What follows belongs to an exercise in optimizing a design on an open flow for small area, a short achievable clock period and few clock cycles per item; a production flow would make more cautious choices. Function was checked by simulation only, so behaviour that the tests miss may differ from the original. The series may have gaps, and a smaller design here may also do less where the tests do not look.

==> flow/design.v, too long to show whole: its modules and the start of the top module <==
// module prince_enc: 1563 lines
module prince_enc (
    input  wire         clk,
    input  wire         rst,         
    input  wire         in_valid,
    output wire         in_ready,
    input  wire [63:0]  plaintext,
    input  wire [127:0] key,         
    output wire         out_valid,
    output wire [63:0]  ciphertext
);
  // ...
==> flow/run.sh <==
#!/bin/bash
# synth_recipe.tcl (not shown) runs the flow's synth.tcl, then flattens the netlist and writes it again
# the make line also repeats each setting of config.mk as NAME=value (left out here)
make -C /OpenROAD-flow-scripts/flow DESIGN_CONFIG=/design/flow/config.mk WORK_HOME=/design/flow/orfs CLKGATE_MAP_FILE= SYNTH_SCRIPT=/design/flow/synth_recipe.tcl finish
==> flow/config.mk <==
export PLATFORM = sky130hd
export DESIGN_NAME = prince_enc
export DESIGN_NICKNAME = prince_enc
export VERILOG_FILES = /design/flow/design.v
export SDC_FILE = /design/flow/constraint.sdc
export NUM_CORES = 4
export LEC_CHECK = 0
export CAP_MARGIN = 20
export CORE_MARGIN = 2
export CORE_UTILIZATION = 60
export PLACE_DENSITY = 0.72
export SLEW_MARGIN = 20
==> flow/constraint.sdc <==
create_clock -name core_clock -period 22.0 [get_ports {clk}]
set_input_delay 4.4000 -clock core_clock [delete_from_list [all_inputs] [get_ports {clk}]]
set_output_delay 4.4000 -clock core_clock [all_outputs]
set_load 0.01 [all_outputs]
==> run_1/cts.png <==
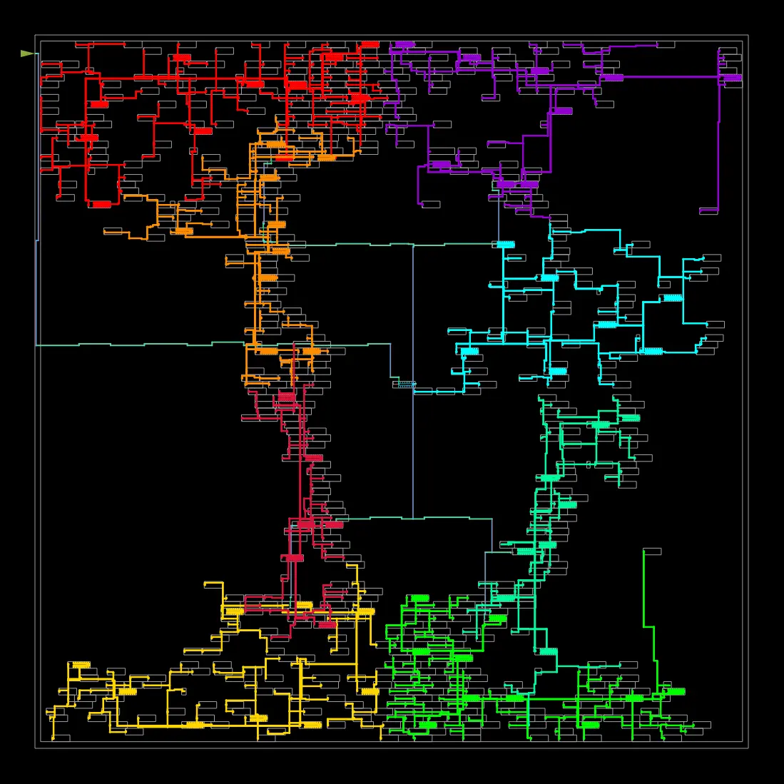
clk sinks: 644
CTS H-tree lvls: 3
seq_cells: 644
total CTS buffers: 70

==> run_1/gates.png <==
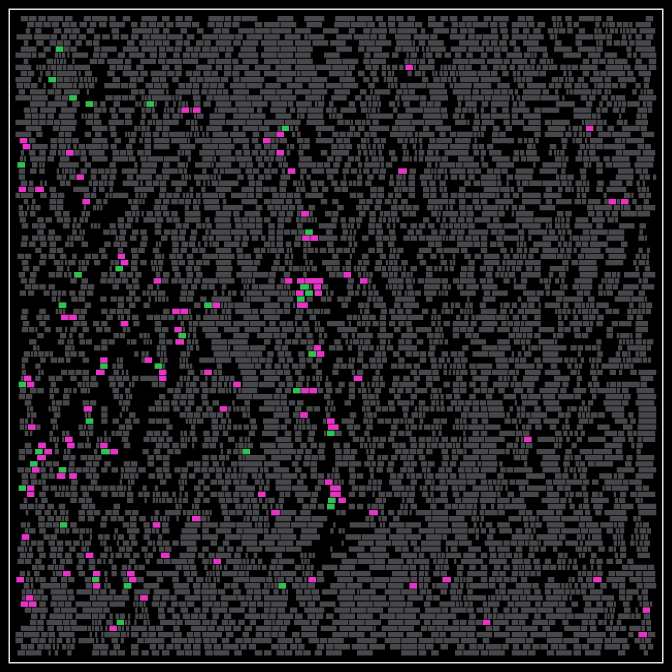
| family | color | cells |
|---|---|---|
| fa/ha/maj cells | green | 36 |
| mux cells | magenta | 105 |
most common cell after layout, fill and taps aside: xnor2_1
Finished Layout Cells: 6613

==> run_1/route_heat.png <==
Bar = 100 µm. The die is cut into 29 by 29 equal tiles; black is low, pale yellow is high, scaled to the fullest tile. Values are wire area over tile area, all layers added.
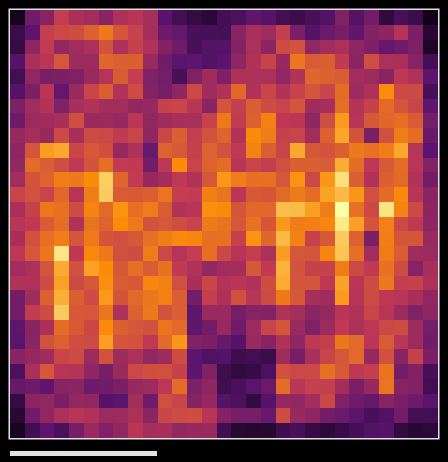
fullest tile: 0.69
mean over tiles: 0.34
tiles over half the peak: 49%
routed wire length: 168.9 mm
Vias: 38480

==> flow_metrics.py, run 1 <==
metrics = {
    "cts": {
        "clkTransAtPathRegs_ns": 0.07,
        "cts_root_buf": "clkbuf_16",
        "cts_hold_buffers": 0,
    },
    "yosys": {
        "syn-instance-count": 5211,
        "syn_area_per_cell_um2": 9.471,
        "ys_seq_elements": 644,
        "yosysSeqAreaShare_pct": 26.12,
        "syn_area_um2": 49350,
        "synth-async-reset-ratio_pct": 0,
        "syn_nets": 5406,
        "yosys_warnings": 1,
    },
    "layout": {
        "fin_util_pct": 67.89,
        "fill_cells": 6671,
        "area_growth_pct": 12.41,
    },
    "worst_setup_path": {
        "worstPathCellList": "xor2_1 -> a21o_1 -> a22oi_1 -> xor2_1 -> xnor2_1 -> mux2i_1 -> mux2i_1 -> xor2_1 -> xor2_1 -> xnor2_1 -> o21ai_0 -> o21ai_0 -> xnor2_1 -> xnor2_1 -> or2_2 -> a21oi_1 -> a211oi_1",
        "cp_max_fo": 7,
        "crit_slowest_cell": "xnor2_1",
        "cp_slowest_stage_delay_ns": 0.86,
        "worstPathArrival_ns": 7.17,
        "crit_type": "reg -> reg",
        "path_buf_inv": 0,
        "start_kind": "register",
        "setup.worst_path.end_class": "register",
    },
    "die": {
        "start_util_pct": 60.39,
        "dieArea_um2": 84560,
        "rows": 105,
        "dieHeight_um": 290.8,
        "die_x_um": 290.8,
    },
    "sta": {
        "setup_viol": 0,
        "finalHoldWorstSlack_ns": 0.3218,
        "fin_crit_ns": 6.723,
        "final_max_slew_viol_count": 0,
        "post-route-period-util_pct": 30.56,
        "max_freq_mhz": 148.7,
        "skew_ns": 0.03800,
        "hold_viol_final": 0,
        "slew_headroom_pct": 21.94,
        "tightest_slew_ns": 1.162,
    },
    "detailed_routing": {
        "viasPerCell": 5.819,
        "routedWlPerCell_um": 25.54,
        "drc_errors": 0,
        "drt_iter0_markers": 3048,
        "drt_pass1_iterations": 7,
    },
    "global_routing": {
        "gr-total-overflow": 0,
        "grt_pass1_vias": 35900,
        "antenna_found_initial": 3,
        "grt_usage_pct": 38.63,
        "grt_pass1_wl_mm": 237.3,
    },
    "worst_hold_path": {
        "whs_path_depth": 0,
    },
    "status": {
        "status": "no timing/DRC/antenna violations",
    },
    "placed_design": {
        "portBuffers": 259,
        "dp_cells": 6483,
        "dpl.hpwl_mm": 140.5,
        "gp_congestion": 1.008,
    },
}
Testbench counts for the RTL of run 1, summed over its fixed seeds: cycles 2,080, items 2,048.
## run 1: per-layer routing
layer / GRT usage, % / wire, µm
met1: 44.26 / 64770
met2: 65.11 / 78880
met3: 4.283 / 8614
met4: 31.99 / 16630
met5: 0 / 0
## run 1: layout make-up
type / count / area [µm²] / share of cell area (%)
diodes: 3 / 7.507 / 0.01353
clock buffers: 87 / 1937 / 3.492
clock inverters: 40 / 506.7 / 0.9135
inverters: 125 / 469.2 / 0.8458
multi-input cells: 4379 / 35680 / 64.33
flip-flops and latches: 644 / 12890 / 23.24
well taps: 1070 / 1339 / 2.413
repair buffers: 265 / 2638 / 4.755
## run 1: synthesized netlist by cell type (12+ instances only)
| master | number | area [µm²] |
|---|---|---|
| or3_1 | 12 | 75.07 |
| xor2_1 | 672 | 5886 |
| a22oi_1 | 111 | 833.3 |
| xnor2_2 | 91 | 1480 |
| a21boi_0 | 35 | 262.8 |
| o211ai_1 | 26 | 195.2 |
| mux2_2 | 13 | 146.4 |
| and2_1 | 21 | 131.4 |
| a21boi_1 | 13 | 97.59 |
| xnor2_1 | 1253 | 10970 |
| nor2_1 | 243 | 912.1 |
| nor2b_1 | 59 | 369.1 |
| a211oi_1 | 21 | 157.7 |
| a21oi_1 | 313 | 1567 |
| o21ai_0 | 237 | 1186 |
| o21bai_1 | 29 | 217.7 |
| a2bb2oi_1 | 26 | 227.7 |
| xnor3_2 | 13 | 309.1 |
| xor2_2 | 31 | 504.2 |
| o21a_1 | 25 | 187.7 |
| o22ai_1 | 108 | 675.7 |
| dfxtp_1 | 644 | 12890 |
| nand2_1 | 248 | 930.9 |
| a21o_1 | 27 | 202.7 |
| nand2b_1 | 86 | 538.0 |
| o21ai_1 | 52 | 260.3 |
| o221ai_1 | 12 | 105.1 |
| maj3_1 | 34 | 340.3 |
| mux2i_1 | 85 | 850.8 |
| buf_2 | 23 | 115.1 |
| inv_1 | 118 | 442.9 |
| or2_2 | 14 | 87.58 |
| xor3_1 | 26 | 618.1 |
| xnor3_1 | 113 | 2545 |
| o2bb2ai_1 | 13 | 113.9 |
| clkbuf_1 | 27 | 101.4 |
| nor3_1 | 51 | 255.2 |
| a31oi_1 | 32 | 200.2 |
| nand3_1 | 36 | 180.2 |
## run 1: logic make-up after synthesis
family,count (synthesis),share of synthesized area (%)
buffers and inverters,188,1.569
adder cells (fa/ha/maj),36,0.7352
flip-flops,644,26.12
other,1,0.007599
multiplexers,105,2.223
AND/OR/NAND/NOR,817,7.791
XOR/XNOR,2205,45.55
AO/OA/AOI/OAI,1215,16.00
## run 1: worst reg2reg max path, delay by kind of cell (launching register included)
family	cells	cell delay, ns
flip-flops	1	0.85
multiplexers	2	0.59
AND/OR/NAND/NOR	1	0.22
AO/OA/AOI/OAI	6	1.92
XOR/XNOR	8	2.95
## run 1: cells in the final DEF, fill, tap and decap left out, drive strengths merged, types with 28 or more instances in the layout
cell | netlist | routed
clkdlybuf4s50 | 0 | 259
maj3 | 36 | 36
xnor3 | 126 | 126
o21bai | 29 | 29
a21oi | 320 | 320
nor2b | 60 | 60
clkbuf | 29 | 87
xnor2 | 1348 | 1348
dfxtp | 644 | 644
xor2 | 704 | 704
mux2i | 90 | 90
o22ai | 111 | 111
nand3 | 36 | 36
inv | 124 | 135
o21ai | 290 | 290
a22oi | 116 | 116
a31oi | 34 | 34
nor2 | 245 | 245
a2bb2oi | 28 | 28
nand2b | 86 | 86
nand2 | 249 | 249
a21boi | 49 | 49
nor3 | 51 | 51
a211oi | 28 | 28
## run 1: stage by stage
stage / cell area [µm²] / worst slack, ns
6_report: 55470 / 15.28
5_1_grt: 55470 / 15.18
4_1_cts: 55470 / 15.61
3_5_place_dp: 53020 / 15.34
3_3_place_gp: 53020 / 15.36
2_1_floorplan: 49350 / 16.04
==> run 1 -> run 2 <==
==> flow/flow/run.sh (new file) <==
#!/bin/bash
# Standard ORFS layout with two changes: repair_timing aims for 16.6 ns of setup
# slack (so the flow sizes the critical paths instead of stopping at the 22 ns
# constraint), and ports are buffered with buf_1 (repair upsizes where needed).
set -euo pipefail
bash standard.sh SETUP_SLACK_MARGIN=16.6 "BUFFER_PORTS_ARGS=-buffer_cell sky130_fd_sc_hd__buf_1" finish > standard_finish.log 2>&1
==> flow/standard.sh (new file) <==
#!/bin/bash
# synth_recipe.tcl (not shown) runs the flow's synth.tcl, then flattens the netlist and writes it again
# the make line also repeats each setting of config.mk as NAME=value (left out here)
make -C /OpenROAD-flow-scripts/flow DESIGN_CONFIG=/design/flow/config.mk WORK_HOME=/design/flow/orfs CLKGATE_MAP_FILE= SYNTH_SCRIPT=/design/flow/synth_recipe.tcl "${@:-finish}"
removed: flow/run.sh
==> flow_metrics.py, run 2 <==
metrics = {
    "cts": {
        "clkTransAtPathRegs_ns": 0.06,
        "clk_path_buf_depth": 3,
        "insertion_delay_ns": 0.65,
        "cts_tree": "yes",
        "clkSinkCount": 644,
        "cts_max_level": 3,
        "cts_hold_buffers": 0,
    },
    "sta": {
        "slew_headroom_pct": 38.46,
        "max_freq_mhz": 182.2,
        "tightest_slew_ns": 0.9218,
        "skew_ns": 0.02019,
        "post-route-period-util_pct": 24.95,
        "final_max_slew_viol_count": 0,
        "setup_ws_ns": 16.51,
        "hold_viol_final": 0,
        "fin_crit_ns": 5.488,
        "setup_viol": 0,
    },
    "worst_setup_path": {
        "worstPathArrival_ns": 1.09,
        "crit_type": "reg -> out",
        "crit_cells": 1,
        "setup.worst_path.end_class": "output pin",
        "cp_max_fo": 1,
        "r2r_cells": 16,
        "crit_slowest_cell": "dfxtp_2",
        "worstPathCellList": "buf_6",
        "cp_top_family": "flip-flops",
        "cp.required_ns": 17.60,
        "cp_slowest_stage_delay_ns": 0.33,
        "path_buf_inv": 1,
        "start_kind": "register",
    },
    "die": {
        "io_pins": 261,
        "coreArea_um2": 81720,
        "dieArea_um2": 84560,
        "die_x_um": 290.8,
        "dieHeight_um": 290.8,
        "rows": 105,
        "start_util_pct": 60.39,
    },
    "global_routing": {
        "grt_max_degree": 17,
        "grt_pass1_wl_mm": 238.6,
        "grt_pass1_vias": 36710,
        "gr-total-overflow": 0,
        "antenna_found_initial": 6,
    },
    "placed_design": {
        "portBuffers": 259,
        "pre_cts_slack_ns": 15.70,
        "dpl.hpwl_mm": 136.9,
        "gp_congestion": 1.068,
    },
    "yosys": {
        "synth_area_leaders": "dfxtp_1 26%, xnor2_1 22%, xor2_1 12%",
        "ys_seq_elements": 644,
        "yosys_warnings": 1,
        "synth_edf_count": 0,
        "synth_top_area_cell": "dfxtp_1",
        "synth_common_cells": "1253 x xnor2_1, 672 x xor2_1, 644 x dfxtp_1",
        "yosysMostFrequentCell": "xnor2_1",
        "synth_top_area_share_pct": 26.12,
        "syn_area_per_cell_um2": 9.471,
        "syn_area_um2": 49350,
        "yosysSeqAreaShare_pct": 26.12,
        "syn-instance-count": 5211,
        "synth-async-reset-ratio_pct": 0,
        "syn_nets": 5406,
    },
    "detailed_routing": {
        "drt_iter0_markers": 3353,
        "drt_pass1_iterations": 8,
        "viasPerCell": 5.896,
        "drc_errors": 0,
        "routedWlPerCell_um": 25.53,
    },
    "layout": {
        "fill_cells": 5923,
        "drive_gt1_share_pct": 21.63,
        "area_growth_pct": 20.92,
        "layout_commonest_cell": "xnor2_1",
        "layout_common_cells": "971 x xnor2_1, 557 x dfxtp_1, 512 x xor2_1, 337 x xnor2_2, 282 x a21oi_1",
    },
    "status": {
        "status": "no timing/DRC/antenna violations",
    },
    "worst_hold_path": {
        "whs_path_depth": 0,
        "hp-class": "reg -> reg",
    },
}
==> run 2: changes by cell type in the layout (fill, tap and decap cells not counted), moves of 31 or more <==
cell | before | now
a21oi_1 | 313 | 282
buf_1 | 0 | 179
buf_2 | 0 | 43
buf_4 | 6 | 86
clkdlybuf4s50_1 | 259 | 0
dfxtp_1 | 644 | 557
dfxtp_2 | 0 | 87
o21ai_0 | 237 | 206
xnor2_1 | 1253 | 971
xnor2_2 | 91 | 337
xnor2_4 | 4 | 40
xor2_1 | 672 | 512
xor2_2 | 31 | 162
==> run 2: kinds of logic after synthesis <==
logic type                 synth area share, %
xor gates and xnor gates                 45.55
AOI/OAI and AO/OA                        16.00
and+or+nand+nor                          7.791
DFF                                      26.12
buffers and inverters                    1.569
muxes                                    2.223
adders and majority gates               0.7352
other                                 0.007599
==> run 2: per-layer routing <==
metal,GRT usage (%),part of all wire (%),vias up
met2,63.25,46,1662
met5,0,0,-
met1,44.18,36,18740
met4,34.13,11,0
li1,-,-,18400
met3,5.514,6.5,669
==> run 2: cell type report <==
type | count | area, µm² | area share, %
Antenna cell | 3 | 7.507 | 0.01258
Multi-Input combinational cell | 4380 | 40480 | 67.84
Sequential cell | 644 | 13000 | 21.79
Inverter | 125 | 469.2 | 0.7863
Tap cell | 1070 | 1339 | 2.243
Clock buffer | 83 | 1848 | 3.097
Clock inverter | 40 | 556.8 | 0.9330
Timing Repair Buffer | 349 | 1969 | 3.300
==> run 2: through the flow <==
stage / hold slack [ns] / std cells / util (%) / cell area (µm²)
floorplan: 0.3096 / 5211 / - / 50880
global placement: 0.3107 / 6478 / 64.72 / 52890
detailed placement: 0.3121 / 6478 / 64.72 / 52890
CTS: 0.3216 / 6615 / 68.99 / 56380
global route: 0.3270 / 6691 / 73.02 / 59670
finish: 0.3147 / 6694 / 73.03 / 59670
==> run 2: what timing repair did <==
item / CTS / global route
pin swaps: 6 / 62
resized for setup: 231 / 448
setup endpoints to repair: 254 / 287
cloned: 0 / 1
buffers inserted: 14 / 75
==> run 2: worst register-to-register path: stages (launching register included) <==
cell and delay [ns]:
dfxtp_1 0.61, xnor2_1 0.14, xnor2_1 0.40, a21oi_1 0.13, a21oi_1 0.37, xnor2_1 0.26
xnor2_1 0.55, xor2_1 0.12, o22ai_1 0.24, xor2_1 0.33, xor2_1 0.30, xor2_1 0.48
nor2_1 0.15, a22oi_1 0.31, xor2_2 0.30, xor2_2 0.33, xnor2_1 0.26
==> run_2/route_heat.png <==
Bar = 100 µm. The die is cut into 29 by 29 equal tiles; black is low, pale yellow is high, scaled to the fullest tile. Values are wire area over tile area, all layers added.
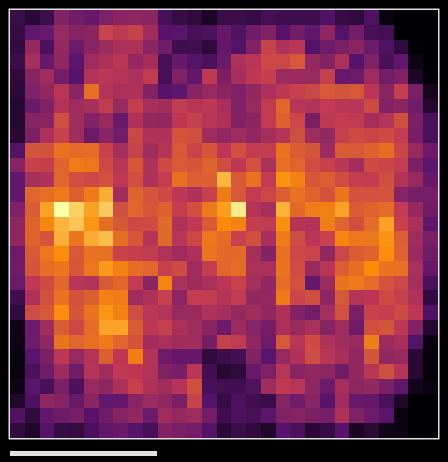
nearly empty tiles: 2.1%
mean over tiles: 0.35
tiles over half the peak: 38%
aggregate global-route resource usage: 38.61%
Vias: 39470
routed wire length: 170.9 mm

==> run_2/cts.png <==
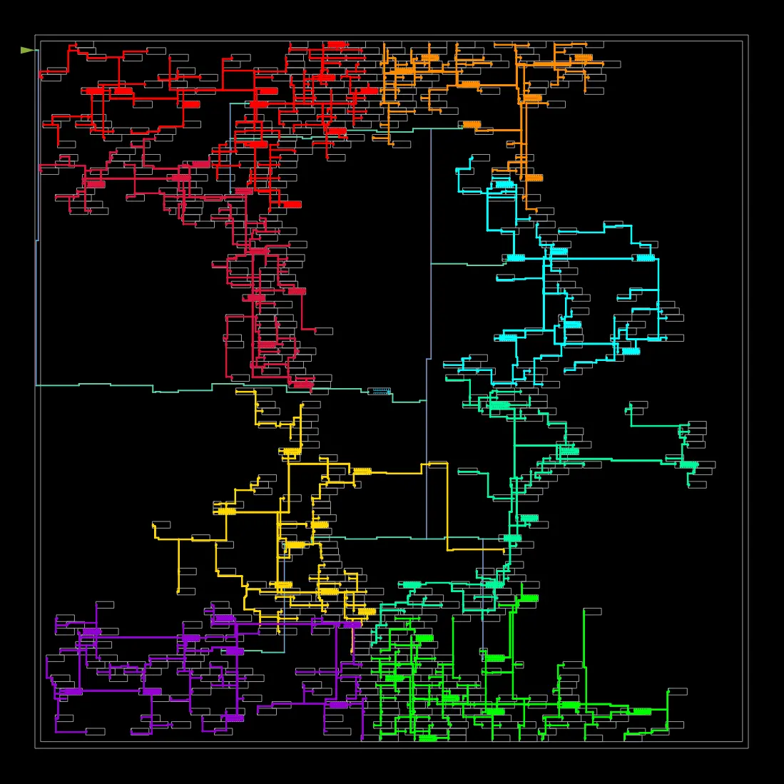
total CTS buffers: 68
clk root buf: clkbuf_16

==> run 2 -> run 3 <==
==> flow/flow/run.sh (replaced) <==
#!/bin/bash
# Own layout flow: the standard flow, with three changes.
#  1. After the standard synthesis, the combinational logic is re-mapped for
#     area by ABC (flow/resynth.ys.in); registers keep their names and cells.
#  2. repair_timing aims for MARGIN ns of setup slack, so the flow sizes the
#     critical paths instead of stopping at the 22 ns constraint.
#  3. Ports are buffered with buf_1 (repair upsizes where needed).
set -euo pipefail
MARGIN=16.45
VARS=(SETUP_SLACK_MARGIN=$MARGIN "BUFFER_PORTS_ARGS=-buffer_cell sky130_fd_sc_hd__buf_1")
bash standard.sh "${VARS[@]}" synth > standard_synth.log 2>&1
R=orfs/results/${FLOW_PLATFORM:-sky130hd}/prince_enc/base
LIB=$FLOW_HOME/platforms/sky130hd/lib/sky130_fd_sc_hd__tt_025C_1v80.lib
YOSYS=$(command -v yosys || echo "$FLOW_HOME/../tools/install/yosys/bin/yosys")
cp $R/1_2_yosys.v standard_1_2_yosys.v
printf 'set_driving_cell sky130_fd_sc_hd__buf_1\nset_load 5\n' > resynth.constr
sed -e "s#@LIB@#$LIB#g" -e "s#@IN@#standard_1_2_yosys.v#" -e "s#@TOP@#${FLOW_TOP:-prince_enc}#" \
    -e "s#@CONSTR@#resynth.constr#" -e "s#@D@#5000#" -e "s#@OUT@#resynth.v#" flow/resynth.ys.in > resynth.ys
"$YOSYS" -l resynth.log -q resynth.ys > /dev/null 2>&1
cp resynth.v $R/1_2_yosys.v
rm -f $R/1_synth.odb $R/1_synth.sdc
bash standard.sh "${VARS[@]}" finish > standard_finish.log 2>&1
==> flow/flow/resynth.ys.in (new file) <==
# Re-map the combinational logic of the standard synthesis netlist for area
# with ABC; flip-flops and tie cells are kept as they are (same instances,
# same names and cell types).
read_liberty -overwrite -ignore_miss_func @LIB@
read_verilog @IN@
hierarchy -top @TOP@
setattr -mod -set keep_hierarchy 1 sky130_fd_sc_hd__df* sky130_fd_sc_hd__conb_1
flatten
opt_clean -purge
abc -liberty @LIB@ -dont_use sky130_fd_sc_hd__probe_p_8 -dont_use sky130_fd_sc_hd__probec_p_8 -dont_use *lpflow* -constr @CONSTR@ -D @D@ -script "+strash; &get -n; &st; &syn2; &dch -f; &nf -R 1000; &put; topo; stime -c"
opt_clean -purge
blackbox sky130_fd_sc_hd__df* sky130_fd_sc_hd__conb_1
stat -liberty @LIB@
write_verilog -noattr -nohex -nodec @OUT@
--- a/flow/config.mk
+++ b/flow/config.mk
@@ -8,5 +8,7 @@
 export CAP_MARGIN = 20
 export CORE_MARGIN = 2
 export CORE_UTILIZATION = 60
+export CTS_CLUSTER_DIAMETER = 60
+export CTS_CLUSTER_SIZE = 30
 export PLACE_DENSITY = 0.72
 export SLEW_MARGIN = 20
==> flow_metrics.py, run 3 <==
metrics = {
    "global_routing": {
        "grt_pass1_wl_mm": 212.0,
        "grt-busiest-layer": "met2",
        "antenna_found_initial": 6,
        "gr-total-overflow": 0,
        "grtUsageMet2_pct": 64.06,
        "grt_pass1_vias": 33990,
        "grt_usage_pct": 38.75,
        "use_met3_pct": 5.509,
        "grt_max_degree": 31,
    },
    "sta": {
        "max_freq_mhz": 159.4,
        "slew_headroom_pct": 29.65,
        "fin_crit_ns": 6.272,
        "hold_viol_final": 0,
        "post-route-period-util_pct": 28.51,
        "skew_ns": 0.04634,
        "tightest_slew_ns": 1.035,
        "setup_viol": 0,
    },
    "cts": {
        "insertion_delay_ns": 0.68,
        "clk_path_buf_depth": 3,
        "clkSinkCount": 644,
        "cts_buffers": 47,
        "cts_tree": "yes",
        "cts_hold_buffers": 0,
        "cts_max_level": 2,
        "cts_root_buf": "clkbuf_16",
        "clkTransAtPathRegs_ns": 0.11,
    },
    "worst_setup_path": {
        "cp_top_family": "XOR/XNOR gates",
        "r2r_cells": 20,
        "cp_slowest_stage_delay_ns": 0.83,
        "crit_cells": 20,
        "cp_max_fo": 7,
        "setup.worst_path.end_class": "register",
        "cp.required_ns": 22.48,
        "crit_slowest_cell": "mux2i_2",
        "worstPathArrival_ns": 6.75,
    },
    "yosys": {
        "yosys_warnings": 1,
        "syn_nets": 5316,
        "syn_area_um2": 43420,
    },
    "detailed_routing": {
        "routedWlPerCell_um": 24.70,
        "wl_mm": 161.1,
        "drc_errors": 0,
        "viasPerCell": 5.913,
        "drt_iter0_markers": 3923,
        "vias": 38550,
        "drt_pass1_iterations": 8,
    },
    "die": {
        "dieArea_um2": 74540,
        "dieHeight_um": 273.0,
        "start_util_pct": 60.64,
        "coreArea_um2": 71610,
    },
    "layout": {
        "layout_commonest_cell": "xnor2_1",
        "layout_common_cells": "954 x xnor2_1, 592 x xor2_1, 589 x dfxtp_1, 417 x nor2_1, 383 x nand2_1",
        "fill_cells": 5225,
        "regArea_um2": 12960,
        "drive_gt1_share_pct": 16.67,
        "multiInputGateArea_um2": 34940,
    },
    "worst_hold_path": {
        "whs_path_depth": 0,
        "hp-class": "reg -> reg",
    },
    "placed_design": {
        "dpl.hpwl_mm": 123.7,
        "portBuffers": 259,
        "gp_congestion": 1.023,
    },
    "status": {
        "status": "no timing/DRC/antenna violations",
    },
}
run 3: area by class of cell:
class,count,share of cell area (%)
inverter,162,1.160
sequential,644,24.22
timing repair buffer,363,3.596
antenna,2,0.009353
multi-input combinational,4315,65.30
clock inverter,35,1.258
clock buffer,49,2.231
tap,950,2.221
run 3: worst register-to-register path, cell delays in order (launching register included):
cell and delay [ns]:
dfxtp_1 0.46, o21ai_0 0.14, mux2i_1 0.36, xor2_2 0.34
xnor2_2 0.17, xnor2_2 0.38, nor2b_1 0.14, nor3_1 0.35
nor2_1 0.14, xnor2_2 0.27, xor2_1 0.37, xnor2_1 0.30
nor2_1 0.15, nor3_1 0.26, a21oi_1 0.11, xnor2_2 0.67
xor2_2 0.22, clkinv_1 0.15, o21ai_0 0.11, mux2i_2 0.83
xnor2_1 0.17
run 3: repair_timing:
action | 4_1_cts | 5_1_grt
pin swaps | 3 | 55
setup endpoints to repair | 155 | 221
setup buffers | 2 | 94
resized for setup | 177 | 506
run 3: routing by layer:
metal  up-vias  routed length, µm
met5         -                  0
met4         0              15270
met3       695              15180
met2      1862              72180
met1     18260              58440
li1      17740                  -
run 3: per-stage QoR:
step           cell area, µm²  utilization (%)  setup slack, ns  hold slack (ns)  cells
6_report                53510            74.72            15.73           0.3026   6520
5_1_grt                 53500            74.72            15.52           0.3039   6518
4_1_cts                 49390            68.97            16.33           0.3145   6424
3_5_place_dp            46680            65.18            15.67           0.3121   6338
3_3_place_gp            46680            65.18            15.70           0.3103   6338
2_1_floorplan           44460                -            16.30           0.3096   5121
==> run_3/util_map.png <==
The die is cut into 27 by 27 equal tiles; black is low, pale yellow is high, 0 to 100% covered.
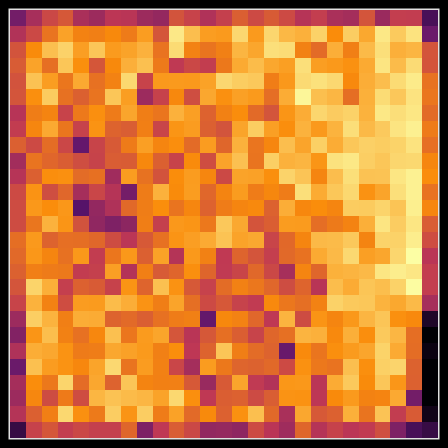
fullest tile: 100%
mean over tiles: 70%
tiles over 75% full: 45%
nearly empty tiles: 0.50%

==> run_3/placed.png <==
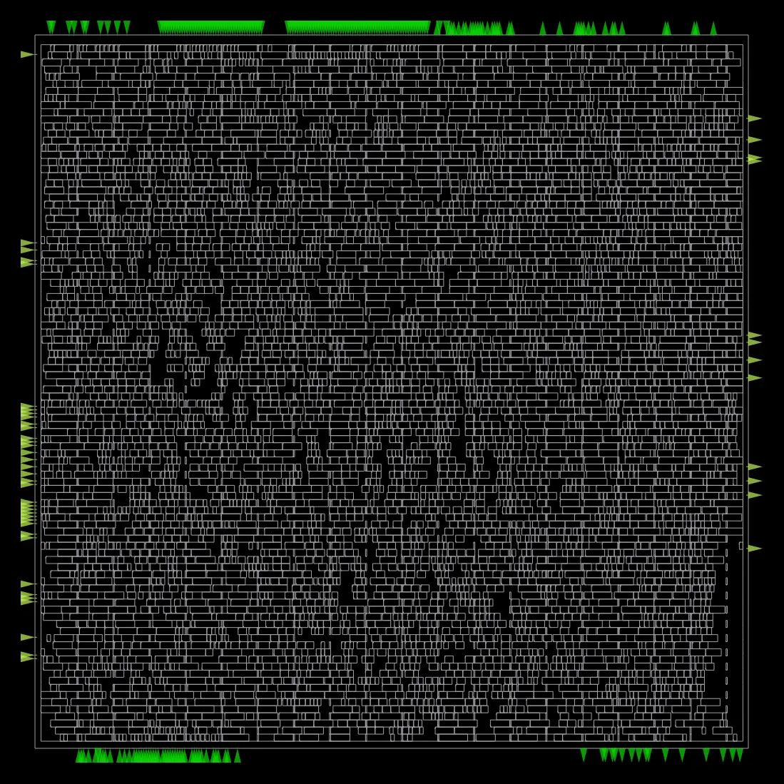
site row count: 98
Finished Layout Cells: 6520

==> run 4: too many edits to list; what changed since run 3 <==
flow/design.v: 1563 -> 1570 lines; modules unchanged: 0
  prince_enc: edited, 1563 -> 1570 lines
==> flow/run.sh (new file) <==
#!/bin/bash
# synth_recipe.tcl (not shown) runs the flow's synth.tcl, then flattens the netlist and writes it again
# the make line also repeats each setting of config.mk as NAME=value (left out here)
make -C /OpenROAD-flow-scripts/flow DESIGN_CONFIG=/design/flow/config.mk WORK_HOME=/design/flow/orfs CLKGATE_MAP_FILE= SYNTH_SCRIPT=/design/flow/synth_recipe.tcl finish
--- a/flow/config.mk
+++ b/flow/config.mk
@@ -9,6 +9,4 @@
 export CORE_MARGIN = 2
 export CORE_UTILIZATION = 60
-export CTS_CLUSTER_DIAMETER = 60
-export CTS_CLUSTER_SIZE = 30
 export PLACE_DENSITY = 0.72
 export SLEW_MARGIN = 20
removed: flow/flow/run.sh
removed: flow/flow/resynth.ys.in
removed: flow/standard.sh
==> flow_metrics.py, run 4 <==
metrics = {
    "detailed_routing": {
        "wl_mm": 168.2,
        "drt_iter0_markers": 3835,
        "vias": 39860,
        "drc_errors": 0,
        "viasPerCell": 5.781,
        "drt_pass1_iterations": 6,
    },
    "yosys": {
        "synth_top_family_by_area": "XOR/XNOR gates",
        "syn_area_um2": 52220,
        "synth_top_area_cell": "dfxtp_1",
        "synthXorXnorAreaFrac_pct": 42.05,
        "synthSimpleGateAreaFrac_pct": 7.622,
        "synthFlopType": "dfxtp_1",
        "ys_seq_elements": 837,
        "synth_area_leaders": "dfxtp_1 32%, xnor2_1 23%, xor2_1 9.6%",
        "synth_common_cells": "1384 x xnor2_1, 837 x dfxtp_1, 574 x xor2_1",
        "synthMuxAreaShare_pct": 1.375,
        "yosys.area_share.adder_pct": 0.5200,
        "yosysSeqAreaShare_pct": 32.09,
        "synth_top_area_share_pct": 32.09,
        "yosysMostFrequentCell": "xnor2_1",
        "synth_compound_area_share_pct": 15.12,
        "syn-instance-count": 5367,
        "synth_edf_count": 0,
        "synth-async-reset-ratio_pct": 0,
        "syn_area_per_cell_um2": 9.729,
        "yosys_warnings": 1,
        "syn_nets": 5562,
    },
    "layout": {
        "area_growth_pct": 12.88,
        "layout_commonest_cell": "xnor2_1",
        "fill_cells": 6894,
        "layout_common_cells": "1383 x xnor2_1, 837 x dfxtp_1, 574 x xor2_1, 318 x a21oi_1, 285 x nor2_1",
        "drive_gt1_share_pct": 5.301,
    },
    "cts": {
        "cts_tree": "yes",
        "insertion_delay_ns": 0.68,
        "cts_root_buf": "clkbuf_16",
        "cts_resized": 0,
        "clkTransAtPathRegs_ns": 0.06,
        "cts_buffers": 83,
        "cts_hold_buffers": 0,
        "cts_max_level": 3,
        "clkSinkCount": 837,
        "postCtsSetupRepairBufs": 0,
        "clk_path_buf_depth": 3,
    },
    "die": {
        "dieHeight_um": 299,
        "io_pins": 261,
        "die_x_um": 299,
        "start_util_pct": 60.38,
        "dieArea_um2": 89400,
        "coreArea_um2": 86480,
        "rows": 108,
    },
    "global_routing": {
        "grt_usage_pct": 36.65,
        "antenna_found_initial": 10,
        "gr-total-overflow": 0,
        "grt-busiest-layer": "met2",
        "grtUsageMet2_pct": 60.39,
        "grtUsageMet1_pct": 47.24,
        "grt_pass1_vias": 36430,
        "grt_pass1_wl_mm": 239.1,
        "grt_max_degree": 16,
        "use_met3_pct": 5.118,
    },
    "worst_setup_path": {
        "crit_slowest_cell": "clkdlybuf4s50_1",
        "worstPathArrival_ns": 1.53,
        "cp_slowest_stage_delay_ns": 0.55,
        "r2r_cells": 13,
        "cp_max_fo": 1,
        "crit_type": "reg -> out",
        "cp_top_family": "buffers and inverters",
        "setup.worst_path.end_class": "output pin",
        "start_kind": "register",
        "cp.required_ns": 17.60,
        "worstPathCellList": "clkdlybuf4s50_1",
        "crit_cells": 1,
        "path_buf_inv": 1,
    },
    "sta": {
        "max_freq_mhz": 168.7,
        "skew_ns": 0.08950,
        "fin_crit_ns": 5.928,
        "hold_viol_final": 0,
        "slew_headroom_pct": 27.81,
        "post-route-period-util_pct": 26.95,
        "setup_viol": 0,
        "final_max_slew_viol_count": 0,
        "tightest_slew_ns": 1.069,
    },
    "placed_design": {
        "portBuffers": 259,
        "dpl.hpwl_mm": 139.5,
        "gp_congestion": 0.9957,
    },
    "worst_hold_path": {
        "hp-class": "reg -> reg",
        "whs_path_depth": 0,
    },
    "status": {
        "status": "no timing/DRC/antenna violations",
    },
}
Testbench counts for the RTL of run 4, summed over its fixed seeds: cycles 2,088, items 2,048.
==> run 4: area by class of cell <==
cell class	count	area, µm²	share of cell area, %
Antenna cell	6	15.01	0.02547
Clock buffer	114	2356	3.997
Clock inverter	32	491.7	0.8343
Inverter	120	450.4	0.7642
Multi-Input combinational cell	4373	34830	59.10
Sequential cell	837	16760	28.43
Tap cell	1155	1445	2.452
Timing Repair Buffer	259	2592	4.398
==> run 4: through the flow <==
step                      hold slack [ns]  setup slack, ns  cell area, µm²  instances  utilization (%)
after floorplan                    0.3096            17.25           52220       5367                -
after global placement             0.3102            16.16           56070       6744            64.84
after detailed placement           0.3121            16.16           56070       6744            64.84
after CTS                          0.2936            16.04           58920       6890            68.13
after global routing               0.3066            16.03           58930       6891            68.14
final                              0.3034            16.07           58940       6896            68.15
==> run 4: worst register-to-register path, delay by kind of cell (launching register included) <==
kind	cells	cell delay (ns)
flip-flops	1	0.68
AO/OA/AOI/OAI	4	1.90
multiplexers	1	0.37
XOR/XNOR	7	2.10
buffers and inverters	1	0.12
==> run 4: metal layers <==
metal  vias up  share of wire [%]
met2      1633                 46
met1     18940                 41
met5         -             0.0071
met3       394                7.3
li1      18890                  -
met4         2                5.7
==> run 4: kinds of logic after synthesis <==
group / Yosys count
xor+xnor: 2191
compound gates: 1231
simple gates: 853
flops: 837
buf+inv: 157
mux: 70
fa+ha+maj: 27
other cells: 1
==> run_4/gates.png <==
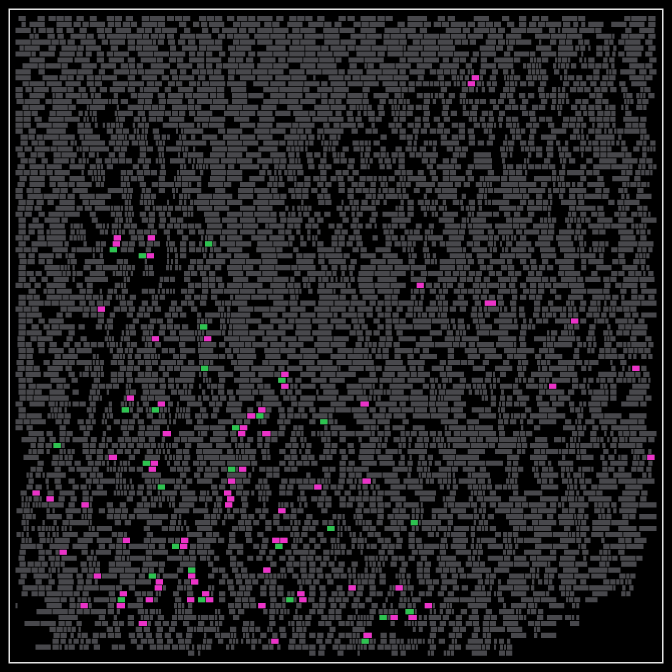
| family | color | cells |
|---|---|---|
| fa/ha/maj cells | green | 27 |
| mux cells | magenta | 70 |

==> run_4/util_map.png <==
The die is cut into 30 by 30 equal tiles; black is low, pale yellow is high, 0 to 100% covered.
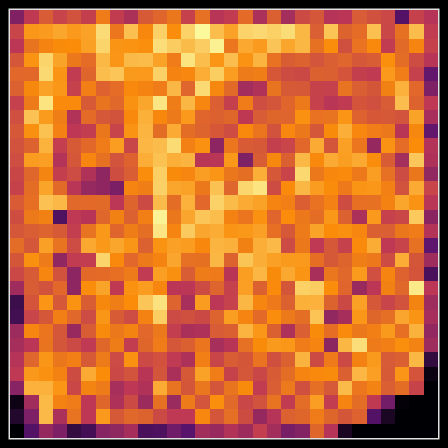
nearly empty tiles: 1.6%
fullest tile: 99%
mean over tiles: 64%
tiles over 75% full: 27%

==> run 4 -> run 5 <==
==> flow/flow/run.sh (new file) <==
#!/bin/bash
# Standard ORFS layout; repair_timing aims for 16.4 ns of setup slack so the
# flow sizes the critical paths instead of stopping at the 22 ns constraint.
set -euo pipefail
bash standard.sh SETUP_SLACK_MARGIN=16.4 finish > standard_finish.log 2>&1
==> flow/standard.sh (new file) <==
#!/bin/bash
# synth_recipe.tcl (not shown) runs the flow's synth.tcl, then flattens the netlist and writes it again
# the make line also repeats each setting of config.mk as NAME=value (left out here)
make -C /OpenROAD-flow-scripts/flow DESIGN_CONFIG=/design/flow/config.mk WORK_HOME=/design/flow/orfs CLKGATE_MAP_FILE= SYNTH_SCRIPT=/design/flow/synth_recipe.tcl "${@:-finish}"
removed: flow/run.sh
==> flow_metrics.py, run 5 <==
metrics = {
    "layout": {
        "drive_gt1_share_pct": 6.434,
        "final_net_count": 5869,
        "layout_common_cells": "1383 x xnor2_1, 837 x dfxtp_1, 574 x xor2_1, 318 x a21oi_1, 285 x nor2_1",
        "area_growth_pct": 12.38,
        "fill_cells": 6932,
        "layout_commonest_cell": "xnor2_1",
        "stdcell_area_um2": 58680,
    },
    "yosys": {
        "synth_top_area_cell": "dfxtp_1",
        "synth_area_leaders": "dfxtp_1 32%, xnor2_1 23%, xor2_1 9.6%",
        "ys_types": 105,
        "yosysSeqAreaShare_pct": 32.09,
        "syn_area_per_cell_um2": 9.729,
        "synth_top_area_share_pct": 32.09,
        "ys_seq_elements": 837,
        "synthFlopType": "dfxtp_1",
        "yosys_warnings": 1,
        "synth-async-reset-ratio_pct": 0,
        "synth_common_cells": "1384 x xnor2_1, 837 x dfxtp_1, 574 x xor2_1",
        "yosysMostFrequentCell": "xnor2_1",
        "syn-instance-count": 5367,
        "syn_area_um2": 52220,
        "syn_nets": 5562,
        "synth_edf_count": 0,
    },
    "worst_setup_path": {
        "reg2reg_slack_ns": 16.74,
        "crit_slowest_cell": "dfxtp_1",
        "setup.worst_path.end_class": "output pin",
        "crit_type": "reg -> out",
        "path_buf_inv": 1,
        "worstPathCellList": "clkdlybuf4s15_2",
        "cp.required_ns": 17.60,
        "cp_slowest_stage_delay_ns": 0.31,
        "start_kind": "register",
        "cp_max_fo": 1,
        "r2r_cells": 13,
        "crit_cells": 1,
        "worstPathArrival_ns": 1.17,
        "cp_top_family": "flip-flops",
    },
    "detailed_routing": {
        "drc_errors": 0,
        "vias": 39720,
        "wl_mm": 168.3,
        "antenna_left": 0,
        "viasPerCell": 5.762,
        "routedWlPerCell_um": 24.41,
        "drt_iter0_markers": 3739,
        "drt_pass1_iterations": 6,
    },
    "global_routing": {
        "antenna_found_initial": 11,
        "grt_usage_pct": 36.65,
        "grt_max_degree": 16,
        "grt_pass1_wl_mm": 239.1,
        "grt_pass1_vias": 36430,
        "gr-total-overflow": 0,
    },
    "die": {
        "dieArea_um2": 89400,
        "rows": 108,
        "die_x_um": 299,
        "dieHeight_um": 299,
        "io_pins": 261,
    },
    "sta": {
        "slew_headroom_pct": 24.17,
        "setup_viol": 0,
        "post-route-period-util_pct": 25.32,
        "tightest_slew_ns": 1.123,
        "hold_viol_final": 0,
        "final_max_slew_viol_count": 0,
        "rsz0062_at_grt": "false",
        "skew_ns": 0.09415,
        "max_freq_mhz": 179.5,
        "fin_crit_ns": 5.571,
        "finalSetupTns_ns": 0,
    },
    "status": {
        "status": "no timing/DRC/antenna violations",
    },
    "cts": {
        "clkTransAtPathRegs_ns": 0.06,
        "cts_tree": "yes",
        "cts_max_level": 3,
        "cts_hold_buffers": 0,
        "clk_path_buf_depth": 3,
        "cts_root_buf": "clkbuf_16",
        "insertion_delay_ns": 0.69,
        "postCtsSetupRepairBufs": 0,
        "clkSinkCount": 837,
        "cts_buffers": 83,
    },
    "placed_design": {
        "dpl.hpwl_mm": 139.5,
        "portBuffers": 259,
        "dpl-instance-area_um2": 56070,
        "gp_congestion": 0.9957,
    },
    "worst_hold_path": {
        "hp-class": "reg -> reg",
        "whs_path_depth": 0,
    },
    "run": {
        "drv_cap": 0,
    },
}
-- run 5: per-layer routing --
layer	vias to the layer above	global-route usage, %	part of all wire [%]
met5	-	0	0.0071
met4	2	18.06	5.7
met3	408	5.111	6.8
met2	1590	60.38	46
met1	18840	47.27	41
li1	18880	-	-
-- run 5: repair_timing --
action / 4_1_cts / 5_1_grt
pin swaps: 0 / 0
endpoints found under the setup margin: 65 / 28
gates resized for setup: 216 / 28
-- run 5: cell type report --
type                       instances  area (µm²)  share of cell area [%]
antenna                            4       10.01                 0.01706
clock buffer                     114        2356                   4.015
clock inverter                    32       491.7                  0.8380
inverter                         120       450.4                  0.7676
multi-input combinational       4373       34830                   59.36
sequential                       837       16760                   28.56
tap                             1155        1445                   2.463
timing repair buffer             259        2336                   3.981
-- run 5: metrics by stage --
step / hold slack, ns / setup slack [ns] / instances / util (%)
3_3_place_gp: 0.3102 / 16.16 / 6744 / 64.84
2_1_floorplan: 0.3096 / 17.25 / 5367 / -
5_1_grt: 0.3066 / 16.40 / 6891 / 67.84
4_1_cts: 0.2936 / 16.37 / 6890 / 68.03
3_5_place_dp: 0.3121 / 16.16 / 6744 / 64.84
6_report: 0.3058 / 16.43 / 6894 / 67.85
-- run 5: worst register-to-register path: stages, from the launching register on --
cell,delay (ns)
dfxtp_1,0.72
xor2_1,0.50
a21oi_1,0.09
a21oi_1,0.39
xnor2_1,0.20
xnor2_1,0.30
mux2_2,0.37
a221oi_1,0.75
xnor2_1,0.27
xnor2_1,0.56
inv_1,0.12
a22oi_1,0.38
xor2_1,0.29
xnor2_1,0.19
-- run 5: logic make-up (layout without fill, tap and decap cells) --
kind of cell,after synthesis,in the layout,share of synthesized area [%]
xor+xnor,2191,2191,42.05
simple gates,853,853,7.622
buf+inv,157,525,1.210
other cells,1,5,0.007182
flops,837,837,32.09
compound gates,1231,1231,15.12
mux,70,70,1.375
fa+ha+maj,27,27,0.5200
==> run_5/util_map.png <==
The die is cut into 30 by 30 equal tiles; black is low, pale yellow is high, 0 to 100% covered.
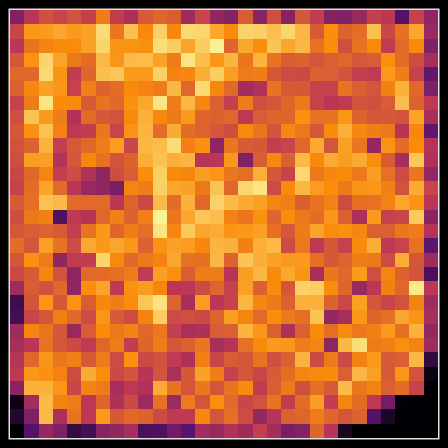
fullest tile: 98%
nearly empty tiles: 1.6%
tiles over 75% full: 27%
mean over tiles: 64%
core area: 86480 µm²
Initial Util: 60.38%
fin util: 67.85%

==> run_5/m3.png <==
Bar = 100 µm. Cells faint in the background.
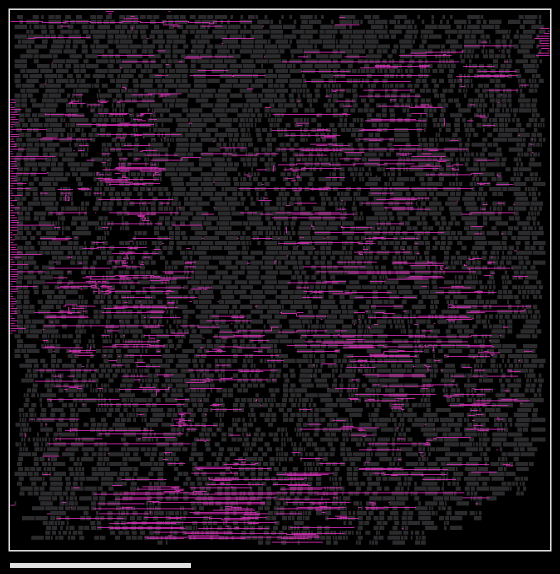
share of all routed wire: 6.8%
longest straight run: 130 µm
nets with wire on the layer: 679
main direction: horizontal

==> run 5 -> run 6 <==
==> flow/flow/run.sh (replaced) <==
#!/bin/bash
# Standard ORFS layout; repair_timing aims for 16.8 ns of setup slack so the
# flow sizes the critical paths instead of stopping at the 22 ns constraint.
set -euo pipefail
bash standard.sh SETUP_SLACK_MARGIN=16.8 finish > standard_finish.log 2>&1
==> flow_metrics.py, run 6 <==
metrics = {
    "cts": {
        "cts_max_level": 3,
        "cts_buffers": 83,
        "cts_root_buf": "clkbuf_16",
        "insertion_delay_ns": 0.68,
        "cts_tree": "yes",
        "clkSinkCount": 837,
        "cts_hold_buffers": 0,
        "clk_path_buf_depth": 3,
        "clkTransAtPathRegs_ns": 0.07,
    },
    "worst_setup_path": {
        "setup.worst_path.end_class": "output pin",
        "crit_slowest_cell": "dfxtp_2",
        "start_kind": "register",
        "cp_top_family": "flip-flops",
        "worstPathArrival_ns": 1.09,
        "worstPathCellList": "buf_6",
        "cp_max_fo": 1,
        "path_buf_inv": 1,
        "crit_cells": 1,
        "r2r_cells": 14,
        "reg2reg_slack_ns": 16.85,
        "cp.required_ns": 17.60,
    },
    "detailed_routing": {
        "viasPerCell": 5.780,
        "antenna_left": 0,
        "drt_iter0_markers": 3685,
        "vias": 39840,
        "routedWlPerCell_um": 24.45,
        "wl_mm": 168.6,
    },
    "sta": {
        "slew_headroom_pct": 31.14,
        "fin_crit_ns": 5.486,
        "setup_viol": 0,
        "rsz0062_at_grt": "true",
        "tightest_slew_ns": 1.020,
        "max_freq_mhz": 182.3,
        "hold_viol_final": 0,
    },
    "layout": {
        "layout_commonest_cell": "xnor2_1",
        "final_net_count": 5869,
        "fin_util_pct": 68.07,
    },
    "die": {
        "coreArea_um2": 86480,
        "rows": 108,
        "io_pins": 261,
        "die_x_um": 299,
        "start_util_pct": 60.38,
        "dieArea_um2": 89400,
    },
    "global_routing": {
        "grt_pass1_vias": 36460,
        "grt_usage_pct": 36.68,
        "antenna_found_initial": 9,
        "grt_max_degree": 16,
    },
    "yosys": {
        "yosys_warnings": 1,
        "ys_seq_elements": 837,
        "ys_types": 105,
        "synth_edf_count": 0,
        "synth-async-reset-ratio_pct": 0,
        "syn_nets": 5562,
        "synth_common_cells": "1384 x xnor2_1, 837 x dfxtp_1, 574 x xor2_1",
        "syn-instance-count": 5367,
        "yosysSeqAreaShare_pct": 32.09,
        "syn_area_per_cell_um2": 9.729,
        "synth_top_area_cell": "dfxtp_1",
        "yosysMostFrequentCell": "xnor2_1",
        "synth_area_leaders": "dfxtp_1 32%, xnor2_1 23%, xor2_1 9.6%",
        "synth_top_area_share_pct": 32.09,
    },
    "run": {
        "drv_cap": 0,
    },
    "status": {
        "status": "no timing/DRC/antenna violations",
    },
    "worst_hold_path": {
        "whs_path_depth": 0,
    },
}
==> run 6: cell counts after synthesis <==
No cell type changed its count.
==> run 6: metal layers <==
layer | up-vias | global-route usage, % | part of all wire [%]
met5 | - | 0 | 0.0071
met4 | 2 | 17.88 | 5.6
met3 | 386 | 5.176 | 7.4
met2 | 1603 | 60.47 | 46
met1 | 18990 | 47.28 | 41
li1 | 18870 | - | -
==> run 6: layout make-up <==
class	instances	share of cell area (%)
timing repair buffer	259	4.106
clock buffer	114	4.002
multi-input combinational	4373	59.30
antenna	4	0.01700
inverter	120	0.7651
clock inverter	32	0.8353
tap	1155	2.455
sequential	837	28.52
==> run 6: cell families after synthesis <==
| group | share of synthesized area [%] |
|---|---|
| muxes | 1.375 |
| adders and majority gates | 0.5200 |
| AOI/OAI and AO/OA | 15.12 |
| and+or+nand+nor | 7.622 |
| DFF | 32.09 |
| buffers and inverters | 1.210 |
| xor gates and xnor gates | 42.05 |
| other | 0.007182 |
==> run 6: timing repair <==
| action | in CTS | in global routing |
|---|---|---|
| resized for setup | 284 | 44 |
| pin swaps | 0 | 0 |
| cloned | 0 | 0 |
| endpoints found under the setup margin | 65 | 115 |
==> run 6: per-stage QoR <==
step | std cells | worst slack [ns] | cell area [µm²]
2_1_floorplan | 5367 | 17.25 | 52220
4_1_cts | 6890 | 16.49 | 58680
6_report | 6894 | 16.51 | 58870
5_1_grt | 6891 | 16.48 | 58860
3_5_place_dp | 6744 | 16.16 | 56070
3_3_place_gp | 6744 | 16.16 | 56070
==> run_6/util_map.png <==
The die is cut into 30 by 30 equal tiles; black is low, pale yellow is high, 0 to 100% covered.
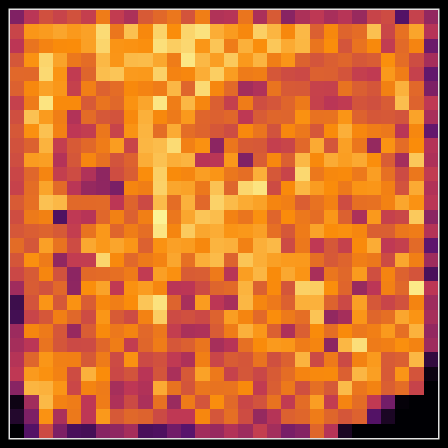
fullest tile: 98%
nearly empty tiles: 1.6%
mean over tiles: 64%
tiles over 75% full: 27%

==> run_6/m3.png <==
Bar = 100 µm. Cells faint in the background.
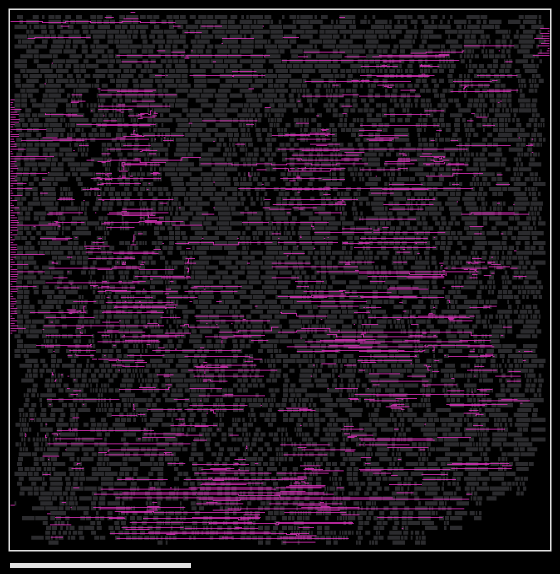
wire length on this layer: 12500 µm
share of all routed wire: 7.4%
main direction: horizontal

==> run 6 -> run 7 <==
==> flow/flow/run.sh (replaced) <==
#!/bin/bash
# Standard ORFS layout with two changes: repair_timing aims for 16.8 ns of setup
# slack (so the flow sizes the critical paths instead of stopping at the 22 ns
# constraint), and ports are buffered with buf_1 (repair upsizes where needed).
set -euo pipefail
bash standard.sh SETUP_SLACK_MARGIN=16.8 "BUFFER_PORTS_ARGS=-buffer_cell sky130_fd_sc_hd__buf_1" finish > standard_finish.log 2>&1
==> flow_metrics.py, run 7 <==
metrics = {
    "worst_setup_path": {
        "path_buf_inv": 1,
        "worstPathCellList": "buf_6",
        "crit_cells": 1,
        "reg2reg_slack_ns": 16.95,
        "crit_slowest_cell": "dfxtp_2",
        "cp_max_fo": 1,
        "crit_type": "reg -> out",
        "start_kind": "register",
    },
    "sta": {
        "max_freq_mhz": 180.2,
        "slew_headroom_pct": 24.09,
        "skew_ns": 0.07544,
        "fin_crit_ns": 5.549,
    },
    "placed_design": {
        "gp_congestion": 1.019,
        "dp_cells": 6744,
        "pre_cts_slack_ns": 16.71,
        "dpl.hpwl_mm": 138.7,
    },
    "die": {
        "io_pins": 261,
    },
    "global_routing": {
        "grt_max_degree": 17,
        "grt_pass1_vias": 36580,
        "grt_pass1_wl_mm": 238.5,
    },
    "yosys": {
        "synth_area_leaders": "dfxtp_1 32%, xnor2_1 23%, xor2_1 9.6%",
        "synth_common_cells": "1384 x xnor2_1, 837 x dfxtp_1, 574 x xor2_1",
        "syn_nets": 5562,
        "syn_area_um2": 52220,
        "yosysMostFrequentCell": "xnor2_1",
        "ys_seq_elements": 837,
        "synth_top_area_share_pct": 32.09,
        "synth_top_area_cell": "dfxtp_1",
        "ys_types": 105,
    },
    "detailed_routing": {
        "wl_mm": 168.5,
        "viasPerCell": 5.825,
        "vias": 40200,
        "routedWlPerCell_um": 24.43,
        "antenna_left": 0,
    },
    "cts": {
        "postCtsSetupRepairBufs": 0,
        "clk_path_buf_depth": 3,
        "cts_max_level": 3,
    },
    "layout": {
        "fin_util_pct": 66.76,
    },
    "worst_hold_path": {
        "hp-class": "reg -> reg",
    },
    "status": {
        "status": "no timing/DRC/antenna violations",
    },
}
run 7: cell counts after synthesis:
Identical to the previous run, type by type.
run 7: layout make-up:
cell class / count / area [µm²]
Antenna cell: 3 / 7.507
Inverter: 120 / 450.4
Clock inverter: 39 / 564.3
Clock buffer: 114 / 2385
Sequential cell: 837 / 16790
Multi-Input combinational cell: 4373 / 34870
Timing Repair Buffer: 259 / 1222
Fill cell: 6905 / 28750
Tap cell: 1155 / 1445
run 7: routing by layer:
| layer | global-route usage, % | vias up | share of wire (%) |
|---|---|---|---|
| met4 | 19.42 | 0 | 6.1 |
| met2 | 59.58 | 1786 | 46 |
| met3 | 5.460 | 446 | 8.3 |
| li1 | - | 18890 | - |
| met1 | 46.78 | 19070 | 40 |
| met5 | 0 | - | 0 |
run 7: through the flow:
| step | hold slack [ns] | cell area [µm²] |
|---|---|---|
| after floorplan | 0.3096 | 52220 |
| after global placement | 0.3099 | 54450 |
| after detailed placement | 0.3121 | 54450 |
| after CTS | 0.2611 | 57530 |
| after global routing | 0.2644 | 57730 |
| final | 0.2572 | 57740 |
run 7: what timing repair did:
| item | 4_1_cts | 5_1_grt |
|---|---|---|
| endpoints found under the setup margin | 65 | 113 |
| cloned | 0 | 0 |
| gates resized for setup | 79 | 49 |
run 7: kinds of logic (layout without fill, tap and decap cells):
family	Yosys count	count (layout)	share of synthesized area (%)
XOR/XNOR	2191	2191	42.05
AO/OA/AOI/OAI	1231	1231	15.12
AND/OR/NAND/NOR	853	853	7.622
flip-flops	837	837	32.09
buffers and inverters	157	532	1.210
multiplexers	70	70	1.375
adder cells (fa/ha/maj)	27	27	0.5200
other	1	4	0.007182
==> run_7/cts.png <==
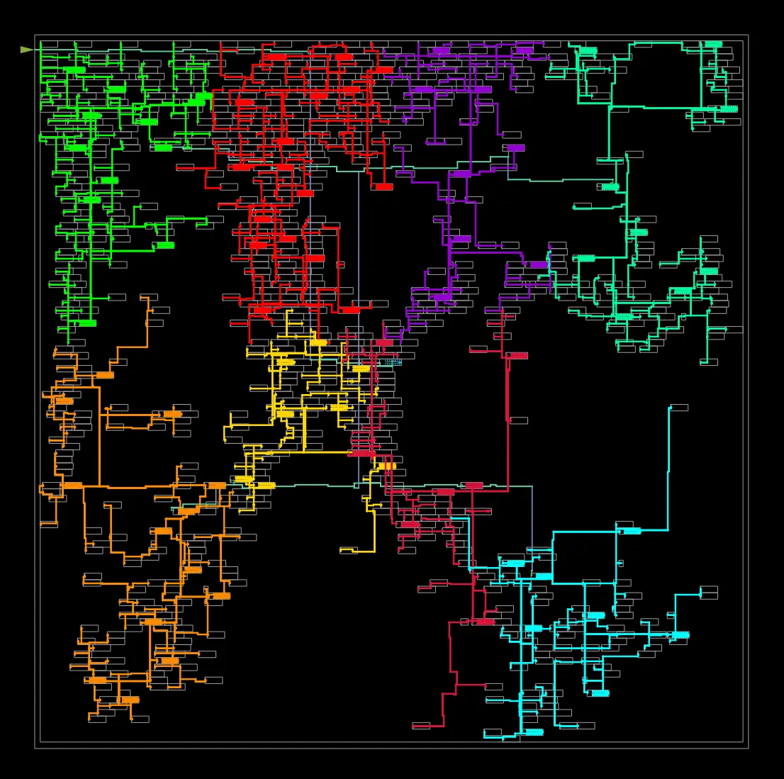
seq_cells: 837
clk sinks: 837
total CTS buffers: 84

==> run_7/gates.png <==
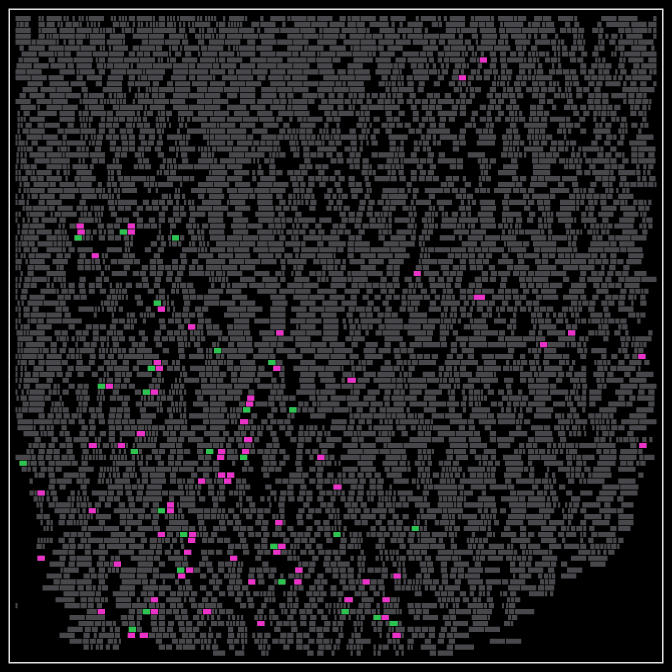
fraction of area in multi-input gates: 60.40%
Finished Layout Cells: 6900

==> run 7 -> run 8 <==
--- a/flow/config.mk
+++ b/flow/config.mk
@@ -8,5 +8,6 @@
 export CAP_MARGIN = 20
 export CORE_MARGIN = 2
 export CORE_UTILIZATION = 60
+export CTS_BUF_LIST = sky130_fd_sc_hd__clkbuf_8
 export PLACE_DENSITY = 0.72
 export SLEW_MARGIN = 20
==> flow_metrics.py, run 8 <==
metrics = {
    "worst_hold_path": {
        "hp-class": "reg -> reg",
    },
    "sta": {
        "setup_ws_ns": 16.29,
        "hold_viol_final": 0,
        "max_freq_mhz": 175.3,
        "setup_viol": 0,
        "skew_ns": 0.06031,
        "final_max_slew_viol_count": 0,
        "fin_crit_ns": 5.706,
        "rsz0062_at_grt": "true",
        "post-route-period-util_pct": 25.94,
        "finalSetupTns_ns": 0,
        "slew_headroom_pct": 21.69,
        "tightest_slew_ns": 1.162,
    },
    "worst_setup_path": {
        "r2r_cells": 13,
        "setup.worst_path.end_class": "output pin",
        "cp.required_ns": 17.60,
        "cp_max_fo": 1,
        "worstPathArrival_ns": 1.31,
        "cp_slowest_stage_delay_ns": 0.36,
        "crit_cells": 1,
    },
    "global_routing": {
        "gr-total-overflow": 0,
        "grt_pass1_wl_mm": 238.3,
        "antenna_found_initial": 13,
        "grt_max_degree": 17,
        "grt_usage_pct": 36.58,
    },
    "yosys": {
        "synth_edf_count": 0,
        "yosysSeqAreaShare_pct": 32.09,
        "synth_area_leaders": "dfxtp_1 32%, xnor2_1 23%, xor2_1 9.6%",
        "yosysMostFrequentCell": "xnor2_1",
        "ys_types": 105,
        "synth_top_area_cell": "dfxtp_1",
        "syn_area_per_cell_um2": 9.729,
        "synthFlopType": "dfxtp_1",
        "synth_common_cells": "1384 x xnor2_1, 837 x dfxtp_1, 574 x xor2_1",
        "ys_seq_elements": 837,
        "syn_area_um2": 52220,
    },
    "placed_design": {
        "portBuffers": 259,
        "gp_congestion": 1.019,
        "dp_cells": 6744,
        "dpl.hpwl_mm": 138.7,
    },
    "layout": {
        "regArea_um2": 16790,
        "layout_common_cells": "1382 x xnor2_1, 808 x dfxtp_1, 573 x xor2_1, 318 x a21oi_1, 285 x nor2_1",
        "fill_cells": 6907,
        "final_net_count": 5918,
        "layout_commonest_cell": "xnor2_1",
        "area_growth_pct": 10.43,
        "drive_gt1_share_pct": 8.001,
        "fin_util_pct": 66.68,
        "multiInputGateArea_um2": 34860,
    },
    "cts": {
        "clkSinkCount": 837,
        "clk_path_buf_depth": 3,
        "postCtsSetupRepairBufs": 0,
        "cts_tree": "yes",
        "insertion_delay_ns": 0.86,
    },
    "detailed_routing": {
        "antenna_left": 0,
        "vias": 40340,
        "routedWlPerCell_um": 24.13,
        "drc_errors": 0,
        "wl_mm": 168.3,
        "drt_iter0_markers": 3988,
        "viasPerCell": 5.785,
        "drt_pass1_iterations": 6,
    },
    "run": {
        "drv_cap": 0,
    },
    "die": {
        "die_x_um": 299,
        "coreArea_um2": 86480,
        "io_pins": 261,
        "rows": 108,
        "dieHeight_um": 299,
        "dieArea_um2": 89400,
    },
    "status": {
        "status": "no timing/DRC/antenna violations",
    },
}
run 8: cell counts after synthesis:
No cell type changed its count.
run 8: cells by family (layout without fill, tap and decap cells):
family                     after synthesis  count (layout)  synth area share, %
xor gates and xnor gates              2191            2191                42.05
AOI/OAI and AO/OA                     1231            1231                15.12
and+or+nand+nor                        853             853                7.622
DFF                                    837             837                32.09
buffers and inverters                  157             602                1.210
muxes                                   70              70                1.375
adders and majority gates               27              27               0.5200
other                                    1               8             0.007182
run 8: layer usage:
metal | track usage (%) | up-vias | routed length, µm
li1 | - | 18990 | -
met3 | 5.860 | 430 | 13730
met5 | 0 | - | 43
met2 | 59.91 | 1764 | 77640
met1 | 46.82 | 19160 | 67610
met4 | 18.45 | 6 | 9271
run 8: stage by stage:
step	cell area (µm²)	hold slack, ns
finish	57660	0.3065
global route	57650	0.3180
CTS	57460	0.3140
detailed placement	54450	0.3121
global placement	54450	0.3099
floorplan	52220	0.3096
run 8: area by class of cell:
cell class | count | area share [%]
Antenna cell | 7 | 0.03038
Multi-Input combinational cell | 4373 | 60.45
Clock buffer | 157 | 3.747
Clock inverter | 66 | 1.230
Timing Repair Buffer | 259 | 2.131
Tap cell | 1155 | 2.506
Sequential cell | 837 | 29.12
Inverter | 120 | 0.7811
run 8: timing repair:
action,in CTS,in global routing
endpoints found under the setup margin,65,107
hold buffers,0,0
gates resized for setup,82,46
==> run_8/gates.png <==
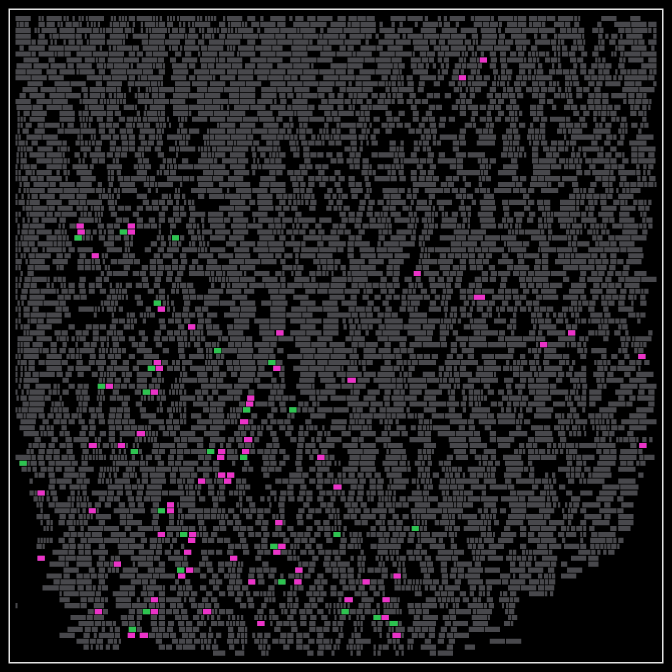
Finished Layout Cells: 6974
fraction of area in multi-input gates: 60.45%

==> run_8/cts.png <==
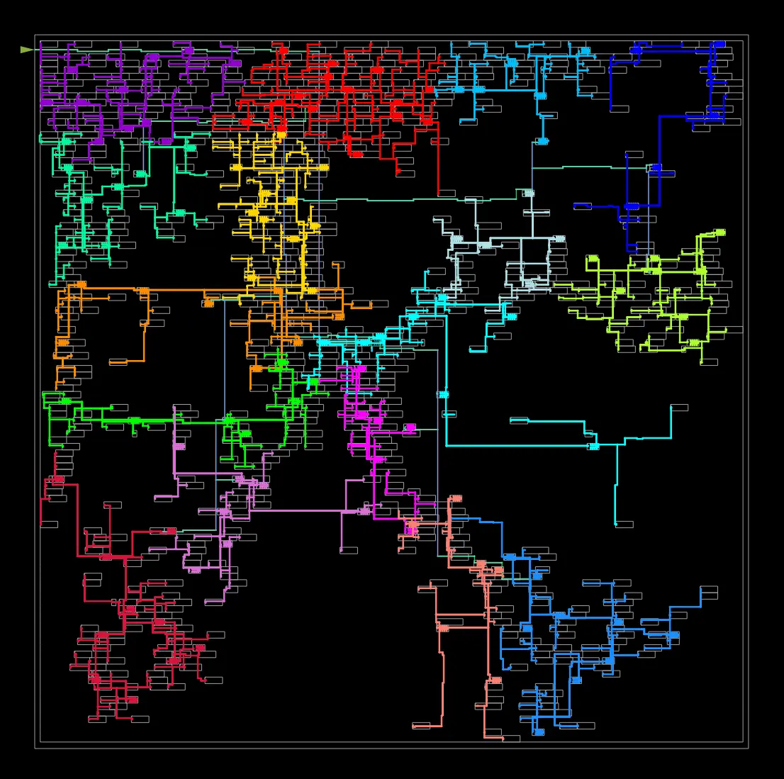
CTS H-tree lvls: 4
total CTS buffers: 132
clk root buf: clkbuf_8

==> run 8 -> run 9 <==
==> flow/flow/run.sh (replaced) <==
#!/bin/bash
# Own layout flow: the standard flow, with three changes.
#  1. After the standard synthesis, the combinational logic is re-mapped for
#     area by ABC (flow/resynth.ys.in); registers keep their names and cells.
#  2. repair_timing aims for MARGIN ns of setup slack, so the flow sizes the
#     critical paths instead of stopping at the 22 ns constraint.
#  3. Ports are buffered with buf_1 (repair upsizes where needed).
set -euo pipefail
MARGIN=16.8
VARS=(SETUP_SLACK_MARGIN=$MARGIN "BUFFER_PORTS_ARGS=-buffer_cell sky130_fd_sc_hd__buf_1")
bash standard.sh "${VARS[@]}" synth > standard_synth.log 2>&1
R=orfs/results/${FLOW_PLATFORM:-sky130hd}/prince_enc/base
LIB=$FLOW_HOME/platforms/sky130hd/lib/sky130_fd_sc_hd__tt_025C_1v80.lib
YOSYS=$(command -v yosys || echo "$FLOW_HOME/../tools/install/yosys/bin/yosys")
cp $R/1_2_yosys.v standard_1_2_yosys.v
printf 'set_driving_cell sky130_fd_sc_hd__buf_1\nset_load 5\n' > resynth.constr
sed -e "s#@LIB@#$LIB#g" -e "s#@IN@#standard_1_2_yosys.v#" -e "s#@TOP@#${FLOW_TOP:-prince_enc}#" \
    -e "s#@CONSTR@#resynth.constr#" -e "s#@D@#5000#" -e "s#@OUT@#resynth.v#" flow/resynth.ys.in > resynth.ys
"$YOSYS" -l resynth.log -q resynth.ys > /dev/null 2>&1
cp resynth.v $R/1_2_yosys.v
rm -f $R/1_synth.odb $R/1_synth.sdc
bash standard.sh "${VARS[@]}" finish > standard_finish.log 2>&1
==> flow/flow/resynth.ys.in (new file) <==
# Re-map the combinational logic of the standard synthesis netlist for area
# with ABC; flip-flops and tie cells are kept as they are (same instances,
# same names and cell types).
read_liberty -overwrite -ignore_miss_func @LIB@
read_verilog @IN@
hierarchy -top @TOP@
setattr -mod -set keep_hierarchy 1 sky130_fd_sc_hd__df* sky130_fd_sc_hd__conb_1
flatten
opt_clean -purge
abc -liberty @LIB@ -dont_use sky130_fd_sc_hd__probe_p_8 -dont_use sky130_fd_sc_hd__probec_p_8 -dont_use *lpflow* -constr @CONSTR@ -D @D@ -script "+strash; &get -n; &st; &syn2; &dch -f; &nf -R 1000; &put; topo; stime -c"
opt_clean -purge
blackbox sky130_fd_sc_hd__df* sky130_fd_sc_hd__conb_1
stat -liberty @LIB@
write_verilog -noattr -nohex -nodec @OUT@
--- a/flow/config.mk
+++ b/flow/config.mk
@@ -8,6 +8,5 @@
 export CAP_MARGIN = 20
 export CORE_MARGIN = 2
 export CORE_UTILIZATION = 60
-export CTS_BUF_LIST = sky130_fd_sc_hd__clkbuf_8
 export PLACE_DENSITY = 0.72
 export SLEW_MARGIN = 20
==> flow_metrics.py, run 9 <==
metrics = {
    "global_routing": {
        "grt_max_degree": 17,
        "antenna_found_initial": 13,
        "grt_pass1_wl_mm": 224.2,
        "gr-total-overflow": 0,
        "grt_usage_pct": 37.66,
        "grt_pass1_vias": 35890,
    },
    "cts": {
        "cts_buffers": 88,
        "insertion_delay_ns": 0.69,
        "clk_path_buf_depth": 3,
        "cts_tree": "yes",
        "clkSinkCount": 837,
        "clkTransAtPathRegs_ns": 0.07,
        "cts_max_level": 3,
        "cts_root_buf": "clkbuf_16",
    },
    "detailed_routing": {
        "antenna_left": 0,
        "wl_mm": 157.7,
        "drc_errors": 0,
        "vias": 38670,
        "viasPerCell": 5.696,
        "drt_pass1_iterations": 8,
        "routedWlPerCell_um": 23.23,
        "drt_iter0_markers": 3476,
    },
    "layout": {
        "fill_cells": 6398,
        "final_net_count": 5869,
        "multiInputGateArea_um2": 30030,
        "drive_gt1_share_pct": 4.703,
        "regArea_um2": 16790,
        "layout_common_cells": "1321 x xnor2_1, 810 x dfxtp_1, 702 x xor2_1, 476 x nor2_1, 382 x a21oi_1",
        "layout_commonest_cell": "xnor2_1",
        "instances_no_fill": 6788,
        "area_growth_pct": 12.43,
    },
    "die": {
        "rows": 102,
        "dieArea_um2": 80850,
        "die_x_um": 284.3,
        "io_pins": 261,
        "start_util_pct": 60.77,
        "dieHeight_um": 284.3,
        "coreArea_um2": 77590,
    },
    "sta": {
        "max_freq_mhz": 181.3,
        "slew_headroom_pct": 36.98,
        "tightest_slew_ns": 0.9354,
        "skew_ns": 0.04630,
        "finalHoldWorstSlack_ns": 0.2983,
        "fin_crit_ns": 5.516,
        "setup_viol": 0,
        "post-route-period-util_pct": 25.07,
        "rsz0062_at_grt": "true",
        "hold_viol_final": 0,
        "final_max_slew_viol_count": 0,
        "finalSetupTns_ns": 0,
    },
    "worst_setup_path": {
        "crit_slowest_cell": "dfxtp_2",
        "worstPathCellList": "buf_6",
        "crit_type": "reg -> out",
        "cp_slowest_stage_delay_ns": 0.32,
        "reg2reg_slack_ns": 16.99,
        "r2r_cells": 16,
        "cp_max_fo": 1,
        "worstPathArrival_ns": 1.12,
        "cp_top_family": "flip-flops",
        "cp.required_ns": 17.60,
        "crit_cells": 1,
        "setup.worst_path.end_class": "output pin",
        "path_buf_inv": 1,
        "start_kind": "register",
    },
    "yosys": {
        "syn_area_um2": 47160,
        "syn-instance-count": 5321,
        "syn_nets": 5516,
        "yosys_warnings": 1,
        "syn_area_per_cell_um2": 8.862,
    },
    "worst_hold_path": {
        "whs_path_depth": 0,
        "hp-class": "reg -> reg",
    },
    "placed_design": {
        "dp_cells": 6620,
        "dpl.hpwl_mm": 130.0,
        "gp_congestion": 1.045,
        "portBuffers": 259,
    },
    "status": {
        "status": "no timing/DRC/antenna violations",
    },
    "run": {
        "drv_cap": 0,
    },
}
run 9: cell type report:
class,count,area share (%)
antenna,7,0.03304
timing repair buffer,263,2.362
sequential,837,31.67
inverter,151,1.069
clock inverter,43,1.123
multi-input combinational,4333,56.65
tap,1040,2.454
clock buffer,114,4.640
run 9: metal layers:
layer / wire, µm / GRT usage, % / share of wire, %
met5: 7 / 0 / 0.0044
met2: 72610 / 62.77 / 46
met4: 14440 / 29.55 / 9.2
met3: 11340 / 5.273 / 7.2
met1: 59250 / 43.56 / 38
run 9: stage by stage:
step	util, %	worst slack (ns)	instance area, µm²
2_1_floorplan	-	17.25	47160
3_3_place_gp	63.70	17.00	49430
3_5_place_dp	63.70	16.94	49430
4_1_cts	67.82	16.46	52620
5_1_grt	68.30	16.44	53000
6_report	68.33	16.48	53020
run 9: timing repair:
action	4_1_cts	5_1_grt
setup buffers	0	4
gates cloned	0	0
endpoints found under the setup margin	65	148
hold endpoints to repair	0	0
resized for setup	80	69
hold buffers	0	0
pin swaps	0	1
==> run_9/util_map.png <==
The die is cut into 28 by 28 equal tiles; black is low, pale yellow is high, 0 to 100% covered.
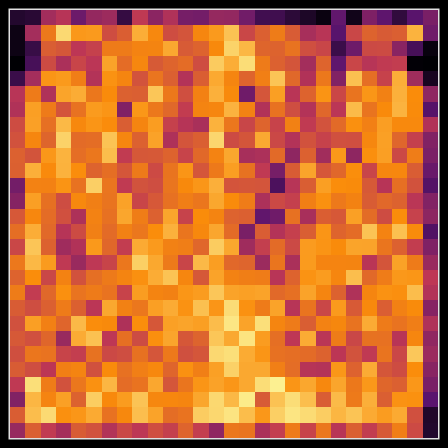
tiles over 75% full: 28%
nearly empty tiles: 0.40%
densest ninth of the die: south
fullest tile: 97%
emptiest ninth of the die: north-east

==> run_9/gates.png <==
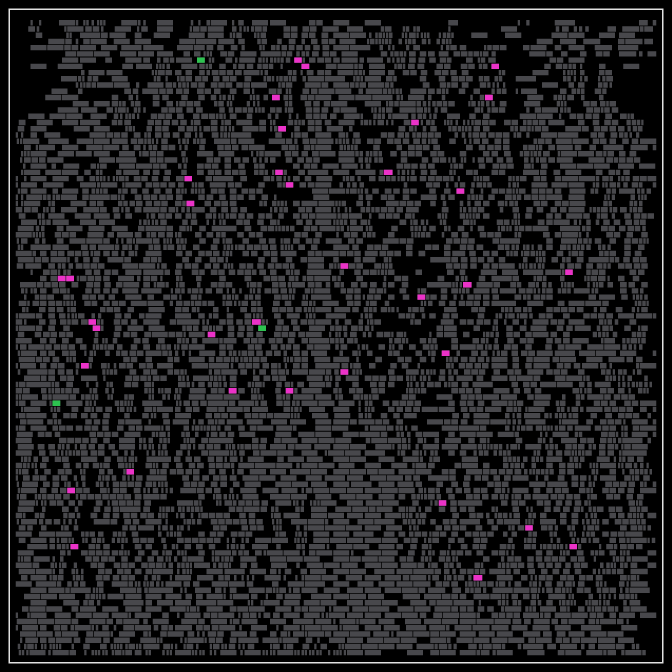
| family | color | cells |
|---|---|---|
| mux cells | magenta | 35 |
| fa/ha/maj cells | green | 3 |

==> run 9 -> run 10 <==
--- a/flow/config.mk
+++ b/flow/config.mk
@@ -8,5 +8,7 @@
 export CAP_MARGIN = 20
 export CORE_MARGIN = 2
 export CORE_UTILIZATION = 60
+export CTS_CLUSTER_DIAMETER = 60
+export CTS_CLUSTER_SIZE = 30
 export PLACE_DENSITY = 0.72
 export SLEW_MARGIN = 20
==> flow_metrics.py, run 10 <==
metrics = {
    "status": {
        "status": "no timing/DRC/antenna violations",
    },
    "yosys": {
        "syn_area_per_cell_um2": 8.862,
        "syn_nets": 5516,
        "yosys_warnings": 1,
    },
    "worst_setup_path": {
        "worstPathCellList": "buf_2",
        "cp_slowest_stage_delay_ns": 0.32,
        "reg2reg_slack_ns": 16.92,
        "cp.required_ns": 17.60,
        "worstPathArrival_ns": 1.12,
        "setup.worst_path.end_class": "output pin",
        "crit_cells": 1,
    },
    "cts": {
        "clk_path_buf_depth": 3,
        "insertion_delay_ns": 0.67,
        "cts_tree": "yes",
        "clkTransAtPathRegs_ns": 0.10,
    },
    "die": {
        "die_x_um": 284.3,
        "dieArea_um2": 80850,
        "dieHeight_um": 284.3,
        "rows": 102,
    },
    "sta": {
        "finalSetupTns_ns": 0,
        "setup_viol": 0,
        "hold_viol_final": 0,
        "finalHoldWorstSlack_ns": 0.3269,
        "tightest_slew_ns": 0.9710,
        "slew_headroom_pct": 34.80,
        "fin_crit_ns": 5.517,
        "max_freq_mhz": 181.3,
        "skew_ns": 0.03627,
    },
    "global_routing": {
        "antenna_found_initial": 9,
        "grt_pass1_wl_mm": 222.5,
        "grt_usage_pct": 37.43,
        "use_met3_pct": 5.024,
        "grtUsageMet1_pct": 43.46,
    },
    "layout": {
        "area_growth_pct": 11.62,
        "fill_cells": 6446,
        "layout_commonest_cell": "xnor2_1",
        "instances_no_fill": 6753,
    },
    "detailed_routing": {
        "vias": 38600,
        "routedWlPerCell_um": 23.22,
        "viasPerCell": 5.716,
        "drt_iter0_markers": 3430,
        "antenna_left": 0,
        "drc_errors": 0,
    },
    "placed_design": {
        "gp_congestion": 1.045,
        "dpl.hpwl_mm": 130.0,
        "pre_cts_slack_ns": 16.94,
    },
    "worst_hold_path": {
        "hp-class": "reg -> reg",
    },
}
run 10: through the flow:
stage,instance area (µm²),util [%]
4_1_cts,52250,67.34
3_3_place_gp,49430,63.70
3_5_place_dp,49430,63.70
2_1_floorplan,47160,-
5_1_grt,52620,67.81
6_report,52640,67.84
run 10: routing by layer:
metal  vias to the layer above  share of wire, %
met5                         -            0.0045
met4                         2               9.1
met3                       528               6.5
met2                      1657                46
met1                     18010                38
li1                      18400                 -
run 10: timing repair:
action,4_1_cts,5_1_grt
pin swaps,0,1
endpoints found under the setup margin,65,141
hold buffers,0,0
setup buffers,0,4
gates resized for setup,77,66
run 10: area by class of cell:
type	instances	area, µm²	area share, %
tap	1040	1301	2.472
sequential	837	16790	31.89
clock inverter	51	996.0	1.892
multi-input combinational	4333	30040	57.06
timing repair buffer	263	1234	2.344
antenna	8	20.02	0.03803
clock buffer	70	1698	3.226
inverter	151	566.8	1.077
==> run_10/gates.png <==
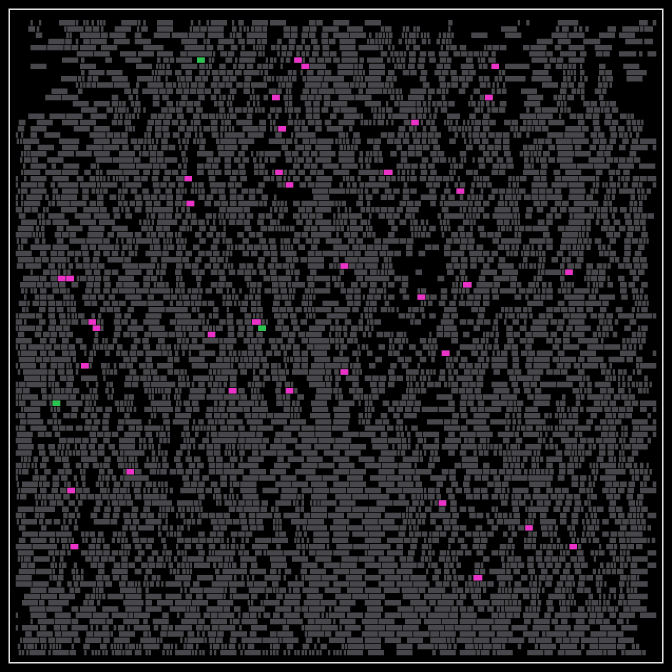
| family | color | cells |
|---|---|---|
| mux cells | magenta | 35 |
| fa/ha/maj cells | green | 3 |

==> run_10/cts.png <==
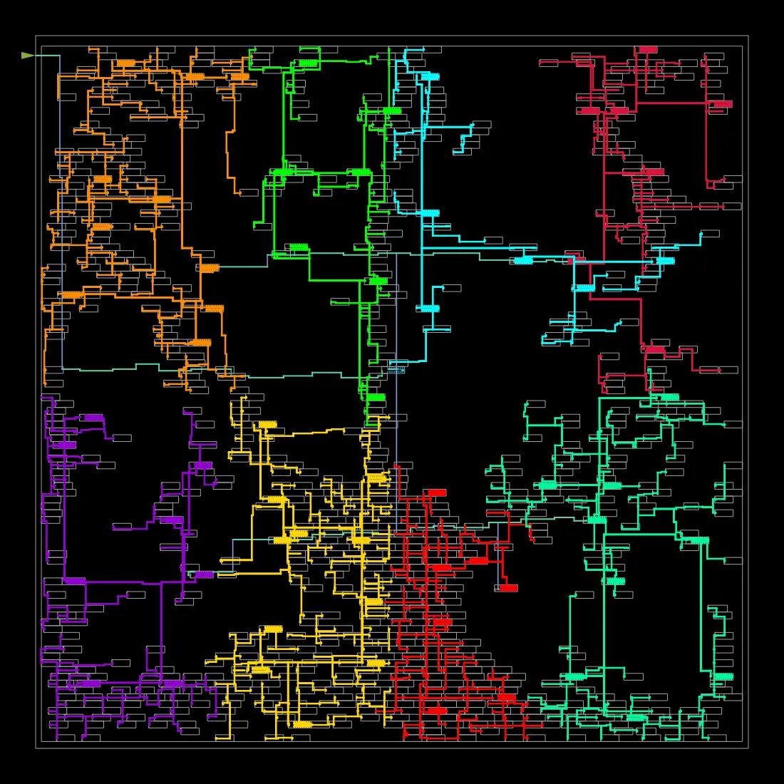
clk root buf: clkbuf_16
CTS H-tree lvls: 3
total CTS buffers: 66

==> run 10 -> run 11 <==
--- a/flow/flow/run.sh
+++ b/flow/flow/run.sh
@@ -6,7 +6,7 @@
 #     critical paths instead of stopping at the 22 ns constraint.
 #  3. Ports are buffered with buf_1 (repair upsizes where needed).
 set -euo pipefail
-MARGIN=16.8
+MARGIN=16.6
 VARS=(SETUP_SLACK_MARGIN=$MARGIN "BUFFER_PORTS_ARGS=-buffer_cell sky130_fd_sc_hd__buf_1")
 bash standard.sh "${VARS[@]}" synth > standard_synth.log 2>&1
 R=orfs/results/${FLOW_PLATFORM:-sky130hd}/prince_enc/base
==> flow_metrics.py, run 11 <==
metrics = {
    "detailed_routing": {
        "drc_errors": 0,
        "drt_iter0_markers": 3589,
        "viasPerCell": 5.701,
        "routedWlPerCell_um": 23.19,
        "drt_pass1_iterations": 6,
    },
    "run": {
        "drv_cap": 0,
    },
    "die": {
        "dieArea_um2": 80850,
        "rows": 102,
        "io_pins": 261,
        "die_x_um": 284.3,
        "coreArea_um2": 77590,
    },
    "yosys": {
        "syn_nets": 5516,
        "syn-instance-count": 5321,
        "yosys_warnings": 1,
        "syn_area_per_cell_um2": 8.862,
    },
    "sta": {
        "skew_ns": 0.03253,
        "setup_viol": 0,
        "fin_crit_ns": 5.517,
        "final_max_slew_viol_count": 0,
        "finalHoldWorstSlack_ns": 0.3274,
        "post-route-period-util_pct": 25.08,
        "tightest_slew_ns": 1.009,
        "hold_viol_final": 0,
    },
    "global_routing": {
        "antenna_found_initial": 9,
        "gr-total-overflow": 0,
    },
    "layout": {
        "final_net_count": 5843,
        "regArea_um2": 16790,
        "stdcell_area_um2": 52420,
        "layout_commonest_cell": "xnor2_1",
        "multiInputGateArea_um2": 29860,
        "layout_common_cells": "1330 x xnor2_1, 813 x dfxtp_1, 712 x xor2_1, 476 x nor2_1, 383 x a21oi_1",
    },
    "cts": {
        "insertion_delay_ns": 0.67,
        "clkTransAtPathRegs_ns": 0.10,
        "cts_max_level": 3,
        "cts_hold_buffers": 0,
        "cts_root_buf": "clkbuf_16",
        "clkSinkCount": 837,
        "cts_buffers": 66,
    },
    "worst_setup_path": {
        "cp_slowest_stage_delay_ns": 0.33,
        "start_kind": "register",
        "cp_max_fo": 1,
        "crit_type": "reg -> out",
        "r2r_cells": 19,
        "cp.required_ns": 17.60,
        "crit_cells": 1,
        "worstPathArrival_ns": 1.12,
        "worstPathCellList": "buf_2",
    },
    "worst_hold_path": {
        "hp-class": "reg -> reg",
        "whs_path_depth": 0,
    },
    "placed_design": {
        "dpl.hpwl_mm": 130.0,
        "gp_congestion": 1.045,
    },
    "status": {
        "status": "no timing/DRC/antenna violations",
    },
}
## run 11: timing repair
action / in CTS / in global routing
setup endpoints to repair: 65 / 89
gates resized for setup: 77 / 40
pin swaps: 0 / 0
## run 11: metrics by stage
stage	setup slack (ns)	instances
after floorplan	17.25	5321
after global placement	17.00	6620
after detailed placement	16.94	6620
after CTS	16.46	6741
after global routing	16.45	6741
final	16.48	6744
## run 11: layout make-up
type	count	area share [%]
repair buffers	259	2.296
diodes	3	0.01432
flip-flops and latches	837	32.02
inverters	151	1.081
clock inverters	51	1.900
well taps	1040	2.482
clock buffers	70	3.239
multi-input cells	4333	56.97
## run 11: worst reg2reg max path: stages, from the launching register on
cell	delay, ns
dfxtp_1	0.36
nor2_1	0.18
nor2_1	0.05
o21ai_0	0.19
o21ai_0	0.15
xor2_1	0.41
xnor2_1	0.24
xor2_1	0.36
nor2b_1	0.33
nor2_1	0.09
o22ai_1	0.25
xor2_1	0.50
xor2_1	0.36
xor2_1	0.44
nand2b_1	0.18
a21oi_1	0.06
o21ai_0	0.22
xor2_1	0.28
xnor2_1	0.21
xor2_1	0.19
## run 11: routing by layer
metal	GRT usage, %	vias to the layer above	wire length (µm)	share of wire (%)
met2	62.69	1581	71930	46
met5	0	-	7	0.0045
li1	-	18410	-	-
met3	5.024	520	10580	6.8
met1	43.46	17940	59540	38
met4	28.62	2	14340	9.2
==> run_11/m3.png <==
Bar = 100 µm. Cells faint in the background.
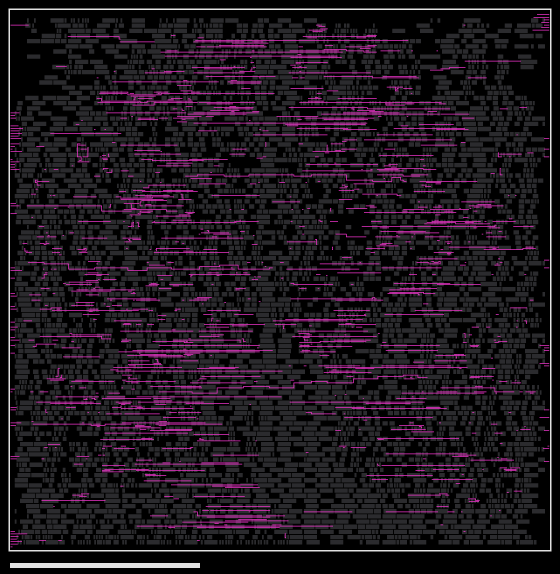
Vias: 38450
routed wire length: 156.4 mm
met3 Usage GRT: 5.024%

==> run_11/placed.png <==
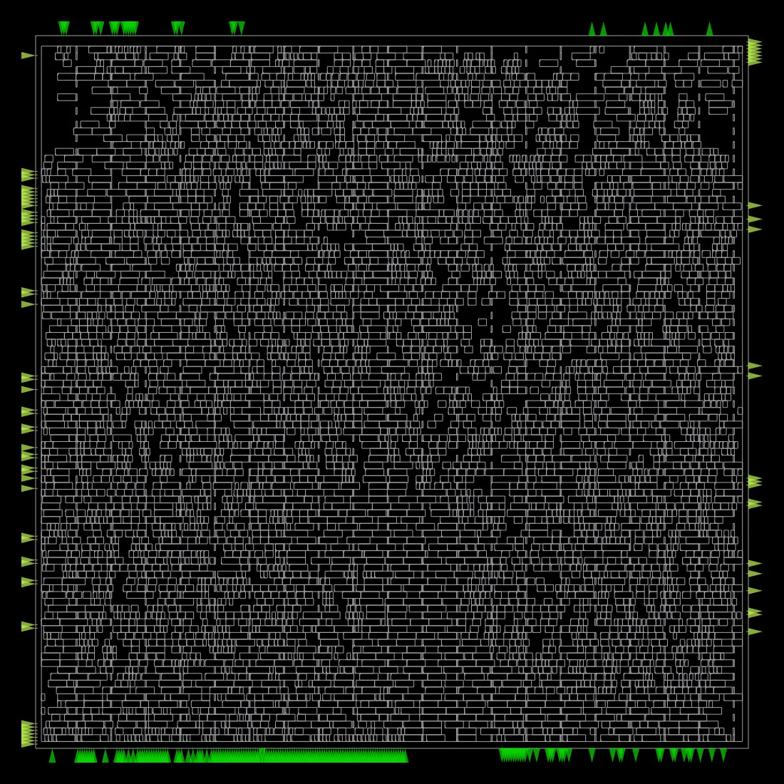
Fill cells: 6485
Finished Layout Cells: 6744
sequential share of cell area: 32.02%
fin util: 67.56%

==> run 11 -> run 12 <==
--- a/flow/flow/run.sh
+++ b/flow/flow/run.sh
@@ -6,7 +6,7 @@
 #     critical paths instead of stopping at the 22 ns constraint.
 #  3. Ports are buffered with buf_1 (repair upsizes where needed).
 set -euo pipefail
-MARGIN=16.6
+MARGIN=16.8
 VARS=(SETUP_SLACK_MARGIN=$MARGIN "BUFFER_PORTS_ARGS=-buffer_cell sky130_fd_sc_hd__buf_1")
 bash standard.sh "${VARS[@]}" synth > standard_synth.log 2>&1
 R=orfs/results/${FLOW_PLATFORM:-sky130hd}/prince_enc/base
--- a/flow/config.mk
+++ b/flow/config.mk
@@ -7,8 +7,6 @@
 export LEC_CHECK = 0
 export CAP_MARGIN = 20
 export CORE_MARGIN = 2
-export CORE_UTILIZATION = 60
-export CTS_CLUSTER_DIAMETER = 60
-export CTS_CLUSTER_SIZE = 30
-export PLACE_DENSITY = 0.72
+export CORE_UTILIZATION = 70
+export PLACE_DENSITY = 0.8
 export SLEW_MARGIN = 20
==> flow_metrics.py, run 12 <==
metrics = {
    "worst_setup_path": {
        "worstPathArrival_ns": 1.13,
        "cp_max_fo": 1,
        "crit_type": "reg -> out",
        "worstPathCellList": "buf_6",
        "cp_slowest_stage_delay_ns": 0.33,
        "cp.required_ns": 17.60,
        "crit_slowest_cell": "dfxtp_2",
        "start_kind": "register",
        "reg2reg_slack_ns": 16.91,
        "r2r_cells": 17,
        "cp_top_family": "flip-flops",
        "setup.worst_path.end_class": "output pin",
    },
    "die": {
        "coreArea_um2": 66920,
        "die_x_um": 263.5,
        "dieHeight_um": 263.5,
        "start_util_pct": 70.46,
        "rows": 95,
    },
    "placed_design": {
        "dpl.hpwl_mm": 127.9,
        "gp_congestion": 1.063,
        "portBuffers": 259,
        "pre_cts_slack_ns": 16.98,
    },
    "sta": {
        "hold_viol_final": 0,
        "setup_viol": 0,
        "setup_ws_ns": 16.47,
        "fin_crit_ns": 5.531,
        "slew_headroom_pct": 22.50,
        "post-route-period-util_pct": 25.14,
        "tightest_slew_ns": 1.152,
        "max_freq_mhz": 180.8,
        "skew_ns": 0.04974,
        "final_max_slew_viol_count": 0,
        "rsz0062_at_grt": "true",
        "finalSetupTns_ns": 0,
    },
    "layout": {
        "final_net_count": 5864,
        "layout_commonest_cell": "xnor2_1",
        "layout_common_cells": "1306 x xnor2_1, 821 x dfxtp_1, 696 x xor2_1, 476 x nor2_1, 382 x a21oi_1",
        "drive_gt1_share_pct": 4.864,
        "stdcell_area_um2": 52730,
    },
    "worst_hold_path": {
        "whs_path_depth": 0,
        "hp-class": "reg -> reg",
    },
    "detailed_routing": {
        "drt_iter0_markers": 3962,
        "drt_pass1_iterations": 7,
        "antenna_left": 0,
        "drc_errors": 0,
        "viasPerCell": 6.006,
    },
    "cts": {
        "clk_path_buf_depth": 3,
        "clkTransAtPathRegs_ns": 0.07,
        "cts_max_level": 3,
        "insertion_delay_ns": 0.69,
        "cts_buffers": 82,
        "cts_tree": "yes",
        "cts_root_buf": "clkbuf_16",
    },
    "status": {
        "status": "no timing/DRC/antenna violations",
    },
    "yosys": {
        "yosys_warnings": 1,
        "syn_area_per_cell_um2": 8.862,
        "syn_area_um2": 47160,
    },
    "global_routing": {
        "grt_max_degree": 18,
    },
    "run": {
        "drv_cap": 0,
    },
}
run 12: metal layers:
layer	global-route usage (%)	vias to the layer above	part of all wire, %
li1	-	18460	-
met1	48.84	18500	35
met2	72.37	2020	45
met3	8.615	722	8.4
met4	42.21	0	11
met5	0	-	0
run 12: per-stage QoR:
| step | utilization, % | instances | hold WS, ns |
|---|---|---|---|
| floorplan | - | 5321 | 0.3096 |
| global placement | 73.55 | 6453 | 0.3102 |
| detailed placement | 73.56 | 6453 | 0.3121 |
| CTS | 78.05 | 6604 | 0.2934 |
| global route | 78.79 | 6609 | 0.3032 |
| finish | 78.79 | 6610 | 0.3047 |
run 12: cell type report:
| class | count | area [µm²] | share of cell area (%) |
|---|---|---|---|
| Multi-Input combinational cell | 4333 | 30210 | 57.28 |
| Sequential cell | 837 | 16780 | 31.82 |
| Clock buffer | 98 | 2182 | 4.138 |
| Timing Repair Buffer | 264 | 1191 | 2.259 |
| Tap cell | 873 | 1092 | 2.072 |
| Clock inverter | 53 | 713.2 | 1.353 |
| Inverter | 151 | 566.8 | 1.075 |
| Antenna cell | 1 | 2.502 | 0.004746 |
run 12: timing repair:
action	in CTS	in global routing
endpoints found under the hold margin	0	0
setup buffers	0	5
hold buffers	0	0
gates resized for setup	73	76
pin swaps	0	3
endpoints found under the setup margin	65	124
==> run_12/m3.png <==
Bar = 100 µm. Cells faint in the background.
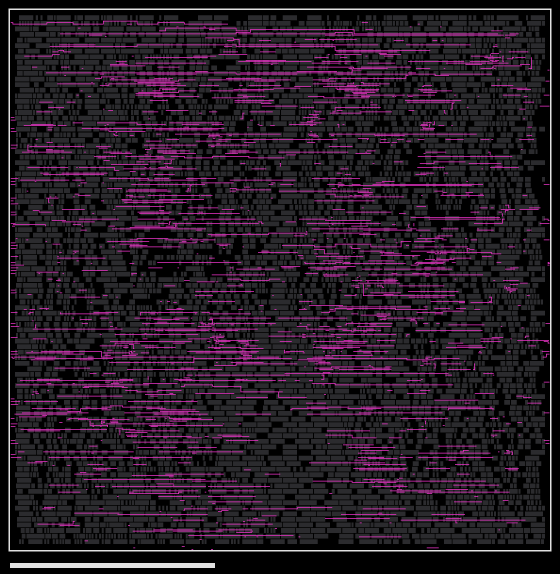
nets with wire on the layer: 785
main direction: horizontal
met3 Usage GRT: 8.615%
Vias: 39700
routed wire length: 159.9 mm

==> run_12/route_heat.png <==
Bar = 100 µm. The die is cut into 26 by 26 equal tiles; black is low, pale yellow is high, scaled to the fullest tile. Values are wire area over tile area, all layers added.
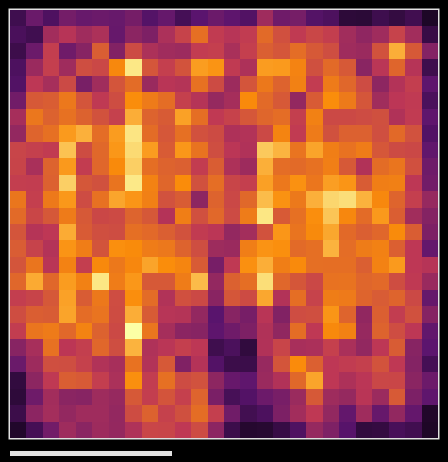
fullest tile: 0.76
tiles over half the peak: 64%
mean over tiles: 0.41
drt wl/cell: 24.19 µm
aggregate global-route resource usage: 44.52%

[afterwards: timing with drivers on the ports]
How much do the figures lean on ideal ports? The routed layouts below were timed once more, with nothing changed but the port constraints. Step 1: set_driving_cell puts a clkbuf_16 on clk and a buf_2 on each other input, an assumption about the parent block. Step 2 adds t to the input delays and takes it off the output delays; t is the mean of the earliest and latest rising clock arrival at the registers after step 1. Input paths then give back, and output paths get back, about the clock's delay inside the block. Three values: ideal ports, drivers, drivers and shift; two values: the first two.
| run | shift t [ns] | setup slack, ns | hold slack, ns | worst setup path at the end |
|---|---|---|---|---|
| run 1 | 0.684 | 15.277 / 15.277 / 15.239 | 0.322 / 0.322 / 0.322 | input to register |
| run 2 | 0.710 | 16.512 / 16.440 / 15.943 | 0.315 / 0.315 / 0.315 | input to register |
| run 3 | 0.724 | 15.728 / 15.728 / 15.728 | 0.303 / 0.303 / 0.303 | register to register |
| run 4 | 0.710 | 16.072 / 16.001 / 16.241 | 0.303 / 0.303 / 0.303 | input to register |
| run 5 | 0.709 | 16.429 / 16.359 / 16.248 | 0.306 / 0.306 / 0.306 | input to register |
| run 6 | 0.709 | 16.514 / 16.444 / 16.246 | 0.305 / 0.305 / 0.305 | input to register |
| run 7 | 0.750 | 16.451 / 16.381 / 16.727 | 0.257 / 0.257 / 0.257 | input to register |
| run 8 | 0.891 | 16.294 / 16.228 / 16.674 | 0.306 / 0.306 / 0.306 | input to register |
| run 9 | 0.740 | 16.484 / 16.412 / 16.986 | 0.298 / 0.298 / 0.298 | input to register |
| run 10 | 0.731 | 16.483 / 16.409 / 16.917 | 0.327 / 0.327 / 0.327 | register to register |
| run 11 | 0.728 | 16.483 / 16.408 / 16.900 | 0.327 / 0.327 / 0.327 | register to register |
| run 12 | 0.738 | 16.469 / 16.398 / 16.914 | 0.305 / 0.305 / 0.305 | register to register |
After both steps setup and hold are still met in every run listed. For run 2, which loses most, drivers alone change the setup slack by -0.072 ns; drivers and shift together by -0.569 ns.
